What follows belongs to an exercise in optimizing a design on an open flow for small area; a production flow would make more cautious choices.
The RTL was checked by simulation tests, not by an equivalence proof against the original design.
Not every run is shown, and edits may drop behaviour that the tests do not exercise.
Power figures rest on the tool's default switching activity, not on a simulated workload.

==> design/flow/config.mk <==
export PLATFORM = sky130hd
export DESIGN_NAME = wiv_ex
export DESIGN_NICKNAME = wiv_ex
export VERILOG_FILES = /design/flow/design.v
export SDC_FILE = /design/flow/constraint.sdc
export NUM_CORES = 4
export LEC_CHECK = 0
export ABC_AREA = 1
export CAP_MARGIN = 20
export CORE_MARGIN = 2
export CORE_UTILIZATION = 25
export PLACE_DENSITY = 0.45
export SLEW_MARGIN = 20
==> design/flow/design.v <==
`timescale 1ns / 1ps
package WivDefines;
typedef struct packed {
    bit valid;
    bit [63:0] PC;
    bit [31:0] instruction;
} IF_ID_t;
typedef struct packed {
    bit        valid;
    bit [63:0] PC;
    bit [6:0]  opcode;
    bit [2:0]  funct3;
    bit [6:0]  funct7;
    bit [63:0] dat_a;
    bit [63:0] dat_b;
    bit [4:0]  rd;
    bit [11:0] csr;
    bit        we;
    bit        ld;
    bit        st;
    bit        jmp;
    bit        invalidate_icache;
    bit        invalidate_dcache;
    bit        csr_st;
    bit        amo;
    bit        trap;
} ID_EX_t;
typedef struct packed {
    bit        valid;
    bit [63:0] PC;
    bit [2:0]  funct3;
    bit [4:0]  funct5;
    bit [63:0] data;
    bit [63:0] addr;
    bit [4:0]  rd;
    bit [11:0] csr;
    bit [63:0] csr_data;
    bit        we;
    bit        ld;
    bit        st;
    bit        csr_st;
    bit        amo;
} EX_MEM_t;
typedef struct packed {
    bit        valid;
    bit [63:0] PC;
    bit [63:0] data;
    bit [4:0]  rd;
    bit        we;
} MEM_WB_t;
typedef enum bit [6:0] {
    LOAD      = 7'h3,
    LOAD_FP   = 7'h7,
    CUSTOM_0  = 7'hB,
    MISC_MEM  = 7'hF,
    OP_IMM    = 7'h13,
    AUIPC     = 7'h17,
    OP_IMM_32 = 7'h1B,
    RESERVED0 = 7'h1F,
    STORE     = 7'h23,
    STORE_FP  = 7'h27,
    CUSTOM_1  = 7'h2B,
    AMO       = 7'h2F,
    OP        = 7'h33,
    LUI       = 7'h37,
    OP_32     = 7'h3B,
    RESERVED1 = 7'h3F,
    MADD      = 7'h43,
    MSUB      = 7'h47,
    NMSUB     = 7'h4B,
    NMADD     = 7'h4F,
    OP_FP     = 7'h53,
    RESERVED2 = 7'h57,
    CUSTOM_2  = 7'h5B,
    RESERVED3 = 7'h5F,
    BRANCH    = 7'h63,
    JALR      = 7'h67,
    RESERVED4 = 7'h6B,
    JAL       = 7'h6F,
    SYSTEM    = 7'h73,
    RESERVED5 = 7'h77,
    CUSTOM_3  = 7'h7B,
    RESERVED6 = 7'h7F
} opcode_type_t;
typedef enum bit [1:0] {
    C0        = 2'h0,
    C1        = 2'h1,
    C2        = 2'h2
} cop_type_t;
typedef enum bit [2:0] {
    C_ADDI4SPN= 3'h0,
    C_FLD     = 3'h1,
    C_LW      = 3'h2,
    C_LD      = 3'h3,
    C_RESERVED= 3'h4,
    C_FSD     = 3'h5,
    C_SW      = 3'h6,
    C_SD      = 3'h7
} cfunct3_c0_type_t;
typedef enum bit [2:0] {
    C_ADDI    = 3'h0,
    C_ADDIW   = 3'h1,
    C_LI      = 3'h2,
    C_LUI     = 3'h3,
    C_ALU     = 3'h4,
    C_J       = 3'h5,
    C_BEQZ    = 3'h6,
    C_BNEZ    = 3'h7
} cfunct3_c1_type_t;
typedef enum bit [2:0] {
    C_SLLI    = 3'h0,
    C_FLDSP   = 3'h1,
    C_LWSP    = 3'h2,
    C_LDSP    = 3'h3,
    C_SPECIAL = 3'h4,
    C_FSDSP   = 3'h5,
    C_SWSP    = 3'h6,
    C_SDSP    = 3'h7
} cfunct3_c2_type_t;
typedef enum bit [2:0] {
    ADDI      = 3'h0,
    SLLI      = 3'h1,
    SLTI      = 3'h2,
    SLTIU     = 3'h3,
    XORI      = 3'h4,
    SRLI_SRAI = 3'h5,
    ORI       = 3'h6,
    ANDI      = 3'h7
} funct3_type_t;
typedef enum bit [2:0] {
    LB_SB     = 3'h0,
    LH_SH     = 3'h1,
    LW_SW     = 3'h2,
    LD_SD     = 3'h3,
    LBU       = 3'h4,
    LHU       = 3'h5,
    LWU       = 3'h6
} funct3_ld_type_t;
typedef enum bit [2:0] {
    FENCE     = 3'h0,
    FENCE_I   = 3'h1
} funct3_misc_mem_type_t;
typedef enum bit [2:0] {
    PRIV      = 3'h0,
    CSRRW     = 3'h1,
    CSRRS     = 3'h2,
    CSRRC     = 3'h3,
    CSRRWI    = 3'h5,
    CSRRSI    = 3'h6,
    CSRRCI    = 3'h7
} funct3_system_type_t;
typedef enum bit [11:0] {
    ECALL      = 12'h000,
    EBREAK     = 12'h001,
    MRET       = 12'h302,
    WFI        = 12'h105
} funct12_system_type_t;
typedef enum bit [4:0] {
    AMOADD     = 5'h00,
    AMOSWAP    = 5'h01,
    LR         = 5'h02,
    SC         = 5'h03,
    AMOXOR     = 5'h04,
    AMOOR      = 5'h08,
    AMOAND     = 5'h0C,
    AMOMIN     = 5'h10,
    AMOMAX     = 5'h14,
    AMOMINU    = 5'h18,
    AMOMAXU    = 5'h1C
} funct5_amo_type_t;
typedef enum bit [1:0] {
    PMP_MODE_OFF    = 2'h0,
    PMP_MODE_TOR    = 2'h1,
    PMP_MODE_NA4    = 2'h2,
    PMP_MODE_NAPOT  = 2'h3
} pmp_cfg_mode_t;
typedef struct packed {
    bit             lock;
    pmp_cfg_mode_t  mode;
    bit             exec;
    bit             write;
    bit             read;
} pmp_cfg_t;
typedef enum bit [1:0] {
    PMP_REQ_EXEC    = 2'h0,
    PMP_REQ_READ    = 2'h1,
    PMP_REQ_WRITE   = 2'h2
} pmp_req_type_t;
endpackage: WivDefines
`timescale 1ns / 1ps
import WivDefines::*;
module core_ex(
    input i_clk,
    input i_reset,
    input  WivDefines::ID_EX_t  i_ID_EX,
    output WivDefines::EX_MEM_t o_EX_MEM,
    input  i_stall,
    input  i_flush,
    output o_dependency
);
WivDefines::EX_MEM_t EX_MEM;
assign o_EX_MEM = EX_MEM;
wire [6:0] opcode = i_ID_EX.opcode;
wire is_compressed = opcode[1:0] != 2'b11;
wire [63:0] dat_a = i_ID_EX.dat_a;
wire [63:0] dat_b = i_ID_EX.dat_b;
wire op_32bit = opcode == OP_32 || opcode == OP_IMM_32;
assign o_dependency = 1'b0;
always @(posedge i_clk) begin
    if(i_reset) begin
        EX_MEM.valid <= 1'b0;
        EX_MEM.PC <= 64'h0;
        EX_MEM.funct3 <= 3'h0;
        EX_MEM.funct5 <= 5'h0;
        EX_MEM.data <= 64'h0;
        EX_MEM.addr <= 64'h0;
        EX_MEM.rd <= 5'h0;
        EX_MEM.we <= 1'b0;
        EX_MEM.ld <= 1'b0;
        EX_MEM.st <= 1'b0;
        EX_MEM.csr <= 12'h0;
        EX_MEM.csr_data <= 64'h0;
        EX_MEM.csr_st <= 1'b0;
        EX_MEM.amo <= 1'b0;
    end
    else if(i_flush) begin
        EX_MEM.valid <= 1'b0;
        EX_MEM.PC <= 64'h0;
        EX_MEM.funct3 <= 3'h0;
        EX_MEM.funct5 <= 5'h0;
        EX_MEM.data <= 64'h0;
        EX_MEM.addr <= 64'h0;
        EX_MEM.rd <= 5'h0;
        EX_MEM.we <= 1'b0;
        EX_MEM.ld <= 1'b0;
        EX_MEM.st <= 1'b0;
        EX_MEM.csr <= 12'h0;
        EX_MEM.csr_data <= 64'h0;
        EX_MEM.csr_st <= 1'b0;
        EX_MEM.amo <= 1'b0;
    end
    else begin
        if(!i_stall) begin
            EX_MEM.valid <= i_ID_EX.valid && !i_stall;
            EX_MEM.rd <= 5'h0;
            EX_MEM.we <= 1'b0;
            EX_MEM.funct3 <= 3'h0;
            EX_MEM.funct5 <= 5'h0;
            EX_MEM.data <= 64'h0;
            EX_MEM.addr <= 64'h0;
            EX_MEM.ld <= 1'b0;
            EX_MEM.st <= 1'b0;
            EX_MEM.csr <= 12'h0;
            EX_MEM.csr_data <= 64'h0;
            EX_MEM.csr_st <= 1'b0;
            EX_MEM.amo <= 1'b0;
            if(i_ID_EX.valid) begin
                if(opcode == OP_IMM || opcode == OP || opcode == OP_IMM_32 || opcode == OP_32) begin
                    case(i_ID_EX.funct3)
                        ADDI: begin
                            if(!op_32bit)
                                if(opcode == OP && i_ID_EX.funct7[5:5])
                                    EX_MEM.data <= dat_a - dat_b;
                                else
                                    EX_MEM.data <= dat_a + dat_b;
                            else  
                                if(opcode == OP_32 && i_ID_EX.funct7[5:5])
                                    EX_MEM.data <= 64'($signed(dat_a[31:0] - dat_b[31:0]));
                                else
                                    EX_MEM.data <= 64'($signed(dat_a[31:0] + dat_b[31:0]));
                        end
                        SLTI:   EX_MEM.data <= ($signed(dat_a) < $signed(dat_b)) ? 64'h1 : 64'h0;
                        SLTIU:  EX_MEM.data <= (dat_a < dat_b) ? 64'h1 : 64'h0;
                        ANDI:   EX_MEM.data <= dat_a & dat_b;
                        ORI:    EX_MEM.data <= dat_a | dat_b;
                        XORI:   EX_MEM.data <= dat_a ^ dat_b;
                        SLLI: begin
                            if(!op_32bit)
                                EX_MEM.data <= dat_a << dat_b[5:0];
                            else begin
                                EX_MEM.data <= 64'($signed(32'(dat_a[31:0] << dat_b[4:0])));
                            end
                        end
                        SRLI_SRAI: begin
                            if(!op_32bit)  
                                if(i_ID_EX.funct7[5:5])
                                    EX_MEM.data <= $signed(dat_a) >>> dat_b[5:0];
                                else
                                    EX_MEM.data <= dat_a >> dat_b[5:0];
                            else
                                if(i_ID_EX.funct7[5:5])  
                                    EX_MEM.data <= 64'($signed($signed(dat_a[31:0]) >>> dat_b[4:0]));
                                else
                                    EX_MEM.data <= 64'($signed(dat_a[31:0] >> dat_b[4:0]));
                        end
                        default: begin
                            EX_MEM.valid <= 1'b0;
                        end
                    endcase
                end else if(opcode == SYSTEM) begin
                    EX_MEM.data <= dat_b;
                    case(i_ID_EX.funct3)
                        CSRRW, CSRRWI: begin
                            EX_MEM.csr_data <= dat_a;
                        end
                        CSRRC, CSRRCI: begin
                            EX_MEM.csr_data <= dat_b & ~dat_a;
                        end
                        CSRRS, CSRRSI: begin
                            EX_MEM.csr_data <= dat_b | dat_a;
                        end
                        default: begin
                            EX_MEM.csr_data <= dat_a + dat_b;
                        end
                    endcase
                end else if(is_compressed) begin
                    EX_MEM.data <= dat_a;
                    case(opcode[1:0])
                        C0: begin
                            if(i_ID_EX.funct3 == C_ADDI4SPN)
                                EX_MEM.data <= dat_a + dat_b;
                            else
                                EX_MEM.data <= dat_a;
                        end
                        C1: begin
                            if(i_ID_EX.funct3 == C_ADDIW)
                                EX_MEM.data <= 64'($signed(dat_a[31:0] + dat_b[31:0]));
                            else if(i_ID_EX.funct3 == C_ALU) begin
                                if(i_ID_EX.funct7[1:0] != 2'b11) begin
                                    case(i_ID_EX.funct7[1:0])
                                        2'b00: EX_MEM.data <= dat_a >> dat_b[5:0];
                                        2'b01: EX_MEM.data <= $signed(dat_a) >>> dat_b[5:0];
                                        2'b10: EX_MEM.data <= dat_a & 64'($signed(dat_b[5:0]));
                                        default: EX_MEM.data <= 64'h0;
                                    endcase
                                end else begin
                                    case(i_ID_EX.funct7[4:2])
                                        3'b000: EX_MEM.data <= dat_a - dat_b;
                                        3'b001: EX_MEM.data <= dat_a ^ dat_b;
                                        3'b010: EX_MEM.data <= dat_a | dat_b;
                                        3'b011: EX_MEM.data <= dat_a & dat_b;
                                        3'b100: EX_MEM.data <= 64'($signed(dat_a[31:0] - dat_b[31:0]));
                                        3'b101: EX_MEM.data <= 64'($signed(dat_a[31:0] + dat_b[31:0]));
                                        default: EX_MEM.data <= 64'h0;
                                    endcase
                                end
                            end
                            else
                                EX_MEM.data <= dat_a + dat_b;
                        end
                        C2: begin
                            case(i_ID_EX.funct3)
                                C_SLLI: begin
                                    EX_MEM.data <= dat_a << dat_b[5:0];
                                end
                                default: begin
                                    EX_MEM.data <= dat_a;
                                end
                            endcase
                        end
                        default: begin end
                    endcase
                end else if(opcode != STORE && opcode != LOAD && opcode != JALR && opcode != JAL && opcode != AMO) begin
                    EX_MEM.data <= dat_a + dat_b;
                end else begin
                    EX_MEM.data <= dat_a;
                end
                EX_MEM.funct3 <= i_ID_EX.funct3;
                EX_MEM.funct5 <= i_ID_EX.funct7[6:2];
                if(is_compressed && (i_ID_EX.ld || i_ID_EX.st)) begin
                    case(i_ID_EX.funct3)
                        C_SWSP,
                        C_LWSP: EX_MEM.funct3 <= LW_SW;
                        C_SDSP,
                        C_LDSP: EX_MEM.funct3 <= LD_SD;
                        default: begin end
                    endcase
                end
                EX_MEM.addr <= i_ID_EX.dat_b;
                EX_MEM.rd <= i_ID_EX.rd;
                EX_MEM.we <= i_ID_EX.we;
                EX_MEM.ld <= i_ID_EX.ld;
                EX_MEM.st <= i_ID_EX.st;
                EX_MEM.csr <= i_ID_EX.csr;
                EX_MEM.csr_st <= i_ID_EX.csr_st;
                EX_MEM.amo <= i_ID_EX.amo;
                EX_MEM.PC <= i_ID_EX.PC;
            end
        end
    end
end
endmodule
module wiv_ex(
    input         clk,
    input         rst,
    input         stall,
    input         flush,
    input         id_valid,
    input  [63:0] id_pc,
    input  [6:0]  id_opcode,
    input  [2:0]  id_funct3,
    input  [6:0]  id_funct7,
    input  [63:0] id_dat_a,
    input  [63:0] id_dat_b,
    input  [4:0]  id_rd,
    input  [11:0] id_csr,
    input         id_we,
    input         id_ld,
    input         id_st,
    input         id_csr_st,
    input         id_amo,
    output        ex_valid,
    output [63:0] ex_pc,
    output [2:0]  ex_funct3,
    output [4:0]  ex_funct5,
    output [63:0] ex_data,
    output [63:0] ex_addr,
    output [4:0]  ex_rd,
    output [11:0] ex_csr,
    output [63:0] ex_csr_data,
    output        ex_we,
    output        ex_ld,
    output        ex_st,
    output        ex_csr_st,
    output        ex_amo
);
WivDefines::ID_EX_t  id;
WivDefines::EX_MEM_t ex;
always_comb begin
    id = '0;
    id.valid    = id_valid;
    id.PC       = id_pc;
    id.opcode   = id_opcode;
    id.funct3   = id_funct3;
    id.funct7   = id_funct7;
    id.dat_a    = id_dat_a;
    id.dat_b    = id_dat_b;
    id.rd       = id_rd;
    id.csr      = id_csr;
    id.we       = id_we;
    id.ld       = id_ld;
    id.st       = id_st;
    id.csr_st   = id_csr_st;
    id.amo      = id_amo;
end
core_ex u_ex(
    .i_clk(clk),
    .i_reset(rst),
    .i_ID_EX(id),
    .o_EX_MEM(ex),
    .i_stall(stall),
    .i_flush(flush),
    .o_dependency()
);
assign ex_valid    = ex.valid;
assign ex_pc       = ex.PC;
assign ex_funct3   = ex.funct3;
assign ex_funct5   = ex.funct5;
assign ex_data     = ex.data;
assign ex_addr     = ex.addr;
assign ex_rd       = ex.rd;
assign ex_csr      = ex.csr;
assign ex_csr_data = ex.csr_data;
assign ex_we       = ex.we;
assign ex_ld       = ex.ld;
assign ex_st       = ex.st;
assign ex_csr_st   = ex.csr_st;
assign ex_amo      = ex.amo;
endmodule
==> design/flow/constraint.sdc <==
create_clock -name core_clock -period 7.0 [get_ports {clk}]
set_input_delay 1.4000 -clock core_clock [delete_from_list [all_inputs] [get_ports {clk}]]
set_output_delay 1.4000 -clock core_clock [all_outputs]
set_load 0.01 [all_outputs]
==> design/flow/run.sh <==
#!/bin/bash
# synth_recipe.tcl (not shown) runs the flow's synth.tcl, then flattens the netlist and writes it again
# the make line also repeats each setting of config.mk as NAME=value (left out here)
make -C /OpenROAD-flow-scripts/flow DESIGN_CONFIG=/design/flow/config.mk WORK_HOME=/design/flow/orfs CLKGATE_MAP_FILE= SYNTH_SCRIPT=/design/flow/synth_recipe.tcl finish
==> run notes, run 1 <==
initial core utilization=0.252; worst r2r dst=u_ex.EX_MEM[174]; NonClk Buf Share=0.162; Critical Path Start=id_dat_a[18]; Worst-path clk slew=0.07 ns; syn_nets=9414; Clock-cell share=0.0240; setup tns final=0 ns; Unique masters post-synth=67; global-route wire length before repair=623000 µm; die width=437 µm; status=no timing/DRC/antenna violations; Worst Skew=0 ns; # hold bufs at CTS=0; Buffers, non-clock=1036; CP cell instances=clkdlybuf4s50_1 -> inv_1 -> ha_1 -> a21oi_1 -> nand2_1 -> nand2_1 -> nand2_1 -> a21oi_2 -> nand2_1 -> nand2_1 -> nand2_1 -> inv_2 -> o21ai_4 -> inv_2 -> a21oi_1 -> o21ai_1 -> nand2_1 -> buf_12 -> a21oi_1; CLK BUF=62; # nets final=9881; worst hold-check path type=reg -> reg; post-CTS sizing=0; FILL cells=21753; slew margin rel.=0.171; max incr delay on CP=1.00 ns; Worst Setup EP=u_ex.EX_MEM[198]; Post-synth top cells=3066 x nand2_1, 903 x a21oi_1, 822 x nand3_1; footprint of the multi-input gates=35500 µm²; most numerous cell in the Yosys netlist=nand2_1; synthesized instance count=8916; Pre-Repair DR Iteration Count=8; well tap count=2480; # H-tree levels=2; Max VDD drop=0.159 mV; design area=58300 µm²; fraction of registers with async set/reset=0; hpwl dp=385000 µm; PwrDens=159 nW/µm²; critical register-to-register path startpoint=u_ex.EX_MEM[174]; hold_sp=u_ex.EX_MEM[90]; leakage=26.4 nW; Logic inverters=787; most common cell after layout, fill and taps aside=nand2_1
run 1: metal layers:
metal  vias to the layer above  wire length, µm  GRT usage
li1                      30411                -          -
met1                     35489           192000      0.613
met2                      5645           182000      0.647
met3                      1070            71800      0.221
met4                        28            38400      0.318
met5                         -              187          0
run 1: kinds of logic (layout without fill, tap and decap cells):
kind of cell	Yosys count	in the layout	share of synthesized area
DFF	287	287	0.123
and+or+nand+nor	4713	4713	0.409
xor gates and xnor gates	51	51	0.00970
other	0	26	0
adders and majority gates	262	262	0.0704
muxes	15	15	0.00321
AOI/OAI and AO/OA	2189	2189	0.264
buffers and inverters	1399	1898	0.121
run 1: how the worst min path moves through the flow:
stage / depth (start not counted) / end / slack [ns]
after global placement: 2 / u_ex.EX_MEM[90] / 0.45
after CTS: 2 / u_ex.EX_MEM[90] / 0.46
final: 2 / u_ex.EX_MEM[90] / 0.46
after detailed placement: 2 / u_ex.EX_MEM[90] / 0.45
after global routing: 2 / u_ex.EX_MEM[46] / 0.48
after floorplan: 2 / u_ex.EX_MEM[90] / 0.48
run 1: worst reg2reg max path: stages (launching register included):
cell and delay (ns):
dfxtp_1 0.56, nand2_1 0.09, a21boi_0 0.15, a21oi_1 0.17
Fig. 1: run 1, nets reached from selected ports
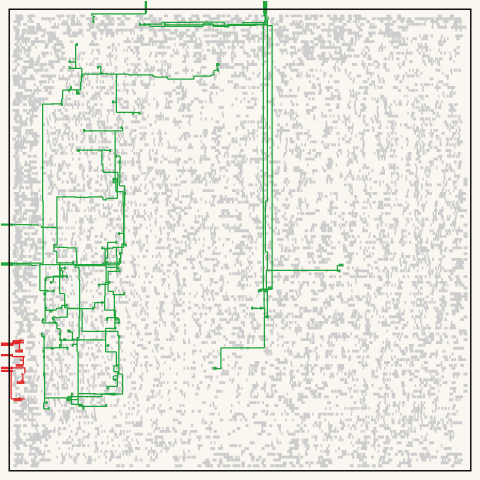
id_funct7 -> green  # bits 7, direction input, edge 4 north, 3 west, end cells 104, buffers 11, wire 4180 µm
ex_rd -> red  # bits 5, direction output, edge west, end cells 5, buffers 5, wire 157 µm
I/O pins: 523
# port buffers: 522

Fig. 2: run 1, routed metal, one color a layer
Scale bar: 100 µm. Only two layers are drawn.
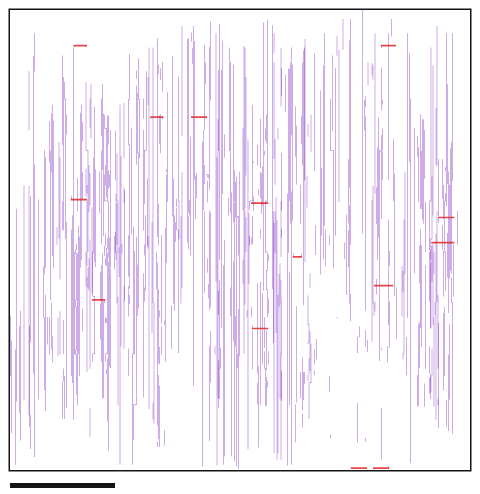
M4 -> purple  # wire length 38.4 mm
M5 -> red  # wire length 188 µm
drt wl/cell: 40.7 µm
gr usage total: 0.484
routed wire length: 485000 µm

Fig. 3: run 1, the metal 3 layer
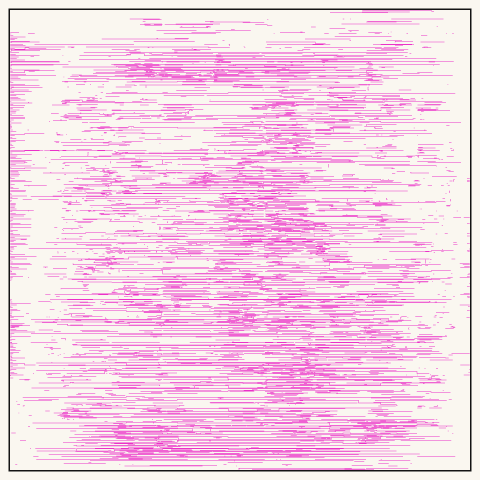
nets with wire on the layer = 1772
share of all routed wire = 15%
wire length on this layer = 71.8 mm
DR vias: 72643
met3 Resource Use GR: 0.221

Fig. 4: run 1, path with the least slack
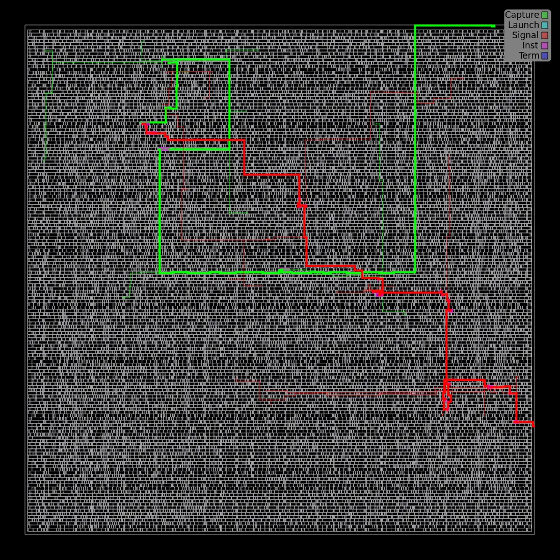

==> run 2: a larger rewrite; changed files in full <==
==> design/flow/design.v <==
package WivDefines;
localparam bit [2:0] CL_SUM   = 3'd0;   
localparam bit [2:0] CL_SH    = 3'd1;   
localparam bit [2:0] CL_CMP   = 3'd2;   
localparam bit [2:0] CL_LOGIC = 3'd3;   
localparam bit [2:0] CL_B     = 3'd4;   
localparam bit [2:0] CL_A     = 3'd5;   
localparam bit [2:0] CL_ANDSX = 3'd6;   
endpackage : WivDefines
module ex_add64(
    input  [63:0] a,
    input  [63:0] b,
    input         cin,
    output [63:0] s,
    output        co
);
    wire [63:0] p = a ^ b;
    wire [63:0] g0 = a & b;
    wire [63:0] G [0:6];
    wire [63:0] P [0:6];
    assign G[0] = {g0[63:1], g0[0] | (p[0] & cin)};
    assign P[0] = p;
    genvar l, i;
    generate
        for (l = 1; l <= 6; l = l + 1) begin : up
            for (i = 0; i < 64; i = i + 1) begin : b_
                if ((i % (1 << l)) == (1 << l) - 1) begin : n
                    assign G[l][i] = G[l-1][i] | (P[l-1][i] & G[l-1][i - (1 << (l-1))]);
                    assign P[l][i] = P[l-1][i] & P[l-1][i - (1 << (l-1))];
                end else begin : c
                    assign G[l][i] = G[l-1][i];
                    assign P[l][i] = P[l-1][i];
                end
            end
        end
    endgenerate
    wire [63:0] D [1:6];
    assign D[6] = G[6];
    generate
        for (l = 5; l >= 1; l = l - 1) begin : dn
            for (i = 0; i < 64; i = i + 1) begin : b_
                if ((i % (1 << l)) == (1 << (l-1)) - 1 && i >= (1 << l)) begin : n
                    assign D[l][i] = D[l+1][i] | (P[l-1][i] & D[l+1][i - (1 << (l-1))]);
                end else begin : c
                    assign D[l][i] = D[l+1][i];
                end
            end
        end
    endgenerate
    wire [64:0] c = {D[1], cin};
    assign s = p ^ c[63:0];
    assign co = c[64];
endmodule
module ex_shift64(
    input  [63:0] a,
    input  [5:0]  amt,
    input         left,
    input         word,
    input         arith,
    output [63:0] y
);
    wire fill = arith & (word ? a[31] : a[63]);
    wire [63:0] x;
    genvar i, l;
    generate
        for (i = 0; i < 64; i = i + 1) begin : inp
            if (i < 32) begin : lo
                assign x[i] = left ? a[63-i] : a[i];
            end else begin : hi
                assign x[i] = left ? a[63-i] : (word ? fill : a[i]);
            end
        end
    endgenerate
    wire [63:0] z [0:6];
    assign z[0] = x;
    generate
        for (l = 0; l < 6; l = l + 1) begin : lv
            for (i = 0; i < 64; i = i + 1) begin : b_
                if (i + (1 << l) < 64) begin : n
                    assign z[l+1][i] = amt[l] ? z[l][i + (1 << l)] : z[l][i];
                end else begin : f
                    assign z[l+1][i] = amt[l] ? fill : z[l][i];
                end
            end
        end
    endgenerate
    generate
        for (i = 0; i < 64; i = i + 1) begin : outp
            assign y[i] = left ? z[6][63-i] : z[6][i];
        end
    endgenerate
endmodule
module core_ex(
    input             clk,
    input             rst,
    input             stall,
    input             flush,
    input             id_valid,
    input      [63:0] id_pc,
    input      [6:0]  id_opcode,
    input      [2:0]  id_funct3,
    input      [6:0]  id_funct7,
    input      [63:0] id_dat_a,
    input      [63:0] id_dat_b,
    input      [4:0]  id_rd,
    input      [11:0] id_csr,
    input             id_we,
    input             id_ld,
    input             id_st,
    input             id_csr_st,
    input             id_amo,
    output reg        ex_valid,
    output reg [63:0] ex_pc,
    output reg [2:0]  ex_funct3,
    output reg [4:0]  ex_funct5,
    output     [63:0] ex_data,
    output reg [63:0] ex_addr,
    output reg [4:0]  ex_rd,
    output reg [11:0] ex_csr,
    output     [63:0] ex_csr_data,
    output reg        ex_we,
    output reg        ex_ld,
    output reg        ex_st,
    output reg        ex_csr_st,
    output reg        ex_amo
);
    wire [6:0] opc = id_opcode;
    wire [2:0] f3  = id_funct3;
    wire [6:0] f7  = id_funct7;
    wire is_alu = opc == 7'h13 || opc == 7'h33 || opc == 7'h1B || opc == 7'h3B;
    wire is_w   = opc == 7'h1B || opc == 7'h3B;
    wire is_reg = opc == 7'h33 || opc == 7'h3B;
    wire is_sys = opc == 7'h73;
    wire is_pass = opc == 7'h23 || opc == 7'h03 || opc == 7'h67 || opc == 7'h6F || opc == 7'h2F;
    reg [2:0] d_cl;
    reg [2:0] d_m;    
    always_comb begin
        d_cl = WivDefines::CL_SUM;
        d_m  = 3'b000;
        if (is_alu) begin
            case (f3)
                3'd0: begin d_cl = WivDefines::CL_SUM;   d_m = {1'b0, is_w, is_reg & f7[5]}; end
                3'd1: begin d_cl = WivDefines::CL_SH;    d_m = {1'b0, is_w, 1'b1}; end
                3'd2: begin d_cl = WivDefines::CL_CMP;   d_m = 3'b001; end
                3'd3: begin d_cl = WivDefines::CL_CMP;   d_m = 3'b000; end
                3'd4: begin d_cl = WivDefines::CL_LOGIC; d_m = 3'b001; end
                3'd5: begin d_cl = WivDefines::CL_SH;    d_m = {f7[5], is_w, 1'b0}; end
                3'd6: begin d_cl = WivDefines::CL_LOGIC; d_m = 3'b011; end
                default: begin d_cl = WivDefines::CL_LOGIC; d_m = 3'b010; end
            endcase
        end else if (is_sys) begin
            d_cl = WivDefines::CL_B;
        end else if (opc[1:0] == 2'b00) begin
            d_cl = (f3 == 3'd0) ? WivDefines::CL_SUM : WivDefines::CL_A;
        end else if (opc[1:0] == 2'b01) begin
            if (f3 == 3'd1) begin
                d_cl = WivDefines::CL_SUM; d_m = 3'b010;
            end else if (f3 == 3'd4) begin
                case (f7[1:0])
                    2'b00: begin d_cl = WivDefines::CL_SH; d_m = 3'b000; end
                    2'b01: begin d_cl = WivDefines::CL_SH; d_m = 3'b100; end
                    2'b10: begin d_cl = WivDefines::CL_ANDSX; end
                    default: begin
                        case (f7[4:2])
                            3'd0: begin d_cl = WivDefines::CL_SUM;   d_m = 3'b001; end
                            3'd1: begin d_cl = WivDefines::CL_LOGIC; d_m = 3'b001; end
                            3'd2: begin d_cl = WivDefines::CL_LOGIC; d_m = 3'b011; end
                            3'd3: begin d_cl = WivDefines::CL_LOGIC; d_m = 3'b010; end
                            3'd4: begin d_cl = WivDefines::CL_SUM;   d_m = 3'b011; end
                            3'd5: begin d_cl = WivDefines::CL_SUM;   d_m = 3'b010; end
                            default: begin d_cl = WivDefines::CL_LOGIC; d_m = 3'b000; end
                        endcase
                    end
                endcase
            end
        end else if (opc[1:0] == 2'b10) begin
            if (f3 == 3'd0) begin d_cl = WivDefines::CL_SH; d_m = 3'b001; end
            else d_cl = WivDefines::CL_A;
        end else if (is_pass) begin
            d_cl = WivDefines::CL_A;
        end
    end
    wire [2:0] d_f3 = (opc[1:0] != 2'b11 && (id_ld || id_st) && f3[1]) ? {1'b0, f3[1:0]} : f3;
    wire clr  = rst | flush;
    wire take = !clr && !stall && id_valid;
    wire keep = !clr && stall;
    reg [63:0] a_q;
    reg [2:0]  cl_q;
    reg [2:0]  m_q;
    always @(posedge clk) begin
        if (clr) begin
            ex_pc <= 64'h0;
        end else if (!stall && id_valid) begin
            ex_pc <= id_pc;
        end
        if (!keep) begin
            cl_q <= d_cl;
            m_q  <= d_m;
        end
        if (!keep) begin
            if (take) begin
                ex_valid  <= 1'b1;
                a_q       <= id_dat_a;
                ex_addr   <= id_dat_b;
                ex_funct3 <= d_f3;
                ex_funct5 <= f7[6:2];
                ex_rd     <= id_rd;
                ex_csr    <= id_csr;
                ex_we     <= id_we;
                ex_ld     <= id_ld;
                ex_st     <= id_st;
                ex_csr_st <= id_csr_st;
                ex_amo    <= id_amo;
            end else begin
                ex_valid  <= 1'b0;
                a_q       <= 64'h0;
                ex_addr   <= 64'h0;
                ex_funct3 <= 3'h0;
                ex_funct5 <= 5'h0;
                ex_rd     <= 5'h0;
                ex_csr    <= 12'h0;
                ex_we     <= 1'b0;
                ex_ld     <= 1'b0;
                ex_st     <= 1'b0;
                ex_csr_st <= 1'b0;
                ex_amo    <= 1'b0;
            end
        end
    end
    wire [63:0] a = a_q;
    wire [63:0] b = ex_addr;
    wire c_sum   = cl_q == WivDefines::CL_SUM;
    wire c_sh    = cl_q == WivDefines::CL_SH;
    wire c_cmp   = cl_q == WivDefines::CL_CMP;
    wire c_logic = cl_q == WivDefines::CL_LOGIC;
    wire c_b     = cl_q == WivDefines::CL_B;
    wire c_a     = cl_q == WivDefines::CL_A;
    wire c_andsx = cl_q == WivDefines::CL_ANDSX;
    wire sub  = (c_sum & m_q[0]) | c_cmp;
    wire word = (c_sum | c_sh) & m_q[1];
    wire [63:0] sum;
    wire        co;
    ex_add64 u_add(.a(a), .b(b ^ {64{sub}}), .cin(sub), .s(sum), .co(co));
    wire [63:0] sh;
    ex_shift64 u_sh(.a(a), .amt({b[5] & ~word, b[4:0]}), .left(m_q[0]), .word(word),
                    .arith(m_q[2]), .y(sh));
    wire [63:0] ar  = c_sum ? sum : (c_sh ? sh : 64'h0);
    wire [63:0] arw = word ? {{32{ar[31]}}, ar[31:0]} : ar;
    wire lt = c_cmp & ((a[63] ^ b[63]) ? (m_q[0] & a[63]) | (~m_q[0] & b[63]) : ~co);
    wire lx = c_logic & m_q[0];
    wire la = c_logic & m_q[1];
    wire [63:0] sxb = {{58{b[5]}}, b[5:0]};
    assign ex_data = arw
                   | ({64{lx}} & (a ^ b))
                   | ({64{la}} & a & b)
                   | ({64{c_andsx}} & a & sxb)
                   | ({64{c_a}} & a)
                   | ({64{c_b}} & b)
                   | {63'h0, lt};
    wire [2:0] cf = ex_funct3;
    assign ex_csr_data = {64{c_b}} & (
                           ({64{cf[1:0] == 2'b01}} & a)
                         | ({64{cf[1:0] == 2'b11}} & b & ~a)
                         | ({64{cf[1:0] == 2'b10}} & (b | a))
                         | ({64{cf[1:0] == 2'b00}} & sum));
endmodule
module wiv_ex(
    input         clk,
    input         rst,
    input         stall,
    input         flush,
    input         id_valid,
    input  [63:0] id_pc,
    input  [6:0]  id_opcode,
    input  [2:0]  id_funct3,
    input  [6:0]  id_funct7,
    input  [63:0] id_dat_a,
    input  [63:0] id_dat_b,
    input  [4:0]  id_rd,
    input  [11:0] id_csr,
    input         id_we,
    input         id_ld,
    input         id_st,
    input         id_csr_st,
    input         id_amo,
    output        ex_valid,
    output [63:0] ex_pc,
    output [2:0]  ex_funct3,
    output [4:0]  ex_funct5,
    output [63:0] ex_data,
    output [63:0] ex_addr,
    output [4:0]  ex_rd,
    output [11:0] ex_csr,
    output [63:0] ex_csr_data,
    output        ex_we,
    output        ex_ld,
    output        ex_st,
    output        ex_csr_st,
    output        ex_amo
);
core_ex u_ex(
    .clk(clk),
    .rst(rst),
    .stall(stall),
    .flush(flush),
    .id_valid(id_valid),
    .id_pc(id_pc),
    .id_opcode(id_opcode),
    .id_funct3(id_funct3),
    .id_funct7(id_funct7),
    .id_dat_a(id_dat_a),
    .id_dat_b(id_dat_b),
    .id_rd(id_rd),
    .id_csr(id_csr),
    .id_we(id_we),
    .id_ld(id_ld),
    .id_st(id_st),
    .id_csr_st(id_csr_st),
    .id_amo(id_amo),
    .ex_valid(ex_valid),
    .ex_pc(ex_pc),
    .ex_funct3(ex_funct3),
    .ex_funct5(ex_funct5),
    .ex_data(ex_data),
    .ex_addr(ex_addr),
    .ex_rd(ex_rd),
    .ex_csr(ex_csr),
    .ex_csr_data(ex_csr_data),
    .ex_we(ex_we),
    .ex_ld(ex_ld),
    .ex_st(ex_st),
    .ex_csr_st(ex_csr_st),
    .ex_amo(ex_amo)
);
endmodule
Fig. 5: run 2, path with the least slack
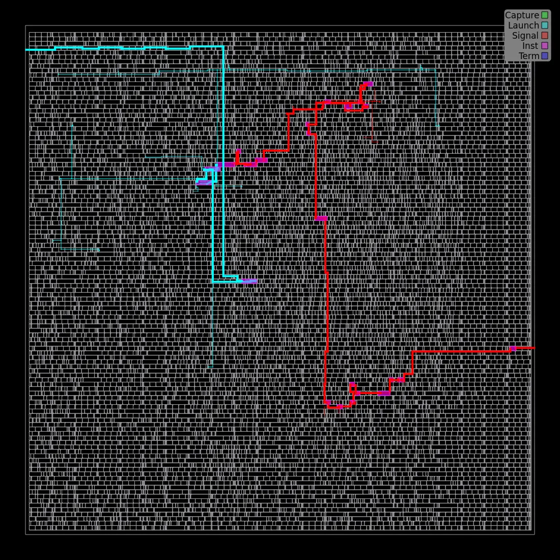
final setup margin: 0.177 ns
setup tns final: 0 ns
Finished Layout Cells: 5202

==> run notes, run 2 <==
Max VDD drop=0.153 mV (was 0.159 mV); status=no timing/DRC/antenna violations (unchanged); hold_sp=u_ex.ex_pc[56] (was u_ex.EX_MEM[90]); Critical Path Start=u_ex.cl_q[1] (was id_dat_a[18]); FILL cells=10161 (was 21753); most common cell after layout, fill and taps aside=nand2_1 (unchanged); # nets final=4327 (was 9881); Post-synth top cells=725 x nand2_1, 630 x nand3_1, 392 x inv_1 (was 3066 x nand2_1, 903 x a21oi_1, 822 x nand3_1); PwrDens=173 nW/µm² (was 159 nW/µm²); fraction of registers with async set/reset=0 (unchanged); Clk pwr share=0.286 (was 0.250); leakage=14.4 nW (was 26.4 nW); register area share after synthesis=0.268 (was 0.123); die width=309 µm (was 437 µm); critical path required time=5.60 ns (was 7.59 ns); gr usage total=0.252 (was 0.484); Pre-Repair DR Iteration Count=8 (unchanged); # hold bufs at CTS=0 (unchanged); worst hold-check path type=reg -> reg (unchanged); Worst-path clk slew=0.06 ns (was 0.07 ns); initial core utilization=0.253 (was 0.252); Min Hold Slack=0.511 ns (was 0.460 ns); most frequent cells in the layout=716 x nand2_1, 630 x nand3_1, 477 x clkdlybuf4s50_1 (was 3065 x nand2_1, 903 x a21oi_1, 820 x nand3_1); CP Launch Type=flip-flop (was input port); combinational power=2.25 mW (was 5.25 mW); number of synthesized flops with an enable pin=165 (was 0); Hold Crit Endpoint=u_ex.ex_pc[56] (was u_ex.EX_MEM[90]); design area=31300 µm² (was 58300 µm²); Via density=5.18 (was 6.09); critical register-to-register path startpoint=u_ex.ex_pc[29] (was u_ex.EX_MEM[174]); CP cell instances=nor2_2 -> nand2_1 -> o21ai_4 -> buf_12 -> xor2_1 -> ha_1 -> a21o_1 -> a221oi_2 -> nand2_2 -> nand3_1 -> nand2_2 -> buf_12 -> buf_4 -> a21oi_2 -> nor2_1 -> nor2_1 -> buf_4 -> buf_4 -> fa_1 -> o22ai_1 -> inv_1 -> a31oi_1 -> clkdlybuf4s50_1 (was clkdlybuf4s50_1 -> inv_1 -> ha_1 -> a21oi_1 -> nand2_1 -> nand2_1 -> nand2_1 -> a21oi_2 -> nand2_1 -> nand2_1 -> nand2_1 -> inv_2 -> o21ai_4 -> inv_2 -> a21oi_1 -> o21ai_1 -> nand2_1 -> buf_12 -> a21oi_1); Unique masters post-synth=53 (was 67); Worst Setup EP=ex_csr_data[28] (was u_ex.EX_MEM[198]); TritonCTS clock tree=done (unchanged); max incr delay on CP=0.63 ns (was 1.00 ns); worst r2r dst=u_ex.ex_pc[29] (was u_ex.EX_MEM[174]); # port buffers=522 (unchanged); syn_nets=3904 (was 9414); # H-tree levels=1 (was 2); synthesized instance count=3510 (was 8916); hpwl dp=95500 µm (was 385000 µm); largest delay contributor family on the critical path=buffers and inverters (unchanged); Worst Skew=0 ns (unchanged); final setup vio count=0 (unchanged); I/O pins=523 (unchanged); global-route wire length before repair=178000 µm (was 623000 µm); WHS Path Cells=2 (unchanged)
Fig. 6: run 2, routed metal, one color a layer
Scale bar: 100 µm. Only two layers are drawn.
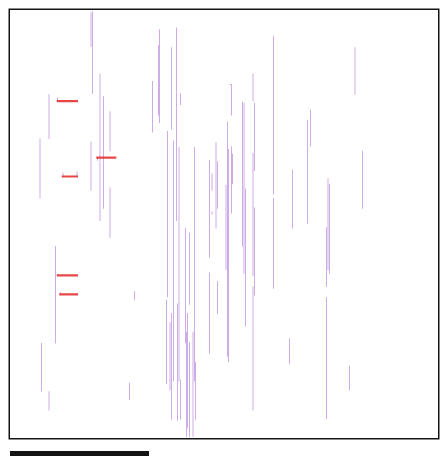
M5 -> red  # wire length 62.6 µm
M4 -> purple  # wire length 4440 µm
routed wire length: 124000 µm
DR vias: 26951
drt wl/cell: 23.9 µm

-- run 2: final cells by class --
class                   count  area (µm²)  area share
repair buffers            628        6260       0.200
multi-input cells        2643       14700       0.471
flip-flops and latches    229        6240       0.199
clock inverters             6        50.0     0.00160
clock buffers              50         918      0.0294
well taps                1243        1560      0.0497
diodes                      2        5.00    0.000160
inverters                 401        1510      0.0483
-- run 2: routing by layer --
metal  vias to the layer above  track usage  part of all wire
met1                     12925        0.325              0.41
met4                        10       0.0842             0.036
met3                       159       0.0591             0.088
li1                      12683            -                 -
met2                      1174        0.412              0.46
met5                         -            0           0.00050
-- run 2: cells by family (layout without fill, tap and decap cells) --
family | after synthesis | count (layout) | synth area share
AOI/OAI and AO/OA | 571 | 571 | 0.151
xor gates and xnor gates | 94 | 94 | 0.0354
adders and majority gates | 158 | 158 | 0.0954
buffers and inverters | 638 | 1085 | 0.107
DFF | 229 | 229 | 0.268
muxes | 3 | 3 | 0.00129
other | 0 | 2 | 0
and+or+nand+nor | 1817 | 1817 | 0.341
-- run 2: what timing repair did --
| item | in CTS | in global routing |
|---|---|---|
| buffers inserted | 1 | 12 |
| resized for setup | 14 | 70 |
| endpoints found under the setup margin | 51 | 60 |
| pin swaps | 3 | 10 |
Fig. 7: run 2, nets reached from selected ports
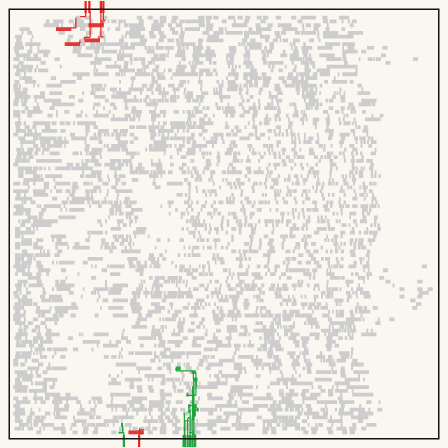

==> run 3: a larger rewrite; changed files in full <==
removed: design/flow/run.sh
==> design/flow/design.v <==
package WivDefines;
localparam bit [2:0] CL_SUM   = 3'd0;   
localparam bit [2:0] CL_SH    = 3'd1;   
localparam bit [2:0] CL_CMP   = 3'd2;   
localparam bit [2:0] CL_LOGIC = 3'd3;   
localparam bit [2:0] CL_B     = 3'd4;   
localparam bit [2:0] CL_A     = 3'd5;   
localparam bit [2:0] CL_ANDSX = 3'd6;   
endpackage : WivDefines
module ex_add64(
    input  [63:0] a,
    input  [63:0] b,
    input         cin,
    output [63:0] s,
    output        co,
    output [63:0] p,
    output [63:0] g0
);
    assign p  = a ^ b;
    assign g0 = a & b;
    wire [63:0] G [0:6];
    wire [63:0] P [0:6];
    assign G[0] = {g0[63:1], g0[0] | (p[0] & cin)};
    assign P[0] = p;
    genvar l, i;
    generate
        for (l = 1; l <= 6; l = l + 1) begin : up
            for (i = 0; i < 64; i = i + 1) begin : b_
                if ((i % (1 << l)) == (1 << l) - 1) begin : n
                    assign G[l][i] = G[l-1][i] | (P[l-1][i] & G[l-1][i - (1 << (l-1))]);
                    assign P[l][i] = P[l-1][i] & P[l-1][i - (1 << (l-1))];
                end else begin : c
                    assign G[l][i] = G[l-1][i];
                    assign P[l][i] = P[l-1][i];
                end
            end
        end
    endgenerate
    wire [63:0] D [1:6];
    assign D[6] = G[6];
    generate
        for (l = 5; l >= 1; l = l - 1) begin : dn
            for (i = 0; i < 64; i = i + 1) begin : b_
                if ((i % (1 << l)) == (1 << (l-1)) - 1 && i >= (1 << l)) begin : n
                    assign D[l][i] = D[l+1][i] | (P[l-1][i] & D[l+1][i - (1 << (l-1))]);
                end else begin : c
                    assign D[l][i] = D[l+1][i];
                end
            end
        end
    endgenerate
    wire [64:0] c = {D[1], cin};
    assign s = p ^ c[63:0];
    assign co = c[64];
endmodule
module ex_shift64(
    input  [63:0] a,
    input  [5:0]  amt,
    input         left,
    input         word,
    input         arith,
    output [63:0] y
);
    wire fill  = arith & (word ? a[31] : a[63]);
    wire right = ~left;
    wire wfill = ~left & word & fill;
    wire rfull = ~left & ~word;
    wire [63:0] x;
    genvar i, k;
    generate
        for (i = 0; i < 64; i = i + 1) begin : inp
            if (i < 32) begin : lo
                assign x[i] = (left & a[63-i]) | (right & a[i]);
            end else begin : hi
                assign x[i] = (left & a[63-i]) | (rfull & a[i]) | wfill;
            end
        end
    endgenerate
    wire [3:0] d0 = 4'b1 << amt[1:0];
    wire [3:0] d1 = 4'b1 << amt[3:2];
    wire [3:0] d2 = 4'b1 << amt[5:4];
    wire [3:0] n0 = ~d0, n1 = ~d1, n2 = ~d2;
    wire [63:0] z1, z2, z3;
    generate
        for (i = 0; i < 64; i = i + 1) begin : st
            wire [3:0] t1, t2, t3;
            for (k = 0; k < 4; k = k + 1) begin : tk
                assign t1[k] = n0[k] | ((i + k      < 64) ? x[(i + k) % 64]       : fill);
                assign t2[k] = n1[k] | ((i + 4*k    < 64) ? z1[(i + 4*k) % 64]    : fill);
                assign t3[k] = n2[k] | ((i + 16*k   < 64) ? z2[(i + 16*k) % 64]   : fill);
            end
            assign z1[i] = &t1;
            assign z2[i] = &t2;
            assign z3[i] = &t3;
        end
    endgenerate
    assign y = z3;
endmodule
module ex_sel #(parameter integer W = 1) (
    input          k,
    input          t,
    input  [W-1:0] q,
    input  [W-1:0] d,
    output [W-1:0] y
);
    assign y = ({W{k}} & q) | ({W{t}} & d);
endmodule
module ex_res(
    input  [63:0] sum,
    input  [63:0] z,
    input  [63:0] a,
    input  [63:0] b,
    input  [63:0] p,
    input  [63:0] g,
    input         s_sum,
    input         s_shr,
    input         s_shl,
    input         word,
    input         s_p,
    input         s_g,
    input         s_a,
    input         s_b,
    input         s_andsx,
    input         lt,
    output [63:0] y
);
    wire ar31 = (s_sum & sum[31]) | (s_shr & z[31]) | (s_shl & z[32]);
    wire ext  = word & ar31;
    wire h_sum = s_sum & ~word;
    wire h_shr = s_shr & ~word;
    wire h_shl = s_shl & ~word;
    wire g_lo  = s_g | s_andsx;
    wire a_hi  = s_a | (s_andsx & b[5]);
    genvar i;
    generate
        for (i = 0; i < 64; i = i + 1) begin : bt
            if (i < 6) begin : lo6
                assign y[i] = (s_sum & sum[i]) | (s_shr & z[i]) | (s_shl & z[63-i])
                            | (s_p & p[i]) | (g_lo & g[i]) | (s_a & a[i]) | (s_b & b[i])
                            | ((i == 0) ? lt : 1'b0);
            end else if (i < 32) begin : lo
                assign y[i] = (s_sum & sum[i]) | (s_shr & z[i]) | (s_shl & z[63-i])
                            | (s_p & p[i]) | (s_g & g[i]) | (a_hi & a[i]) | (s_b & b[i]);
            end else begin : hi
                assign y[i] = (h_sum & sum[i]) | (h_shr & z[i]) | (h_shl & z[63-i]) | ext
                            | (s_p & p[i]) | (s_g & g[i]) | (a_hi & a[i]) | (s_b & b[i]);
            end
        end
    endgenerate
endmodule
module ex_csr(
    input  [63:0] a,
    input  [63:0] b,
    input  [63:0] p,
    input  [63:0] g,
    input  [63:0] sum,
    input         s_a,
    input         s_bna,
    input         s_or,
    input         s_sum,
    output [63:0] y
);
    assign y = ({64{s_a}} & a) | ({64{s_bna}} & p & b) | ({64{s_or}} & (p | g))
             | ({64{s_sum}} & sum);
endmodule
module core_ex(
    input             clk,
    input             rst,
    input             stall,
    input             flush,
    input             id_valid,
    input      [63:0] id_pc,
    input      [6:0]  id_opcode,
    input      [2:0]  id_funct3,
    input      [6:0]  id_funct7,
    input      [63:0] id_dat_a,
    input      [63:0] id_dat_b,
    input      [4:0]  id_rd,
    input      [11:0] id_csr,
    input             id_we,
    input             id_ld,
    input             id_st,
    input             id_csr_st,
    input             id_amo,
    output reg        ex_valid,
    output reg [63:0] ex_pc,
    output reg [2:0]  ex_funct3,
    output reg [4:0]  ex_funct5,
    output     [63:0] ex_data,
    output reg [63:0] ex_addr,
    output reg [4:0]  ex_rd,
    output reg [11:0] ex_csr,
    output     [63:0] ex_csr_data,
    output reg        ex_we,
    output reg        ex_ld,
    output reg        ex_st,
    output reg        ex_csr_st,
    output reg        ex_amo
);
    wire [6:0] opc = id_opcode;
    wire [2:0] f3  = id_funct3;
    wire [6:0] f7  = id_funct7;
    wire is_alu = opc == 7'h13 || opc == 7'h33 || opc == 7'h1B || opc == 7'h3B;
    wire is_w   = opc == 7'h1B || opc == 7'h3B;
    wire is_reg = opc == 7'h33 || opc == 7'h3B;
    wire is_sys = opc == 7'h73;
    wire is_pass = opc == 7'h23 || opc == 7'h03 || opc == 7'h67 || opc == 7'h6F || opc == 7'h2F;
    reg [2:0] d_cl;
    reg [2:0] d_m;    
    always_comb begin
        d_cl = WivDefines::CL_SUM;
        d_m  = 3'b000;
        if (is_alu) begin
            case (f3)
                3'd0: begin d_cl = WivDefines::CL_SUM;   d_m = {1'b0, is_w, is_reg & f7[5]}; end
                3'd1: begin d_cl = WivDefines::CL_SH;    d_m = {1'b0, is_w, 1'b1}; end
                3'd2: begin d_cl = WivDefines::CL_CMP;   d_m = 3'b001; end
                3'd3: begin d_cl = WivDefines::CL_CMP;   d_m = 3'b000; end
                3'd4: begin d_cl = WivDefines::CL_LOGIC; d_m = 3'b001; end
                3'd5: begin d_cl = WivDefines::CL_SH;    d_m = {f7[5], is_w, 1'b0}; end
                3'd6: begin d_cl = WivDefines::CL_LOGIC; d_m = 3'b011; end
                default: begin d_cl = WivDefines::CL_LOGIC; d_m = 3'b010; end
            endcase
        end else if (is_sys) begin
            d_cl = WivDefines::CL_B;
        end else if (opc[1:0] == 2'b00) begin
            d_cl = (f3 == 3'd0) ? WivDefines::CL_SUM : WivDefines::CL_A;
        end else if (opc[1:0] == 2'b01) begin
            if (f3 == 3'd1) begin
                d_cl = WivDefines::CL_SUM; d_m = 3'b010;
            end else if (f3 == 3'd4) begin
                case (f7[1:0])
                    2'b00: begin d_cl = WivDefines::CL_SH; d_m = 3'b000; end
                    2'b01: begin d_cl = WivDefines::CL_SH; d_m = 3'b100; end
                    2'b10: begin d_cl = WivDefines::CL_ANDSX; end
                    default: begin
                        case (f7[4:2])
                            3'd0: begin d_cl = WivDefines::CL_SUM;   d_m = 3'b001; end
                            3'd1: begin d_cl = WivDefines::CL_LOGIC; d_m = 3'b001; end
                            3'd2: begin d_cl = WivDefines::CL_LOGIC; d_m = 3'b011; end
                            3'd3: begin d_cl = WivDefines::CL_LOGIC; d_m = 3'b010; end
                            3'd4: begin d_cl = WivDefines::CL_SUM;   d_m = 3'b011; end
                            3'd5: begin d_cl = WivDefines::CL_SUM;   d_m = 3'b010; end
                            default: begin d_cl = WivDefines::CL_LOGIC; d_m = 3'b000; end
                        endcase
                    end
                endcase
            end
        end else if (opc[1:0] == 2'b10) begin
            if (f3 == 3'd0) begin d_cl = WivDefines::CL_SH; d_m = 3'b001; end
            else d_cl = WivDefines::CL_A;
        end else if (is_pass) begin
            d_cl = WivDefines::CL_A;
        end
    end
    wire [2:0] d_f3 = (opc[1:0] != 2'b11 && (id_ld || id_st) && f3[1]) ? {1'b0, f3[1:0]} : f3;
    wire clr  = rst | flush;
    wire take = !clr && !stall && id_valid;
    wire keep = !clr && stall;
    reg [63:0] a_q;
    reg [2:0]  cl_q;
    reg [2:0]  m_q;
    reg        sub_q;    
    wire [63:0] n_pc;
    ex_sel #(.W(64)) u_npc(.k(!clr && (stall || !id_valid)), .t(take), .q(ex_pc), .d(id_pc), .y(n_pc));
    localparam integer NR = 1 + 64 + 64 + 3 + 5 + 5 + 12 + 5;
    wire [NR-1:0] r_q = {ex_valid, a_q, ex_addr, ex_funct3, ex_funct5, ex_rd, ex_csr,
                         ex_we, ex_ld, ex_st, ex_csr_st, ex_amo};
    wire [NR-1:0] r_in = {1'b1, id_dat_a, id_dat_b, d_f3, f7[6:2], id_rd, id_csr,
                          id_we, id_ld, id_st, id_csr_st, id_amo};
    wire [NR-1:0] n_r;
    ex_sel #(.W(NR)) u_nr(.k(keep), .t(take), .q(r_q), .d(r_in), .y(n_r));
    always @(posedge clk) begin
        ex_pc <= n_pc;
        {ex_valid, a_q, ex_addr, ex_funct3, ex_funct5, ex_rd, ex_csr,
         ex_we, ex_ld, ex_st, ex_csr_st, ex_amo} <= n_r;
        if (!keep) begin
            cl_q  <= d_cl;
            m_q   <= d_m;
            sub_q <= (d_cl == WivDefines::CL_SUM && d_m[0]) || d_cl == WivDefines::CL_CMP;
        end
    end
    wire [63:0] a = a_q;
    wire [63:0] b = ex_addr;
    wire c_sum   = cl_q == WivDefines::CL_SUM;
    wire c_sh    = cl_q == WivDefines::CL_SH;
    wire c_cmp   = cl_q == WivDefines::CL_CMP;
    wire c_logic = cl_q == WivDefines::CL_LOGIC;
    wire c_b     = cl_q == WivDefines::CL_B;
    wire c_a     = cl_q == WivDefines::CL_A;
    wire c_andsx = cl_q == WivDefines::CL_ANDSX;
    wire sub  = sub_q;
    wire word = (c_sum | c_sh) & m_q[1];
    wire [63:0] sum, p, g;
    wire        co;
    ex_add64 u_add(.a(a), .b(b ^ {64{sub}}), .cin(sub), .s(sum), .co(co), .p(p), .g0(g));
    wire [63:0] sh;
    ex_shift64 u_sh(.a(a), .amt({b[5] & ~word, b[4:0]}), .left(m_q[0]), .word(word),
                    .arith(m_q[2]), .y(sh));
    wire lt = c_cmp & ((a[63] ^ b[63]) ? (m_q[0] & a[63]) | (~m_q[0] & b[63]) : ~co);
    ex_res u_res(
        .sum(sum), .z(sh), .a(a), .b(b), .p(p), .g(g),
        .s_sum(c_sum), .s_shr(c_sh & ~m_q[0]), .s_shl(c_sh & m_q[0]), .word(word),
        .s_p(c_logic & m_q[0]), .s_g(c_logic & m_q[1]), .s_a(c_a), .s_b(c_b),
        .s_andsx(c_andsx), .lt(lt), .y(ex_data));
    wire [2:0] cf = ex_funct3;
    ex_csr u_csr(.a(a), .b(b), .p(p), .g(g), .sum(sum),
                 .s_a(c_b & cf[1:0] == 2'b01), .s_bna(c_b & cf[1:0] == 2'b11),
                 .s_or(c_b & cf[1:0] == 2'b10), .s_sum(c_b & cf[1:0] == 2'b00),
                 .y(ex_csr_data));
endmodule
module wiv_ex(
    input         clk,
    input         rst,
    input         stall,
    input         flush,
    input         id_valid,
    input  [63:0] id_pc,
    input  [6:0]  id_opcode,
    input  [2:0]  id_funct3,
    input  [6:0]  id_funct7,
    input  [63:0] id_dat_a,
    input  [63:0] id_dat_b,
    input  [4:0]  id_rd,
    input  [11:0] id_csr,
    input         id_we,
    input         id_ld,
    input         id_st,
    input         id_csr_st,
    input         id_amo,
    output        ex_valid,
    output [63:0] ex_pc,
    output [2:0]  ex_funct3,
    output [4:0]  ex_funct5,
    output [63:0] ex_data,
    output [63:0] ex_addr,
    output [4:0]  ex_rd,
    output [11:0] ex_csr,
    output [63:0] ex_csr_data,
    output        ex_we,
    output        ex_ld,
    output        ex_st,
    output        ex_csr_st,
    output        ex_amo
);
core_ex u_ex(
    .clk(clk),
    .rst(rst),
    .stall(stall),
    .flush(flush),
    .id_valid(id_valid),
    .id_pc(id_pc),
    .id_opcode(id_opcode),
    .id_funct3(id_funct3),
    .id_funct7(id_funct7),
    .id_dat_a(id_dat_a),
    .id_dat_b(id_dat_b),
    .id_rd(id_rd),
    .id_csr(id_csr),
    .id_we(id_we),
    .id_ld(id_ld),
    .id_st(id_st),
    .id_csr_st(id_csr_st),
    .id_amo(id_amo),
    .ex_valid(ex_valid),
    .ex_pc(ex_pc),
    .ex_funct3(ex_funct3),
    .ex_funct5(ex_funct5),
    .ex_data(ex_data),
    .ex_addr(ex_addr),
    .ex_rd(ex_rd),
    .ex_csr(ex_csr),
    .ex_csr_data(ex_csr_data),
    .ex_we(ex_we),
    .ex_ld(ex_ld),
    .ex_st(ex_st),
    .ex_csr_st(ex_csr_st),
    .ex_amo(ex_amo)
);
endmodule
==> design/flow/flow/run.sh <==
#!/bin/bash
# Own layout flow: the standard flow (standard.sh) with two changes:
#  - synthesis (flow/synth.tcl, the standard script with the abc call wrapped) maps
#    the adder module with the standard ABC script and every other module with an
#    area-oriented one (flow/abc_small.script); registers are mapped before ABC,
#    exactly as in the standard synthesis;
#  - the port buffers that placement inserts are sky130_fd_sc_hd__buf_1.
set -euo pipefail
WORK=$(cd "$(dirname "$0")/.." && pwd)
export MY_ABC_AREA="$WORK/flow/abc_small.script"
export MY_ABC_FAST_MODULES="ex_add64"
export BUFFER_PORTS_ARGS="-buffer_cell sky130_fd_sc_hd__buf_1"
sed "s#SYNTH_SCRIPT=[^ ]*#SYNTH_SCRIPT=$WORK/flow/synth.tcl#" "$WORK/standard.sh" > "$WORK/own_standard.sh"
bash "$WORK/own_standard.sh" > "$WORK/own_flow.log" 2>&1
==> design/flow/flow/abc_small.script <==
strash
dch
amap -F 4 -A 10
topo
==> design/flow/flow/synth.tcl <==
proc synth {args} { yosys synth -nofsm -noshare {*}$args }
proc abc {args} {
  set i [lsearch -exact $args -script]
  if {$i >= 0 && [info exists ::env(MY_ABC_AREA)] && $::env(MY_ABC_AREA) ne ""} {
    set small $args
    lset small [expr {$i + 1}] $::env(MY_ABC_AREA)
    set fast [list]
    foreach m $::env(MY_ABC_FAST_MODULES) {
      lappend fast "=$m"
      if {[llength $fast] > 1} { lappend fast %u }
    }
    if {[llength $fast] > 0} {
      yosys abc {*}$args {*}$fast
      yosys abc {*}$small {*}$fast %n
    } else {
      yosys abc {*}$small
    }
  } else {
    yosys abc {*}$args
  }
}
source $::env(SCRIPTS_DIR)/synth.tcl
# left out here: clear keep_hierarchy, flatten, clean up, hide names made inside functions, write 1_2_yosys.v
==> design/flow/standard.sh <==
#!/bin/bash
# synth_recipe.tcl (not shown) runs the flow's synth.tcl, then flattens the netlist and writes it again
# the make line also repeats each setting of config.mk as NAME=value (left out here)
make -C /OpenROAD-flow-scripts/flow DESIGN_CONFIG=/design/flow/config.mk WORK_HOME=/design/flow/orfs CLKGATE_MAP_FILE= SYNTH_SCRIPT=/design/flow/synth_recipe.tcl "${@:-finish}"
==> design/flow/config.mk <==
export PLATFORM = sky130hd
export DESIGN_NAME = wiv_ex
export DESIGN_NICKNAME = wiv_ex
export VERILOG_FILES = /design/flow/design.v
export SDC_FILE = /design/flow/constraint.sdc
export NUM_CORES = 4
export LEC_CHECK = 0
export ABC_AREA = 1
export CAP_MARGIN = 20
export CORE_MARGIN = 2
export CORE_UTILIZATION = 50
export PLACE_DENSITY = 0.65
export SLEW_MARGIN = 20
export SYNTH_HIERARCHICAL = 1
export SYNTH_MINIMUM_KEEP_SIZE = 0
Fig. 8: run 3, nets reached from selected ports
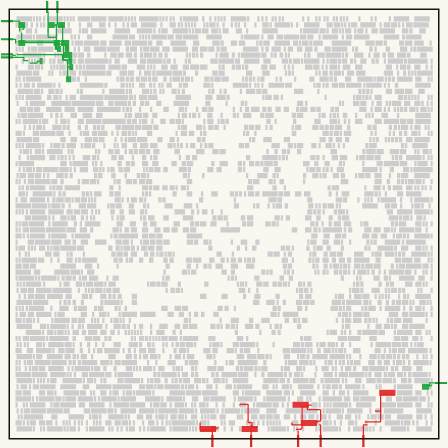
id_funct7 -> green  # bits 7, direction input, edge 4 west, 2 north, 1 east, end cells 17, buffers 7, wire 202 µm
ex_rd -> red  # bits 5, direction output, edge south, end cells 5, buffers 5, wire 126 µm

==> run notes, run 3 <==
initial core utilization=0.505 (was 0.253); Clock-cell share=0.0389 (was 0.0310); Buffers, non-clock=602 (was 628); n_diodes=5 (was 2); critical path required time=5.60 ns (about the same); multi-input gates=1697 (was 2643); # nets final=3160 (was 4327); NonClk Buf Share=0.120 (was 0.200); number of synthesized flops with an enable pin=7 (was 165); critical register-to-register path startpoint=u_ex.a_q[31] (was u_ex.ex_pc[29]); routed wire length=88300 µm (was 124000 µm); synthesized instance count=2197 (was 3510); register area share after synthesis=0.262 (was 0.268); sequential share of cell area=0.211 (was 0.199); # port buffers=522 (unchanged); final setup vio count=0 (unchanged); Sequential Area=4670 µm² (was 6240 µm²); worst hold-check path type=reg -> reg (unchanged); sequential cells=230 (was 229); hpwl dp=63400 µm (was 95500 µm); footprint of the multi-input gates=12300 µm² (was 14700 µm²); DR vias=23854 (was 26951); # H-tree levels=1 (unchanged); Worst Skew=0 ns (unchanged); TritonCTS clock tree=done (unchanged); setup tns final=0 ns (unchanged); status=no timing/DRC/antenna violations (unchanged); WHS Path Cells=1 (was 2); met1 GRT Util=0.571 (was 0.325); Clk pwr share=0.367 (was 0.286); design area=22100 µm² (was 31300 µm²)
Fig. 9: run 3, gate-type map
Scale bar: 50 µm.
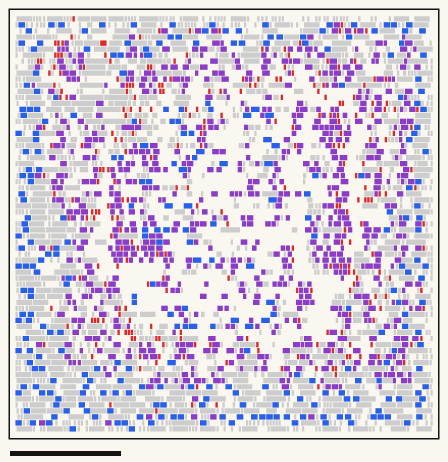
aoi and oai cells -> purple  # cells 755, most used o22ai_1, where widely spread
inv cells -> red  # cells 271, most used clkinv_1, where widely spread
non-inverting ao/oa cells -> blue  # cells 293, most used a22o_1, where widely spread
multi-input gate share of total cell area: 0.557
most common cell after layout, fill and taps aside: buf_1
Finished Layout Cells: 3312

run 3: cell count changes after synthesis, moves of 98 or more:
cell      previous run  this run
nand2_1            725       146
nand3_1            630        90
inv_1              392        64
a22o_1               0       223
clkinv_1             6       207
nor2_1             376       194
dfxtp_1             64       223
edfxtp_1           165         7
o22ai_1             13       165
clkbuf_1           144         0
a222oi_1             0       136
a21oi_1            189        91
run 3: kinds of logic (layout without fill, tap and decap cells):
| logic type | count (synthesis) | in the layout | synth area share |
|---|---|---|---|
| xor gates and xnor gates | 31 | 31 | 0.0152 |
| AOI/OAI and AO/OA | 1048 | 1048 | 0.457 |
| DFF | 230 | 230 | 0.262 |
| buffers and inverters | 271 | 919 | 0.0569 |
| other | 1 | 6 | 0.000210 |
| and+or+nand+nor | 519 | 520 | 0.127 |
| adders and majority gates | 97 | 97 | 0.0818 |
run 3: timing repair:
action	CTS	global route
pin swaps	1	0
setup buffers	1	8
resized for setup	1	0
setup endpoints to repair	32	32
cloned	1	0
run 3: modules after synthesis, one instance, submodules excluded, excerpt:
module      copies in the design  flops+latches  cells
ex_add64                       1              0    353
ex_res                         1              0    263
ex_csr                         1              0    256
ex_shift64                     1              0    646
core_ex                        1            230    456
Fig. 10: run 3, routed metal, one color a layer
Scale bar: 50 µm. Only two layers are drawn.
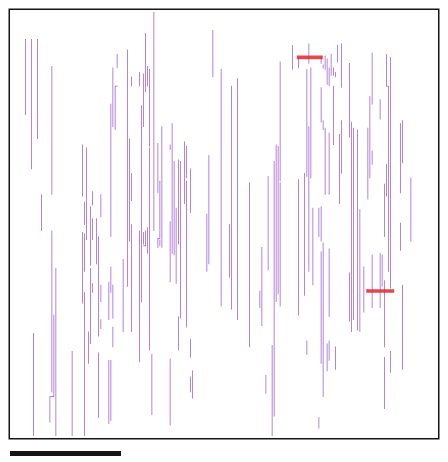

## Run 4: what changed since run 3
==> design/flow/flow/run.sh (replaced) <==
#!/bin/bash
# Own layout flow: the standard flow (standard.sh) with two changes:
#  - synthesis (flow/synth.tcl, the standard script with the abc call wrapped) maps
#    the adder module with the standard ABC script and every other module with an
#    area-oriented one (flow/abc_small.script); registers are mapped before ABC,
#    exactly as in the standard synthesis;
#  - the port buffers that placement inserts are sky130_fd_sc_hd__buf_1;
#  - clock tree synthesis uses clkbuf_4 (clkbuf_8 at the root) and no dummy loads.
set -euo pipefail
WORK=$(cd "$(dirname "$0")/.." && pwd)
export MY_ABC_AREA="$WORK/flow/abc_small.script"
export MY_ABC_FAST_MODULES="ex_add64"
export BUFFER_PORTS_ARGS="-buffer_cell sky130_fd_sc_hd__buf_1"
export CTS_ARGS="-sink_clustering_enable -repair_clock_nets -buf_list sky130_fd_sc_hd__clkbuf_4 -root_buf sky130_fd_sc_hd__clkbuf_8 -dont_use_dummy_load"
sed "s#SYNTH_SCRIPT=[^ ]*#SYNTH_SCRIPT=$WORK/flow/synth.tcl#" "$WORK/standard.sh" > "$WORK/own_standard.sh"
bash "$WORK/own_standard.sh" > "$WORK/own_flow.log" 2>&1
Fig. 11: run 4, routed metal, one color a layer
Scale bar: 50 µm. Only two layers are drawn.
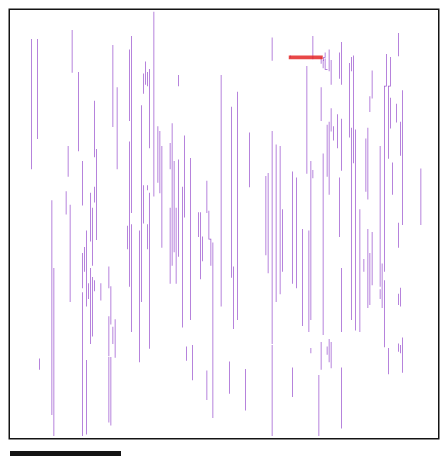
M4 -> purple  # wire length 4790 µm
M5 -> red  # wire length 13.8 µm
routed wire length: 87900 µm
DR vias: 23795
drt wl/cell: 26.5 µm
gr usage total: 0.447

Fig. 12: run 4, the metal 3 layer
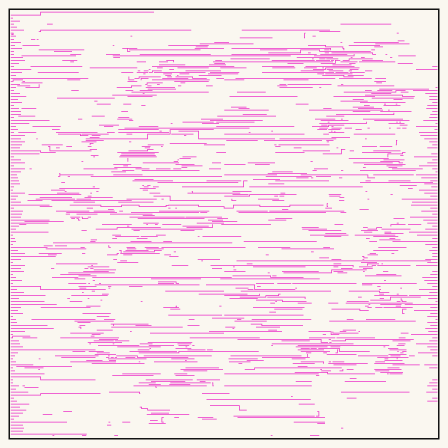
wire length on this layer = 10900 µm
main direction = horizontal
share of all routed wire = 12%
nets with wire on the layer = 689
longest straight run = 87.4 µm
met3 Resource Use GR: 0.0981

==> run notes, run 4 <==
hpwl dp=63400 µm (unchanged); Pre-Repair DR Iteration Count=12 (was 13); Hold Crit Endpoint=u_ex.ex_rd[3] (was u_ex.ex_csr[1]); worst r2r dst=u_ex.a_q[31] (unchanged); status=no timing/DRC/antenna violations (unchanged); Unique masters post-synth=51 (unchanged); leakage=8.22 nW (was 8.36 nW); worst hold-check path type=reg -> reg (unchanged); met2 WL=39400 µm (was 39200 µm); Critical Path Start=u_ex.sub_q (was u_ex.cl_q[1]); Synth Area in Compound Gates=0.457 (unchanged); FILL cells=3231 (was 3183); Synth Area in XOR/XNOR=0.0152 (unchanged); footprint of the multi-input gates=12300 µm² (about the same); TritonCTS clock tree=done (unchanged); setup tns final=0 ns (unchanged); WHS Path Cells=1 (unchanged); register area share after synthesis=0.262 (unchanged); # H-tree levels=2 (was 1); Post-synth top cells=223 x a22o_1, 223 x dfxtp_1, 207 x clkinv_1 (unchanged); Worst-path clk slew=0.05 ns (was 0.06 ns); CP Launch Type=flip-flop (unchanged); initial core utilization=0.505 (unchanged); # nets final=3193 (was 3160); die width=193 µm (unchanged); post-synthesis mux area share=0 (unchanged); max incr delay on CP=0.67 ns (was 0.72 ns); most frequent cells in the layout=522 x buf_1, 223 x a22o_1, 223 x dfxtp_1 (unchanged); Sequential Area=4670 µm² (unchanged); final setup vio count=0 (unchanged); slew margin rel.=0.177 (was 0.165); Synth Area in Simple Gates=0.127 (unchanged); Min Hold Slack=0.472 ns (was 0.468 ns); syn_nets=2530 (unchanged); Finished Layout Cells=3322 (was 3312); Adder-Cell Fraction of Synth Area=0.0818 (unchanged); design area=21800 µm² (was 22100 µm²); CP cell instances=nor2_1 -> a21oi_1 -> inv_1 -> fa_1 -> inv_1 -> fa_1 -> nand3_1 -> nand3_2 -> nand2_1 -> nand2_2 -> nand2_1 -> nand2_2 -> nand2_2 -> nand2_4 -> nand2_2 -> nand2_4 -> nand2_1 -> nand2_1 -> nand3_1 -> nand2_1 -> fa_1 -> a222oi_1 -> o2111ai_1 -> buf_1 (was nor3_1 -> buf_4 -> o221ai_1 -> buf_4 -> clkinv_1 -> nand3_1 -> buf_4 -> o221ai_1 -> o22a_1 -> o221ai_1 -> nand2_1 -> o21ai_0 -> a221oi_1 -> o22ai_1 -> nor3_1 -> a222oi_1 -> o2111ai_1 -> buf_1); metal3 WL=10900 µm (was 11300 µm); fraction of registers with async set/reset=0 (unchanged); top layer used by detailed routing=met5 (unchanged); critical path required time=5.60 ns (about the same); largest delay contributor family on the critical path=simple AND/OR/NAND/NOR gates (was compound AO/OA/AOI/OAI gates); PwrDens=153 nW/µm² (was 171 nW/µm²); Max VDD drop=0.148 mV (was 0.224 mV); met1 GRT Util=0.572 (was 0.571); GRT busiest layer=met2 (unchanged)
-- run 4: cell counts after synthesis --
Identical to the previous run, type by type.
-- run 4: power by group through the flow --
| stage | Sequential (mW) | Clock, mW | Combinational (mW) |
|---|---|---|---|
| finish | 1.39 | 0.933 | 1.01 |
| global route | 1.39 | 1.00 | 1.06 |
| CTS | 1.39 | 0.942 | 0.966 |
| detailed placement | 1.42 | 0 | 0.960 |
| global placement | 1.41 | 0 | 0.948 |
| floorplan | 1.42 | 0 | 0.544 |
-- run 4: cell families after synthesis --
logic type               after synthesis
AO/OA/AOI/OAI                       1048
AND/OR/NAND/NOR                      519
buffers and inverters                271
flip-flops                           230
adder cells (fa/ha/maj)               97
XOR/XNOR                              31
other                                  1
-- run 4: layout make-up --
class / count / area share
Antenna cell: 3 / 0.000345
Clock buffer: 59 / 0.0218
Inverter: 271 / 0.0470
Multi-Input combinational cell: 1697 / 0.567
Sequential cell: 230 / 0.215
Tap cell: 461 / 0.0265
Timing Repair Buffer: 601 / 0.122
-- run 4: what timing repair did --
item | in CTS | in global routing
setup buffers | 5 | 3
endpoints found under the setup margin | 32 | 34
gates resized for setup | 1 | 1
hold buffers | 0 | 0
pin swaps | 0 | 2
gates cloned | 1 | 0
Fig. 13: run 4, gate-type map
Scale bar: 50 µm.
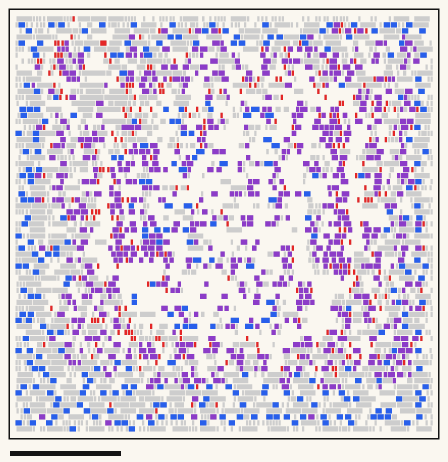

## Run 5: what changed since run 4
--- a/design/flow/design.v
+++ b/design/flow/design.v
@@ -118,11 +118,12 @@
     input         word,
     input         s_p,
     input         s_g,
-    input         s_a,
-    input         s_b,
+    input         s_bna,
+    input         s_sys,
     input         s_andsx,
     input         lt,
-    output [63:0] y
+    output [63:0] y,
+    output [63:0] csr
 );
     wire ar31 = (s_sum & sum[31]) | (s_shr & z[31]) | (s_shl & z[32]);
     wire ext  = word & ar31;
@@ -130,38 +131,27 @@
     wire h_shr = s_shr & ~word;
     wire h_shl = s_shl & ~word;
     wire g_lo  = s_g | s_andsx;
-    wire a_hi  = s_a | (s_andsx & b[5]);
+    wire x_shr = s_shr | (s_andsx & b[5]);
+    wire xh_shr = x_shr & ~word;
+    wire [63:0] r;
     genvar i;
     generate
         for (i = 0; i < 64; i = i + 1) begin : bt
             if (i < 6) begin : lo6
-                assign y[i] = (s_sum & sum[i]) | (s_shr & z[i]) | (s_shl & z[63-i])
-                            | (s_p & p[i]) | (g_lo & g[i]) | (s_a & a[i]) | (s_b & b[i])
+                assign r[i] = (s_sum & sum[i]) | (s_shr & z[i]) | (s_shl & z[63-i])
+                            | (s_p & p[i]) | (g_lo & g[i]) | (s_bna & p[i] & b[i])
                             | ((i == 0) ? lt : 1'b0);
             end else if (i < 32) begin : lo
-                assign y[i] = (s_sum & sum[i]) | (s_shr & z[i]) | (s_shl & z[63-i])
-                            | (s_p & p[i]) | (s_g & g[i]) | (a_hi & a[i]) | (s_b & b[i]);
+                assign r[i] = (s_sum & sum[i]) | (x_shr & z[i]) | (s_shl & z[63-i])
+                            | (s_p & p[i]) | (s_g & g[i]) | (s_bna & p[i] & b[i]);
             end else begin : hi
-                assign y[i] = (h_sum & sum[i]) | (h_shr & z[i]) | (h_shl & z[63-i]) | ext
-                            | (s_p & p[i]) | (s_g & g[i]) | (a_hi & a[i]) | (s_b & b[i]);
+                assign r[i] = (h_sum & sum[i]) | (xh_shr & z[i]) | (h_shl & z[63-i]) | ext
+                            | (s_p & p[i]) | (s_g & g[i]) | (s_bna & p[i] & b[i]);
             end
         end
     endgenerate
-endmodule
-module ex_csr(
-    input  [63:0] a,
-    input  [63:0] b,
-    input  [63:0] p,
-    input  [63:0] g,
-    input  [63:0] sum,
-    input         s_a,
-    input         s_bna,
-    input         s_or,
-    input         s_sum,
-    output [63:0] y
-);
-    assign y = ({64{s_a}} & a) | ({64{s_bna}} & p & b) | ({64{s_or}} & (p | g))
-             | ({64{s_sum}} & sum);
+    assign y   = s_sys ? b : r;
+    assign csr = {64{s_sys}} & r;
 endmodule
 module core_ex(
     input             clk,
@@ -260,7 +250,7 @@
     reg [63:0] a_q;
     reg [2:0]  cl_q;
     reg [2:0]  m_q;
-    reg        sub_q;    
+    reg [1:0]  sub_q;    
     wire [63:0] n_pc;
     ex_sel #(.W(64)) u_npc(.k(!clr && (stall || !id_valid)), .t(take), .q(ex_pc), .d(id_pc), .y(n_pc));
     localparam integer NR = 1 + 64 + 64 + 3 + 5 + 5 + 12 + 5;
@@ -270,15 +260,15 @@
                           id_we, id_ld, id_st, id_csr_st, id_amo};
     wire [NR-1:0] n_r;
     ex_sel #(.W(NR)) u_nr(.k(keep), .t(take), .q(r_q), .d(r_in), .y(n_r));
+    wire       d_sub = (d_cl == WivDefines::CL_SUM && d_m[0]) || d_cl == WivDefines::CL_CMP;
+    wire [7:0] n_c;
+    ex_sel #(.W(8)) u_nc(.k(keep), .t(!keep), .q({cl_q, m_q, sub_q}), .d({d_cl, d_m, {2{d_sub}}}),
+                         .y(n_c));
     always @(posedge clk) begin
         ex_pc <= n_pc;
         {ex_valid, a_q, ex_addr, ex_funct3, ex_funct5, ex_rd, ex_csr,
          ex_we, ex_ld, ex_st, ex_csr_st, ex_amo} <= n_r;
-        if (!keep) begin
-            cl_q  <= d_cl;
-            m_q   <= d_m;
-            sub_q <= (d_cl == WivDefines::CL_SUM && d_m[0]) || d_cl == WivDefines::CL_CMP;
-        end
+        {cl_q, m_q, sub_q} <= n_c;
     end
     wire [63:0] a = a_q;
     wire [63:0] b = ex_addr;
@@ -289,25 +279,24 @@
     wire c_b     = cl_q == WivDefines::CL_B;
     wire c_a     = cl_q == WivDefines::CL_A;
     wire c_andsx = cl_q == WivDefines::CL_ANDSX;
-    wire sub  = sub_q;
+    wire sub  = sub_q[0];
     wire word = (c_sum | c_sh) & m_q[1];
     wire [63:0] sum, p, g;
     wire        co;
-    ex_add64 u_add(.a(a), .b(b ^ {64{sub}}), .cin(sub), .s(sum), .co(co), .p(p), .g0(g));
+    ex_add64 u_add(.a(a), .b(b ^ {{32{sub_q[1]}}, {32{sub_q[0]}}}), .cin(sub), .s(sum), .co(co), .p(p), .g0(g));
     wire [63:0] sh;
-    ex_shift64 u_sh(.a(a), .amt({b[5] & ~word, b[4:0]}), .left(m_q[0]), .word(word),
-                    .arith(m_q[2]), .y(sh));
+    ex_shift64 u_sh(.a(a), .amt({b[5] & ~word, b[4:0]} & {6{c_sh}}), .left(c_sh & m_q[0]),
+                    .word(word), .arith(m_q[2]), .y(sh));
     wire lt = c_cmp & ((a[63] ^ b[63]) ? (m_q[0] & a[63]) | (~m_q[0] & b[63]) : ~co);
+    wire [1:0] cf = ex_funct3[1:0];
     ex_res u_res(
         .sum(sum), .z(sh), .a(a), .b(b), .p(p), .g(g),
-        .s_sum(c_sum), .s_shr(c_sh & ~m_q[0]), .s_shl(c_sh & m_q[0]), .word(word),
-        .s_p(c_logic & m_q[0]), .s_g(c_logic & m_q[1]), .s_a(c_a), .s_b(c_b),
-        .s_andsx(c_andsx), .lt(lt), .y(ex_data));
-    wire [2:0] cf = ex_funct3;
-    ex_csr u_csr(.a(a), .b(b), .p(p), .g(g), .sum(sum),
-                 .s_a(c_b & cf[1:0] == 2'b01), .s_bna(c_b & cf[1:0] == 2'b11),
-                 .s_or(c_b & cf[1:0] == 2'b10), .s_sum(c_b & cf[1:0] == 2'b00),
-                 .y(ex_csr_data));
+        .s_sum(c_sum | (c_b & cf == 2'b00)),
+        .s_shr((c_sh & ~m_q[0]) | c_a | (c_b & cf == 2'b01)), .s_shl(c_sh & m_q[0]),
+        .word(word),
+        .s_p((c_logic & m_q[0]) | (c_b & cf == 2'b10)), .s_g((c_logic & m_q[1]) | (c_b & cf == 2'b10)),
+        .s_bna(c_b & cf == 2'b11), .s_sys(c_b),
+        .s_andsx(c_andsx), .lt(lt), .y(ex_data), .csr(ex_csr_data));
 endmodule
 module wiv_ex(
     input         clk,
--- a/design/flow/flow/run.sh
+++ b/design/flow/flow/run.sh
@@ -1,5 +1,5 @@
 #!/bin/bash
-# Own layout flow: the standard flow (standard.sh) with two changes:
+# Own layout flow: the standard flow (standard.sh) with these changes:
 #  - synthesis (flow/synth.tcl, the standard script with the abc call wrapped) maps
 #    the adder module with the standard ABC script and every other module with an
 #    area-oriented one (flow/abc_small.script); registers are mapped before ABC,
--- a/design/flow/config.mk
+++ b/design/flow/config.mk
@@ -10,6 +10,7 @@
 export CORE_MARGIN = 2
 export CORE_UTILIZATION = 50
 export PLACE_DENSITY = 0.65
+export SETUP_SLACK_MARGIN = 0.1
 export SLEW_MARGIN = 20
 export SYNTH_HIERARCHICAL = 1
 export SYNTH_MINIMUM_KEEP_SIZE = 0
Fig. 14: run 5, gate-type map
Scale bar: 50 µm.
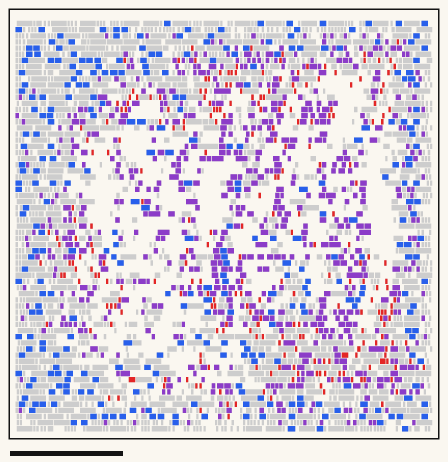
aoi and oai cells -> purple  # cells 691, most used o22ai_1, where widely spread
non-inverting ao/oa cells -> blue  # cells 317, most used a22o_1, where widely spread
inv cells -> red  # cells 259, most used clkinv_1, where widely spread
Finished Layout Cells: 3369
multi-input gate share of total cell area: 0.556

Fig. 15: run 5, routed metal, one color a layer
Scale bar: 50 µm. Only two layers are drawn.
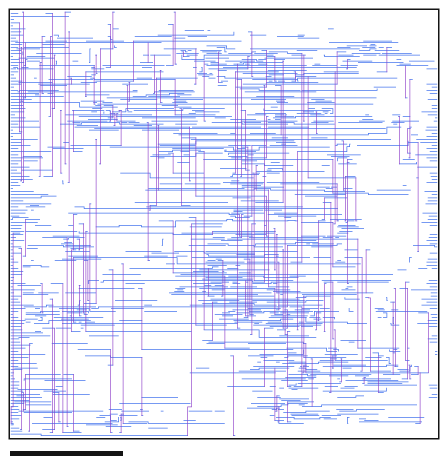
M4 -> purple  # wire length 5130 µm
M3 -> blue  # wire length 12000 µm
gr usage total: 0.461
drt wl/cell: 26.3 µm
DR vias: 23454
routed wire length: 88700 µm

==> run notes, run 5 <==
design area=21600 µm² (was 21800 µm²); largest power group=sequential cells (unchanged); Clock Power=0.973 mW (was 0.933 mW); status=no timing/DRC/antenna violations (unchanged); Max VDD drop=0.127 mV (was 0.148 mV); met1 GRT Util=0.585 (was 0.572); final setup vio count=0 (unchanged); FILL cells=2919 (was 3231); CLK BUF=61 (was 59); # H-tree levels=2 (unchanged); main combinational cell family by area after synthesis=compound AO/OA/AOI/OAI gates (unchanged); synthesized instance count=2218 (was 2197); most common cell after layout, fill and taps aside=buf_1 (unchanged); I/O pins=523 (unchanged); most numerous cell in the Yosys netlist=nor2_1; number of synthesized flops with an enable pin=0 (was 7); post-CTS sizing=12 (was 1); die width=190 µm (was 193 µm); worst hold-check path type=reg -> reg (unchanged); slew margin rel.=0.222 (was 0.177); well tap count=448 (was 461); grt met2 use=0.709 (was 0.698); n_diodes=15 (was 3); sequential cells=231 (was 230); P_seq=1.38 mW (was 1.39 mW); Pre-Repair DR Iteration Count=13 (was 12); # hold bufs at CTS=0 (unchanged); Synth Area in XOR/XNOR=0.0158 (was 0.0152); postcts setup bufs=0 (was 5); Max-area cell class=multi-input gates (unchanged); Adder-Cell Fraction of Synth Area=0.0849 (was 0.0818); Buffers, non-clock=626 (was 601); leakage=8.54 nW (was 8.22 nW); TritonCTS clock tree=done (unchanged); multi-input gates=1729 (was 1697); Via density=6.96 (was 7.16); Synth Area in Simple Gates=0.145 (was 0.127); Post-synth top cells=261 x nor2_1, 232 x a22o_1, 231 x dfxtp_1 (was 223 x a22o_1, 223 x dfxtp_1, 207 x clkinv_1); Sequential Area=4630 µm² (was 4670 µm²); register area share after synthesis=0.269 (was 0.262); GRT busiest layer=met2 (unchanged); sequential share of cell area=0.215 (about the same); hpwl dp=64600 µm (was 63400 µm); Worst Skew=0 ns (unchanged); Worst-path clk slew=0.05 ns (about the same); Unique masters post-synth=52 (was 51); critical path required time=5.60 ns (about the same); global-route wire length before repair=128000 µm (was 129000 µm); Synth Area in Compound Gates=0.429 (was 0.457)
[run 5: path summary, 6_finish.rpt]
| check | startpoint | to | slack (ns) | cells after the start |
|---|---|---|---|---|
| hold / removal | u_ex.ex_csr[6] | u_ex.ex_csr[6] | 0.47 | 1 |
| hold reg to reg | u_ex.ex_csr[6] | u_ex.ex_csr[6] | 0.47 | 1 |
| setup reg to reg | u_ex.sub_q[1] | u_ex.sub_q[1] | 5.57 | 3 |
| setup / recovery | u_ex.sub_q[0] | ex_data[49] | 0.18 | 23 |
[run 5: stage by stage]
step / power (mW) / setup slack, ns
after floorplan: 1.81 / 0.141
after global placement: 2.12 / 0.0529
after detailed placement: 2.13 / 0.388
after CTS: 3.09 / 0.103
after global routing: 3.23 / 0.0655
final: 3.13 / 0.177
[run 5: layer usage]
metal  vias up  wire length (µm)
met1     11035             32600
met5         -                 0
met4         0              5130
li1      10106                 -
met2      1947             38900
met3       366             12000
[run 5: worst max-delay path, delay by kind of cell (launching register included)]
kind / cells / cell delay, ns
simple gates: 5 / 0.54
buf+inv: 6 / 0.96
xor+xnor: 1 / 0.21
compound gates: 9 / 2.01
flops: 1 / 0.37
fa+ha+maj: 2 / 0.68
Fig. 16: run 5, path with the least slack
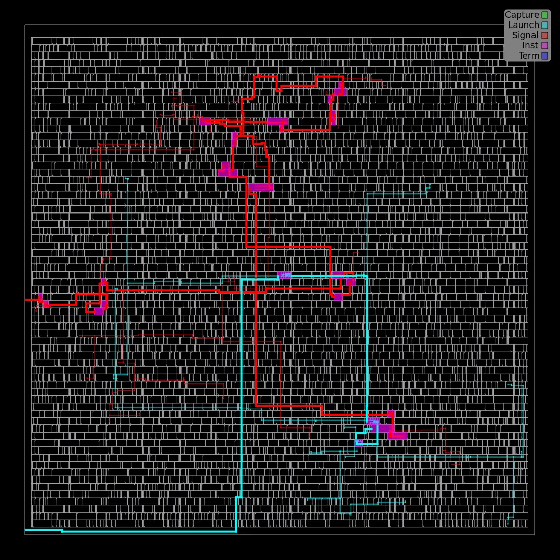

## Run 6: what changed since run 5
--- a/design/flow/design.v
+++ b/design/flow/design.v
@@ -251,6 +251,9 @@
     reg [2:0]  cl_q;
     reg [2:0]  m_q;
     reg [1:0]  sub_q;    
+    reg        shf_q;    
+    reg        shl_q;    
+    reg        word_q;   
     wire [63:0] n_pc;
     ex_sel #(.W(64)) u_npc(.k(!clr && (stall || !id_valid)), .t(take), .q(ex_pc), .d(id_pc), .y(n_pc));
     localparam integer NR = 1 + 64 + 64 + 3 + 5 + 5 + 12 + 5;
@@ -261,14 +264,16 @@
     wire [NR-1:0] n_r;
     ex_sel #(.W(NR)) u_nr(.k(keep), .t(take), .q(r_q), .d(r_in), .y(n_r));
     wire       d_sub = (d_cl == WivDefines::CL_SUM && d_m[0]) || d_cl == WivDefines::CL_CMP;
-    wire [7:0] n_c;
-    ex_sel #(.W(8)) u_nc(.k(keep), .t(!keep), .q({cl_q, m_q, sub_q}), .d({d_cl, d_m, {2{d_sub}}}),
-                         .y(n_c));
+    wire       d_shf  = d_cl == WivDefines::CL_SH;
+    wire       d_word = (d_cl == WivDefines::CL_SUM || d_cl == WivDefines::CL_SH) && d_m[1];
+    wire [10:0] n_c;
+    ex_sel #(.W(11)) u_nc(.k(keep), .t(!keep), .q({cl_q, m_q, sub_q, shf_q, shl_q, word_q}),
+                          .d({d_cl, d_m, {2{d_sub}}, d_shf, d_shf & d_m[0], d_word}), .y(n_c));
     always @(posedge clk) begin
         ex_pc <= n_pc;
         {ex_valid, a_q, ex_addr, ex_funct3, ex_funct5, ex_rd, ex_csr,
          ex_we, ex_ld, ex_st, ex_csr_st, ex_amo} <= n_r;
-        {cl_q, m_q, sub_q} <= n_c;
+        {cl_q, m_q, sub_q, shf_q, shl_q, word_q} <= n_c;
     end
     wire [63:0] a = a_q;
     wire [63:0] b = ex_addr;
@@ -280,19 +285,19 @@
     wire c_a     = cl_q == WivDefines::CL_A;
     wire c_andsx = cl_q == WivDefines::CL_ANDSX;
     wire sub  = sub_q[0];
-    wire word = (c_sum | c_sh) & m_q[1];
+    wire word = word_q;
     wire [63:0] sum, p, g;
     wire        co;
     ex_add64 u_add(.a(a), .b(b ^ {{32{sub_q[1]}}, {32{sub_q[0]}}}), .cin(sub), .s(sum), .co(co), .p(p), .g0(g));
     wire [63:0] sh;
-    ex_shift64 u_sh(.a(a), .amt({b[5] & ~word, b[4:0]} & {6{c_sh}}), .left(c_sh & m_q[0]),
+    ex_shift64 u_sh(.a(a), .amt({b[5] & ~word, b[4:0]} & {6{shf_q}}), .left(shl_q),
                     .word(word), .arith(m_q[2]), .y(sh));
     wire lt = c_cmp & ((a[63] ^ b[63]) ? (m_q[0] & a[63]) | (~m_q[0] & b[63]) : ~co);
     wire [1:0] cf = ex_funct3[1:0];
     ex_res u_res(
         .sum(sum), .z(sh), .a(a), .b(b), .p(p), .g(g),
         .s_sum(c_sum | (c_b & cf == 2'b00)),
-        .s_shr((c_sh & ~m_q[0]) | c_a | (c_b & cf == 2'b01)), .s_shl(c_sh & m_q[0]),
+        .s_shr((shf_q & ~shl_q) | c_a | (c_b & cf == 2'b01)), .s_shl(shl_q),
         .word(word),
         .s_p((c_logic & m_q[0]) | (c_b & cf == 2'b10)), .s_g((c_logic & m_q[1]) | (c_b & cf == 2'b10)),
         .s_bna(c_b & cf == 2'b11), .s_sys(c_b),
==> design/flow/flow/run.sh (replaced) <==
#!/bin/bash
# Own layout flow: the standard flow (standard.sh) with these changes:
#  - synthesis (flow/synth.tcl, the standard script with the abc call wrapped) maps
#    the adder module with the standard ABC script and every other module with an
#    area-oriented one (flow/abc_small.script); registers are mapped before ABC,
#    exactly as in the standard synthesis;
#  - the port buffers that placement inserts are sky130_fd_sc_hd__buf_1;
#  - clock tree synthesis uses clkbuf_2 (clkbuf_8 at the root) and no dummy loads.
set -euo pipefail
WORK=$(cd "$(dirname "$0")/.." && pwd)
export MY_ABC_AREA="$WORK/flow/abc_small.script"
export MY_ABC_FAST_MODULES="ex_add64"
export BUFFER_PORTS_ARGS="-buffer_cell sky130_fd_sc_hd__buf_1"
export CTS_ARGS="-sink_clustering_enable -repair_clock_nets -buf_list sky130_fd_sc_hd__clkbuf_2 -root_buf sky130_fd_sc_hd__clkbuf_8 -dont_use_dummy_load"
sed "s#SYNTH_SCRIPT=[^ ]*#SYNTH_SCRIPT=$WORK/flow/synth.tcl#" "$WORK/standard.sh" > "$WORK/own_standard.sh"
bash "$WORK/own_standard.sh" > "$WORK/own_flow.log" 2>&1
--- a/design/flow/config.mk
+++ b/design/flow/config.mk
@@ -6,11 +6,11 @@
 export NUM_CORES = 4
 export LEC_CHECK = 0
 export ABC_AREA = 1
-export CAP_MARGIN = 20
+export CAP_MARGIN = 10
 export CORE_MARGIN = 2
 export CORE_UTILIZATION = 50
 export PLACE_DENSITY = 0.65
 export SETUP_SLACK_MARGIN = 0.1
-export SLEW_MARGIN = 20
+export SLEW_MARGIN = 10
 export SYNTH_HIERARCHICAL = 1
 export SYNTH_MINIMUM_KEEP_SIZE = 0
Fig. 17: run 6, path with the least slack
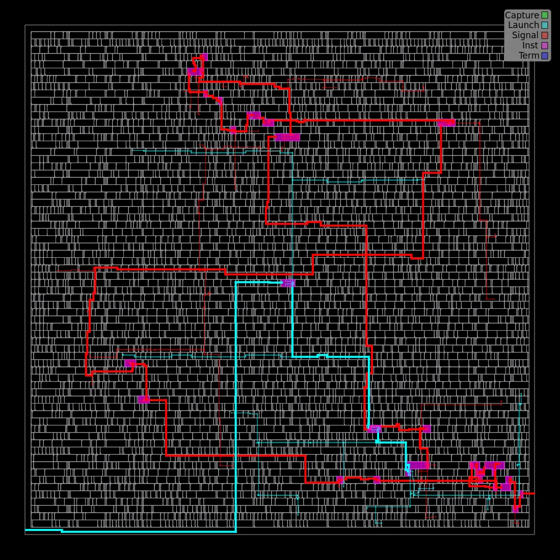
Core Util, Final: 0.617
min Tclk post-route: 6.82 ns
final setup margin: 0.182 ns

==> run notes, run 6 <==
slew margin rel.=0.233 (was 0.222); GRT busiest layer=met2 (unchanged); drt wl/cell=26.9 µm (was 26.3 µm); setup tns final=0 ns (unchanged); WP depth=27 (was 23); # nets final=3237 (was 3241); # H-tree levels=2 (unchanged); Worst Setup EP=ex_data[63] (was ex_data[49]); most common cell after layout, fill and taps aside=buf_1 (unchanged); Min Hold Slack=0.481 ns (was 0.472 ns); R2R depth=3 (unchanged); Pre-Repair DR Iteration Count=12 (was 13); # port buffers=522 (unchanged); register area share after synthesis=0.270 (was 0.269); met1 GRT Util=0.595 (was 0.585); largest delay contributor family on the critical path=simple AND/OR/NAND/NOR gates (was compound AO/OA/AOI/OAI gates); most numerous cell in the Yosys netlist=nor2_1 (unchanged); Synth Area in XOR/XNOR=0.0157 (was 0.0158); hpwl dp=66600 µm (was 64600 µm); hold_sp=u_ex.ex_funct5[0] (was u_ex.ex_csr[6]); Synth Area in Compound Gates=0.429 (about the same); global-route wire length before repair=129000 µm (was 128000 µm); Sequential Area=4690 µm² (was 4630 µm²); Critical Path Start=u_ex.sub_q[0] (unchanged); most frequent cells in the layout=522 x buf_1, 261 x nor2_1, 235 x a22o_1 (was 522 x buf_1, 255 x nor2_1, 232 x a22o_1); grt met2 use=0.700 (was 0.709); synthesized instance count=2229 (was 2218); Worst-path clk slew=0.10 ns (was 0.05 ns); Unique masters post-synth=54 (was 52); worst hold-check path type=reg -> reg (unchanged); met1 wire length=33500 µm (was 32600 µm); routed wire length=90600 µm (was 88700 µm); fraction of registers with async set/reset=0 (unchanged); met3 Resource Use GR=0.157 (was 0.125); leakage=8.40 nW (was 8.54 nW); WHS Path Cells=1 (unchanged); Finished Layout Cells=3371 (was 3369); initial core utilization=0.504 (was 0.511); critical register-to-register path startpoint=u_ex.shl_q (was u_ex.sub_q[1]); Hold Crit Endpoint=u_ex.ex_funct5[0] (was u_ex.ex_csr[6]); Worst Skew=0 ns (unchanged); Post-synth top cells=265 x nor2_1, 235 x a22o_1, 234 x dfxtp_1 (was 261 x nor2_1, 232 x a22o_1, 231 x dfxtp_1); status=no timing/DRC/antenna violations (unchanged); metal3 WL=12600 µm (was 12000 µm); top layer used by detailed routing=met5 (was met4); max incr delay on CP=0.42 ns (was 0.38 ns); TritonCTS clock tree=done (unchanged); worst r2r dst=u_ex.shl_q (was u_ex.sub_q[1]); Synth Area in Simple Gates=0.143 (was 0.145); FF-to-FF setup slack=5.47 ns (was 5.57 ns); pre-CTS WS=0.529 ns (was 0.388 ns); critical path required time=5.60 ns (about the same); Max VDD drop=0.154 mV (was 0.127 mV); CP Launch Type=flip-flop (unchanged); PwrDens=147 nW/µm² (was 145 nW/µm²); Via density=6.98 (was 6.96); syn_nets=2562 (was 2551)
Fig. 18: run 6, nets reached from selected ports
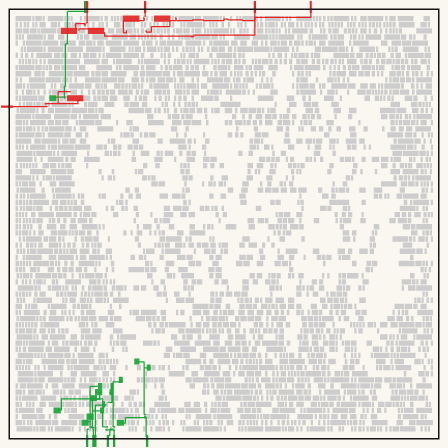
id_funct7 -> green  # bits 7, direction input, edge 6 south, 1 north, end cells 17, buffers 7, wire 282 µm
ex_rd -> red  # bits 5, direction output, edge 4 north, 1 west, end cells 5, buffers 5, wire 261 µm

==> run 6: changes by cell type after synthesis, sizes merged, moves of 3 or more <==
| cell | delta |
|---|---|
| clkinv | +7 |
| nor2 | +4 |
| a22o | +3 |
| a21oi | -4 |
| nor3 | -3 |
| dfxtp | +3 |
| o21ai | -4 |
==> run 6: power groups by stage <==
stage                     combinational, mW  sequential [mW]  clock (mW)
after floorplan                       0.472             1.44           0
after global placement                0.823             1.43           0
after detailed placement              0.838             1.43           0
after CTS                             0.844             1.40       0.814
after global routing                  0.937             1.41       0.869
final                                 0.893             1.40       0.815
==> run 6: what timing repair did <==
item,4_1_cts,5_1_grt
resized for setup,4,22
cloned,0,2
hold buffers,0,0
pin swaps,0,3
setup buffers,0,7
endpoints found under the setup margin,45,71
==> run 6: final cells by class <==
type                    instances  share of cell area
diodes                         14             0.00165
clock buffers                  59              0.0160
inverters                     266              0.0475
multi-input cells            1729               0.557
flip-flops and latches        234               0.221
well taps                     455              0.0268
repair buffers                614               0.130
==> run 6: modules after synthesis, one instance, submodules excluded, excerpt <==
module      flip-flops and latches  cells inside  copies in the design
core_ex                        234           472                     1
ex_shift64                       0           646                     1
ex_res                           0           523                     1
ex_add64                         0           354                     1
Fig. 19: run 6, routed metal, one color a layer
Scale bar: 50 µm. Only two layers are drawn.
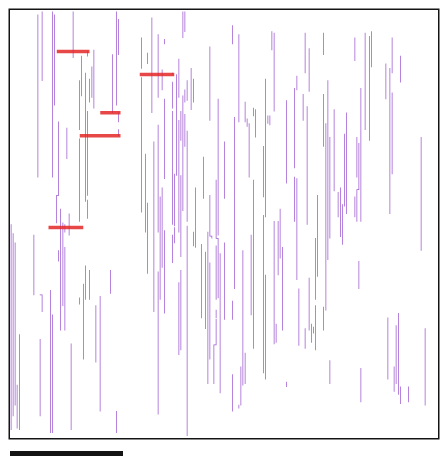

## Run 7: what changed since run 6
--- a/design/flow/config.mk
+++ b/design/flow/config.mk
@@ -10,7 +10,7 @@
 export CORE_MARGIN = 2
 export CORE_UTILIZATION = 50
 export PLACE_DENSITY = 0.65
-export SETUP_SLACK_MARGIN = 0.1
+export SETUP_SLACK_MARGIN = 0.25
 export SLEW_MARGIN = 10
 export SYNTH_HIERARCHICAL = 1
 export SYNTH_MINIMUM_KEEP_SIZE = 0
Fig. 20: run 7, routed metal, one color a layer
Scale bar: 50 µm. Only two layers are drawn.
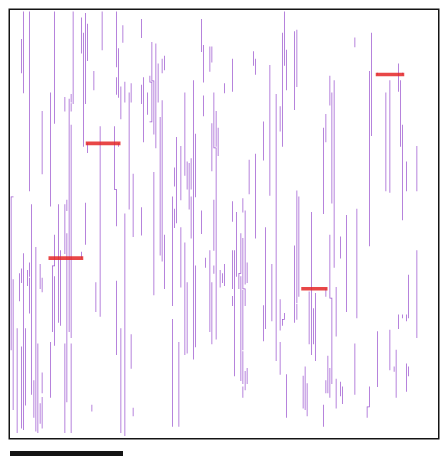
M5 -> red  # wire length 48.8 µm
M4 -> purple  # wire length 5770 µm
gr usage total: 0.475
drt wl/cell: 27.2 µm

Fig. 21: run 7, path with the least slack
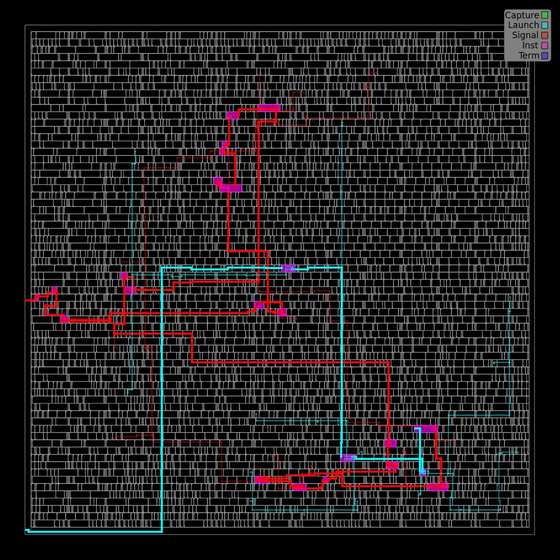
Core Util, Final: 0.622
min Tclk post-route: 6.70 ns
Finished Layout Cells: 3376
final setup margin: 0.296 ns

==> run notes, run 7 <==
Post-synth top cells=265 x nor2_1, 235 x a22o_1, 234 x dfxtp_1 (unchanged); hold_sp=u_ex.ex_csr[8] (was u_ex.ex_funct5[0]); CP Launch Type=flip-flop (unchanged); grt met2 use=0.709 (was 0.700); # H-tree levels=2 (unchanged); design area=21400 µm² (was 21200 µm²); fraction of registers with async set/reset=0 (unchanged); Hold Crit Endpoint=u_ex.ex_csr[8] (was u_ex.ex_funct5[0]); routed wire length=91800 µm (was 90600 µm); Power Total=3.13 mW (was 3.11 mW); Synth Area in XOR/XNOR=0.0157 (unchanged); post-CTS sizing=12 (was 4); # hold bufs at CTS=0 (unchanged); top layer used by detailed routing=met5 (unchanged); CP cell instances=buf_12 -> nor2_1 -> a21oi_2 -> ha_1 -> nand2_1 -> inv_1 -> a21oi_2 -> nand2_4 -> nand2_2 -> nand2_4 -> a31oi_4 -> o21bai_2 -> nand3_1 -> nand3_1 -> fa_2 -> xor2_1 -> a22o_1 -> a2111oi_1 -> buf_4 -> o21ai_0 -> buf_1; WP buf/inv=4 (unchanged); Pre-Repair DR Iteration Count=11 (was 12); FILL cells=3059 (was 3139); most common cell after layout, fill and taps aside=buf_1 (unchanged); number of synthesized flops with an enable pin=0 (unchanged); register area share after synthesis=0.270 (unchanged); leakage=8.51 nW (was 8.40 nW); WHS Path Cells=1 (unchanged); Max VDD drop=0.148 mV (was 0.154 mV); most frequent cells in the layout=518 x buf_1, 261 x nor2_1, 235 x a22o_1 (was 522 x buf_1, 261 x nor2_1, 235 x a22o_1); die width=190 µm (unchanged); TritonCTS clock tree=done (unchanged); R2R depth=2 (was 3); P_seq=1.40 mW (about the same); PwrDens=146 nW/µm² (was 147 nW/µm²); combinational power=0.909 mW (was 0.893 mW); GRT busiest layer=met2 (unchanged); FF-to-FF setup slack=5.67 ns (was 5.47 ns); met1 wire length=33900 µm (was 33500 µm); Via density=7.00 (was 6.98); worst hold-check path type=reg -> reg (unchanged); largest power group=sequential cells (unchanged); post-synthesis mux area share=0 (unchanged); synthesized instance count=2229 (unchanged); footprint of the multi-input gates=11900 µm² (was 11800 µm²); critical register-to-register path startpoint=u_ex.shl_q (unchanged); hpwl dp=67100 µm (was 66600 µm); I/O pins=523 (unchanged); Worst Skew=0 ns (unchanged); syn_nets=2562 (unchanged); Clk pwr share=0.261 (was 0.262); status=no timing/DRC/antenna violations (unchanged); Min Hold Slack=0.483 ns (was 0.481 ns); initial core utilization=0.504 (unchanged); setup tns final=0 ns (unchanged); Clock Power=0.818 mW (was 0.815 mW); # nets final=3247 (was 3237); Synth Area in Compound Gates=0.429 (unchanged); slew margin rel.=0.184 (was 0.233); final setup vio count=0 (unchanged)
[run 7: kinds of logic (layout without fill, tap and decap cells)]
family,Yosys count,in the layout
and+or+nand+nor,590,590
AOI/OAI and AO/OA,1010,1010
adders and majority gates,97,97
buffers and inverters,266,949
xor gates and xnor gates,31,31
other,1,10
DFF,234,234
[run 7: final cells by class]
type / count / share of cell area
Multi-Input combinational cell: 1729 / 0.556
Sequential cell: 234 / 0.220
Timing Repair Buffer: 622 / 0.133
Inverter: 266 / 0.0471
Tap cell: 455 / 0.0266
Clock buffer: 61 / 0.0163
Antenna cell: 9 / 0.00105
[run 7: how the worst max path moves through the flow]
stage / from / end / slack, ns / cells past startpoint
detailed placement: u_ex.sub_q[0] / ex_data[31] / 0.58 / 23
global route: u_ex.sub_q[0] / ex_data[31] / 0.21 / 21
finish: u_ex.sub_q[0] / ex_data[31] / 0.30 / 21
floorplan: u_ex.cl_q[2] / ex_data[31] / 0.31 / 8
global placement: u_ex.sub_q[0] / ex_data[31] / 0.57 / 21
CTS: u_ex.sub_q[0] / ex_data[54] / 0.27 / 27
Fig. 22: run 7, gate-type map
Scale bar: 50 µm.
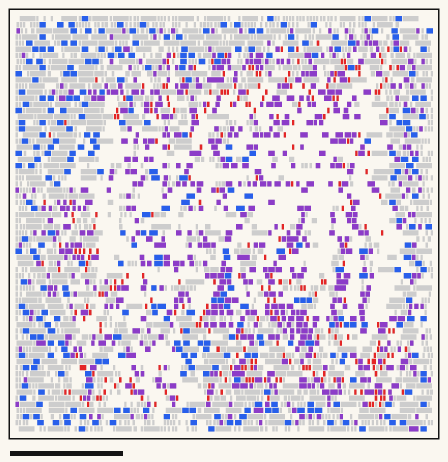

## Run 8: what changed since run 7
--- a/design/flow/config.mk
+++ b/design/flow/config.mk
@@ -8,9 +8,9 @@
 export ABC_AREA = 1
 export CAP_MARGIN = 10
 export CORE_MARGIN = 2
-export CORE_UTILIZATION = 50
-export PLACE_DENSITY = 0.65
-export SETUP_SLACK_MARGIN = 0.25
+export CORE_UTILIZATION = 60
+export PLACE_DENSITY = 0.75
+export SETUP_SLACK_MARGIN = 0.1
 export SLEW_MARGIN = 10
 export SYNTH_HIERARCHICAL = 1
 export SYNTH_MINIMUM_KEEP_SIZE = 0
Fig. 23: run 8, gate-type map
Scale bar: 50 µm.
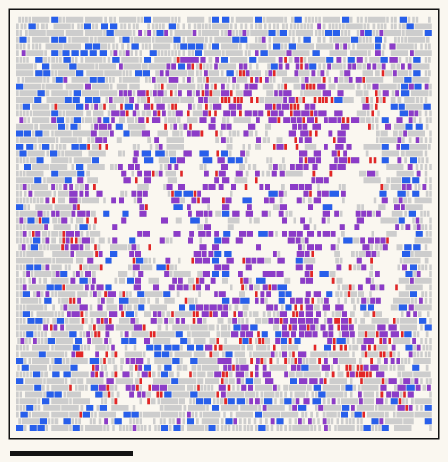
inv cells -> red  # cells 266, most used clkinv_1, where widely spread
aoi and oai cells -> purple  # cells 688, most used o22ai_1, where widely spread
non-inverting ao/oa cells -> blue  # cells 322, most used a22o_1, where widely spread
Finished Layout Cells: 3280
multi-input gate share of total cell area: 0.563

==> run notes, run 8 <==
status=no timing/DRC/antenna violations (unchanged); Critical Path Start=u_ex.a_q[31] (was u_ex.sub_q[0]); Via density=7.25 (was 7.00); PwrDens=148 nW/µm² (was 146 nW/µm²); largest delay contributor family on the critical path=compound AO/OA/AOI/OAI gates (unchanged); hold_sp=u_ex.ex_pc[48] (was u_ex.ex_csr[8]); Hold Crit Endpoint=u_ex.ex_pc[48] (was u_ex.ex_csr[8]); FF-to-FF setup slack=5.69 ns (was 5.67 ns); Power Total=3.10 mW (was 3.13 mW); post-CTS sizing=1 (was 12); die width=174 µm (was 190 µm); # port buffers=522 (unchanged); # nets final=3215 (was 3247); WP buf/inv=4 (unchanged); register area share after synthesis=0.270 (unchanged); CP Launch Type=flip-flop (unchanged); Worst Skew=0 ns (unchanged); Post-synth top cells=265 x nor2_1, 235 x a22o_1, 234 x dfxtp_1 (unchanged); initial core utilization=0.607 (was 0.504); final setup margin=0.180 ns (was 0.296 ns); max incr delay on CP=0.98 ns (was 0.91 ns); most common cell after layout, fill and taps aside=buf_1 (unchanged); most frequent cells in the layout=522 x buf_1, 262 x nor2_1, 235 x a22o_1 (was 518 x buf_1, 261 x nor2_1, 235 x a22o_1); design area=20900 µm² (was 21400 µm²); worst r2r dst=u_ex.shl_q (unchanged); FILL cells=2153 (was 3059)
Fig. 24: run 8, routed metal, one color a layer
Scale bar: 50 µm. Only two layers are drawn.
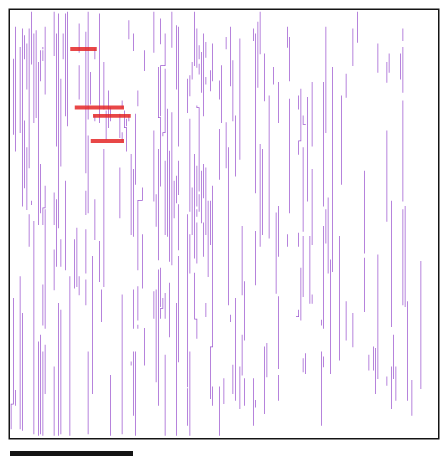
M4 -> purple  # wire length 6470 µm
M5 -> red  # wire length 53.4 µm
routed wire length: 85900 µm
DR vias: 23789
gr usage total: 0.531
drt wl/cell: 26.2 µm

## run 8: final cells by class
| cell class | instances | area (µm²) | area share |
|---|---|---|---|
| Antenna cell | 16 | 40.0 | 0.00192 |
| Clock buffer | 57 | 329 | 0.0158 |
| Inverter | 266 | 1010 | 0.0485 |
| Multi-Input combinational cell | 1729 | 11800 | 0.563 |
| Sequential cell | 234 | 4690 | 0.225 |
| Tap cell | 384 | 480 | 0.0230 |
| Timing Repair Buffer | 594 | 2550 | 0.122 |
## run 8: Yosys stat by module, one instance, submodules excluded, a selection
module / cell area (µm²) / cells
ex_add64: 2810 / 354
ex_res: 2820 / 523
ex_shift64: 3850 / 646
core_ex: 5790 / 472
## run 8: power groups by stage
stage	combinational [mW]	clock (mW)	sequential (mW)
2_1_floorplan	0.472	0	1.44
3_3_place_gp	0.797	0	1.43
3_5_place_dp	0.818	0	1.43
4_1_cts	0.823	0.791	1.40
5_1_grt	0.914	0.850	1.41
6_report	0.878	0.813	1.40
## run 8: per-layer routing
layer	GRT usage	part of all wire	vias up
met5	0	0.00062	-
met4	0.335	0.075	8
met3	0.212	0.16	568
met2	0.774	0.41	2273
met1	0.652	0.35	10889
li1	-	-	10051

==> gallery <==
The metal 3 layer.
Plate I
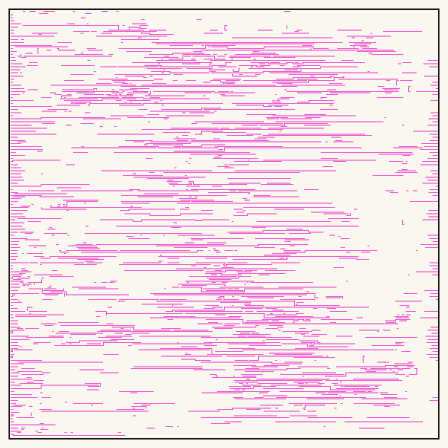
Plate II
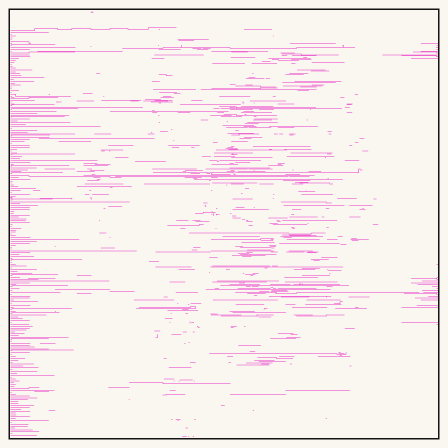
Plate III
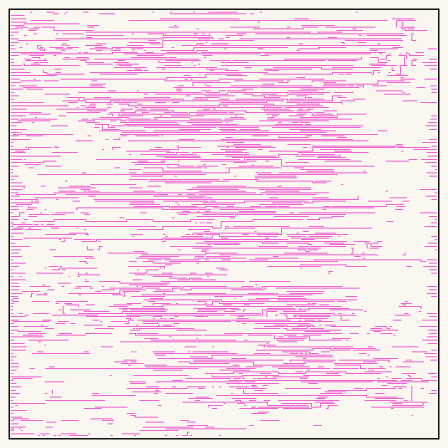
Plate IV
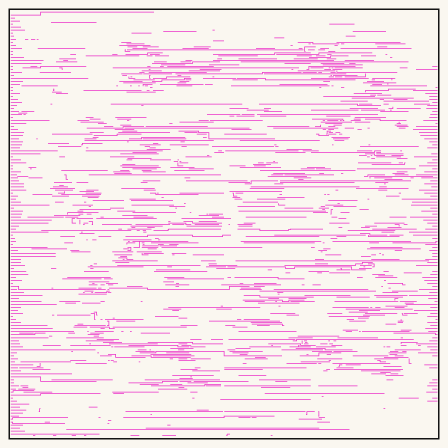
Plate II -> run 2
Plate I -> run 7
Plate III -> run 8
Plate IV -> run 3

Key to Plate II:
share of all routed wire = 8.8%
main direction = horizontal
wire length on this layer = 11000 µm


==> layout pictures side by side <==
Nets reached from selected ports.
shot_01.png
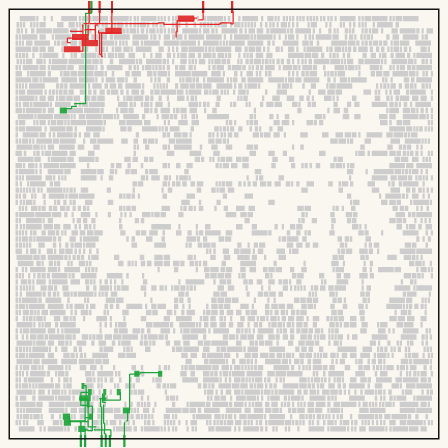
shot_02.png
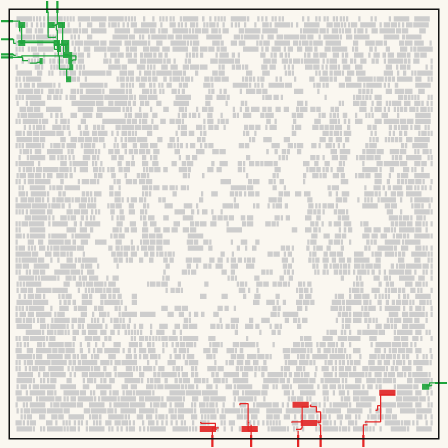
shot_03.png
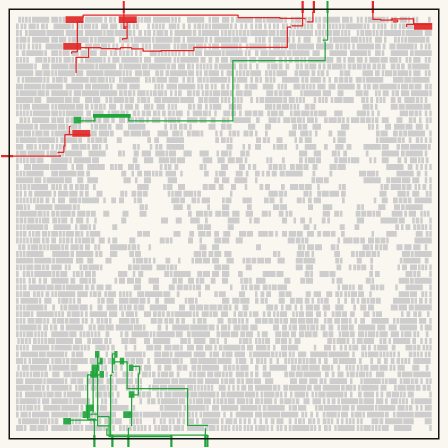
shot_04.png
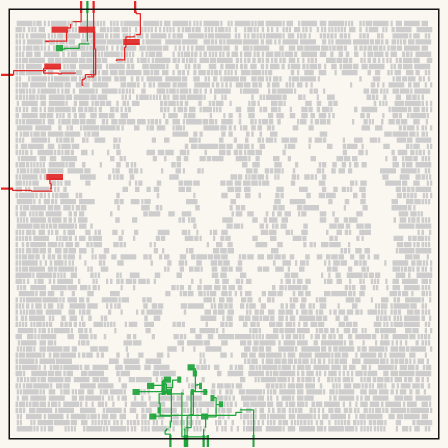
shot_04.png is run 5.
shot_01.png is run 7.
shot_03.png is run 8.
shot_02.png is run 4.

Key to shot_02.png:
ex_rd -> red  # bits 5, direction output, edge south, end cells 5, buffers 5, wire 128 µm
id_funct7 -> green  # bits 7, direction input, edge 4 west, 2 north, 1 east, end cells 17, buffers 7, wire 208 µm

## what the ideal ports hide
In the flow no input, the clock included, has a driving cell. The finished layouts below were timed again as built, in two steps. Step 1: set_driving_cell puts a clkbuf_16 on clk and a buf_2 on each other input, an assumption about the parent block. Step 2 also shifts input and output timing later by t, the mid clock arrival at the registers, as if the neighbouring blocks saw the same clock. a / b / c = ideal / step 1 / step 2; a / b = the first two.
run | t (ns) | slack for setup (ns) | worst setup path after step 2 | latest minus earliest clock arrival (ns) | cell pins on the clock port's net
run 1 | 0.784 | 0.800 / 0.862 / 0.078 | input to register | 0.065 / 0.065 | 1
run 2 | 0.659 | 0.177 / 0.111 / 0.770 | register to output | 0.016 / 0.016 | 1
run 3 | 0.613 | 0.194 / 0.138 / 0.751 | register to output | 0.030 / 0.030 | 1
run 4 | 0.641 | 0.214 / 0.163 / 0.805 | register to output | 0.049 / 0.049 | 1
run 5 | 0.651 | 0.177 / 0.124 / 0.775 | register to output | 0.079 / 0.079 | 1
run 6 | 0.656 | 0.182 / 0.130 / 0.787 | register to output | 0.086 / 0.085 | 1
run 7 | 0.641 | 0.296 / 0.241 / 0.882 | register to output | 0.055 / 0.055 | 1
run 8 | 0.624 | 0.180 / 0.126 / 0.750 | register to output | 0.070 / 0.070 | 1
After both steps every run listed still meets setup and hold. The setup slack of run 1, which loses most, moves by +0.062 ns with the drivers and by -0.722 ns with both steps.
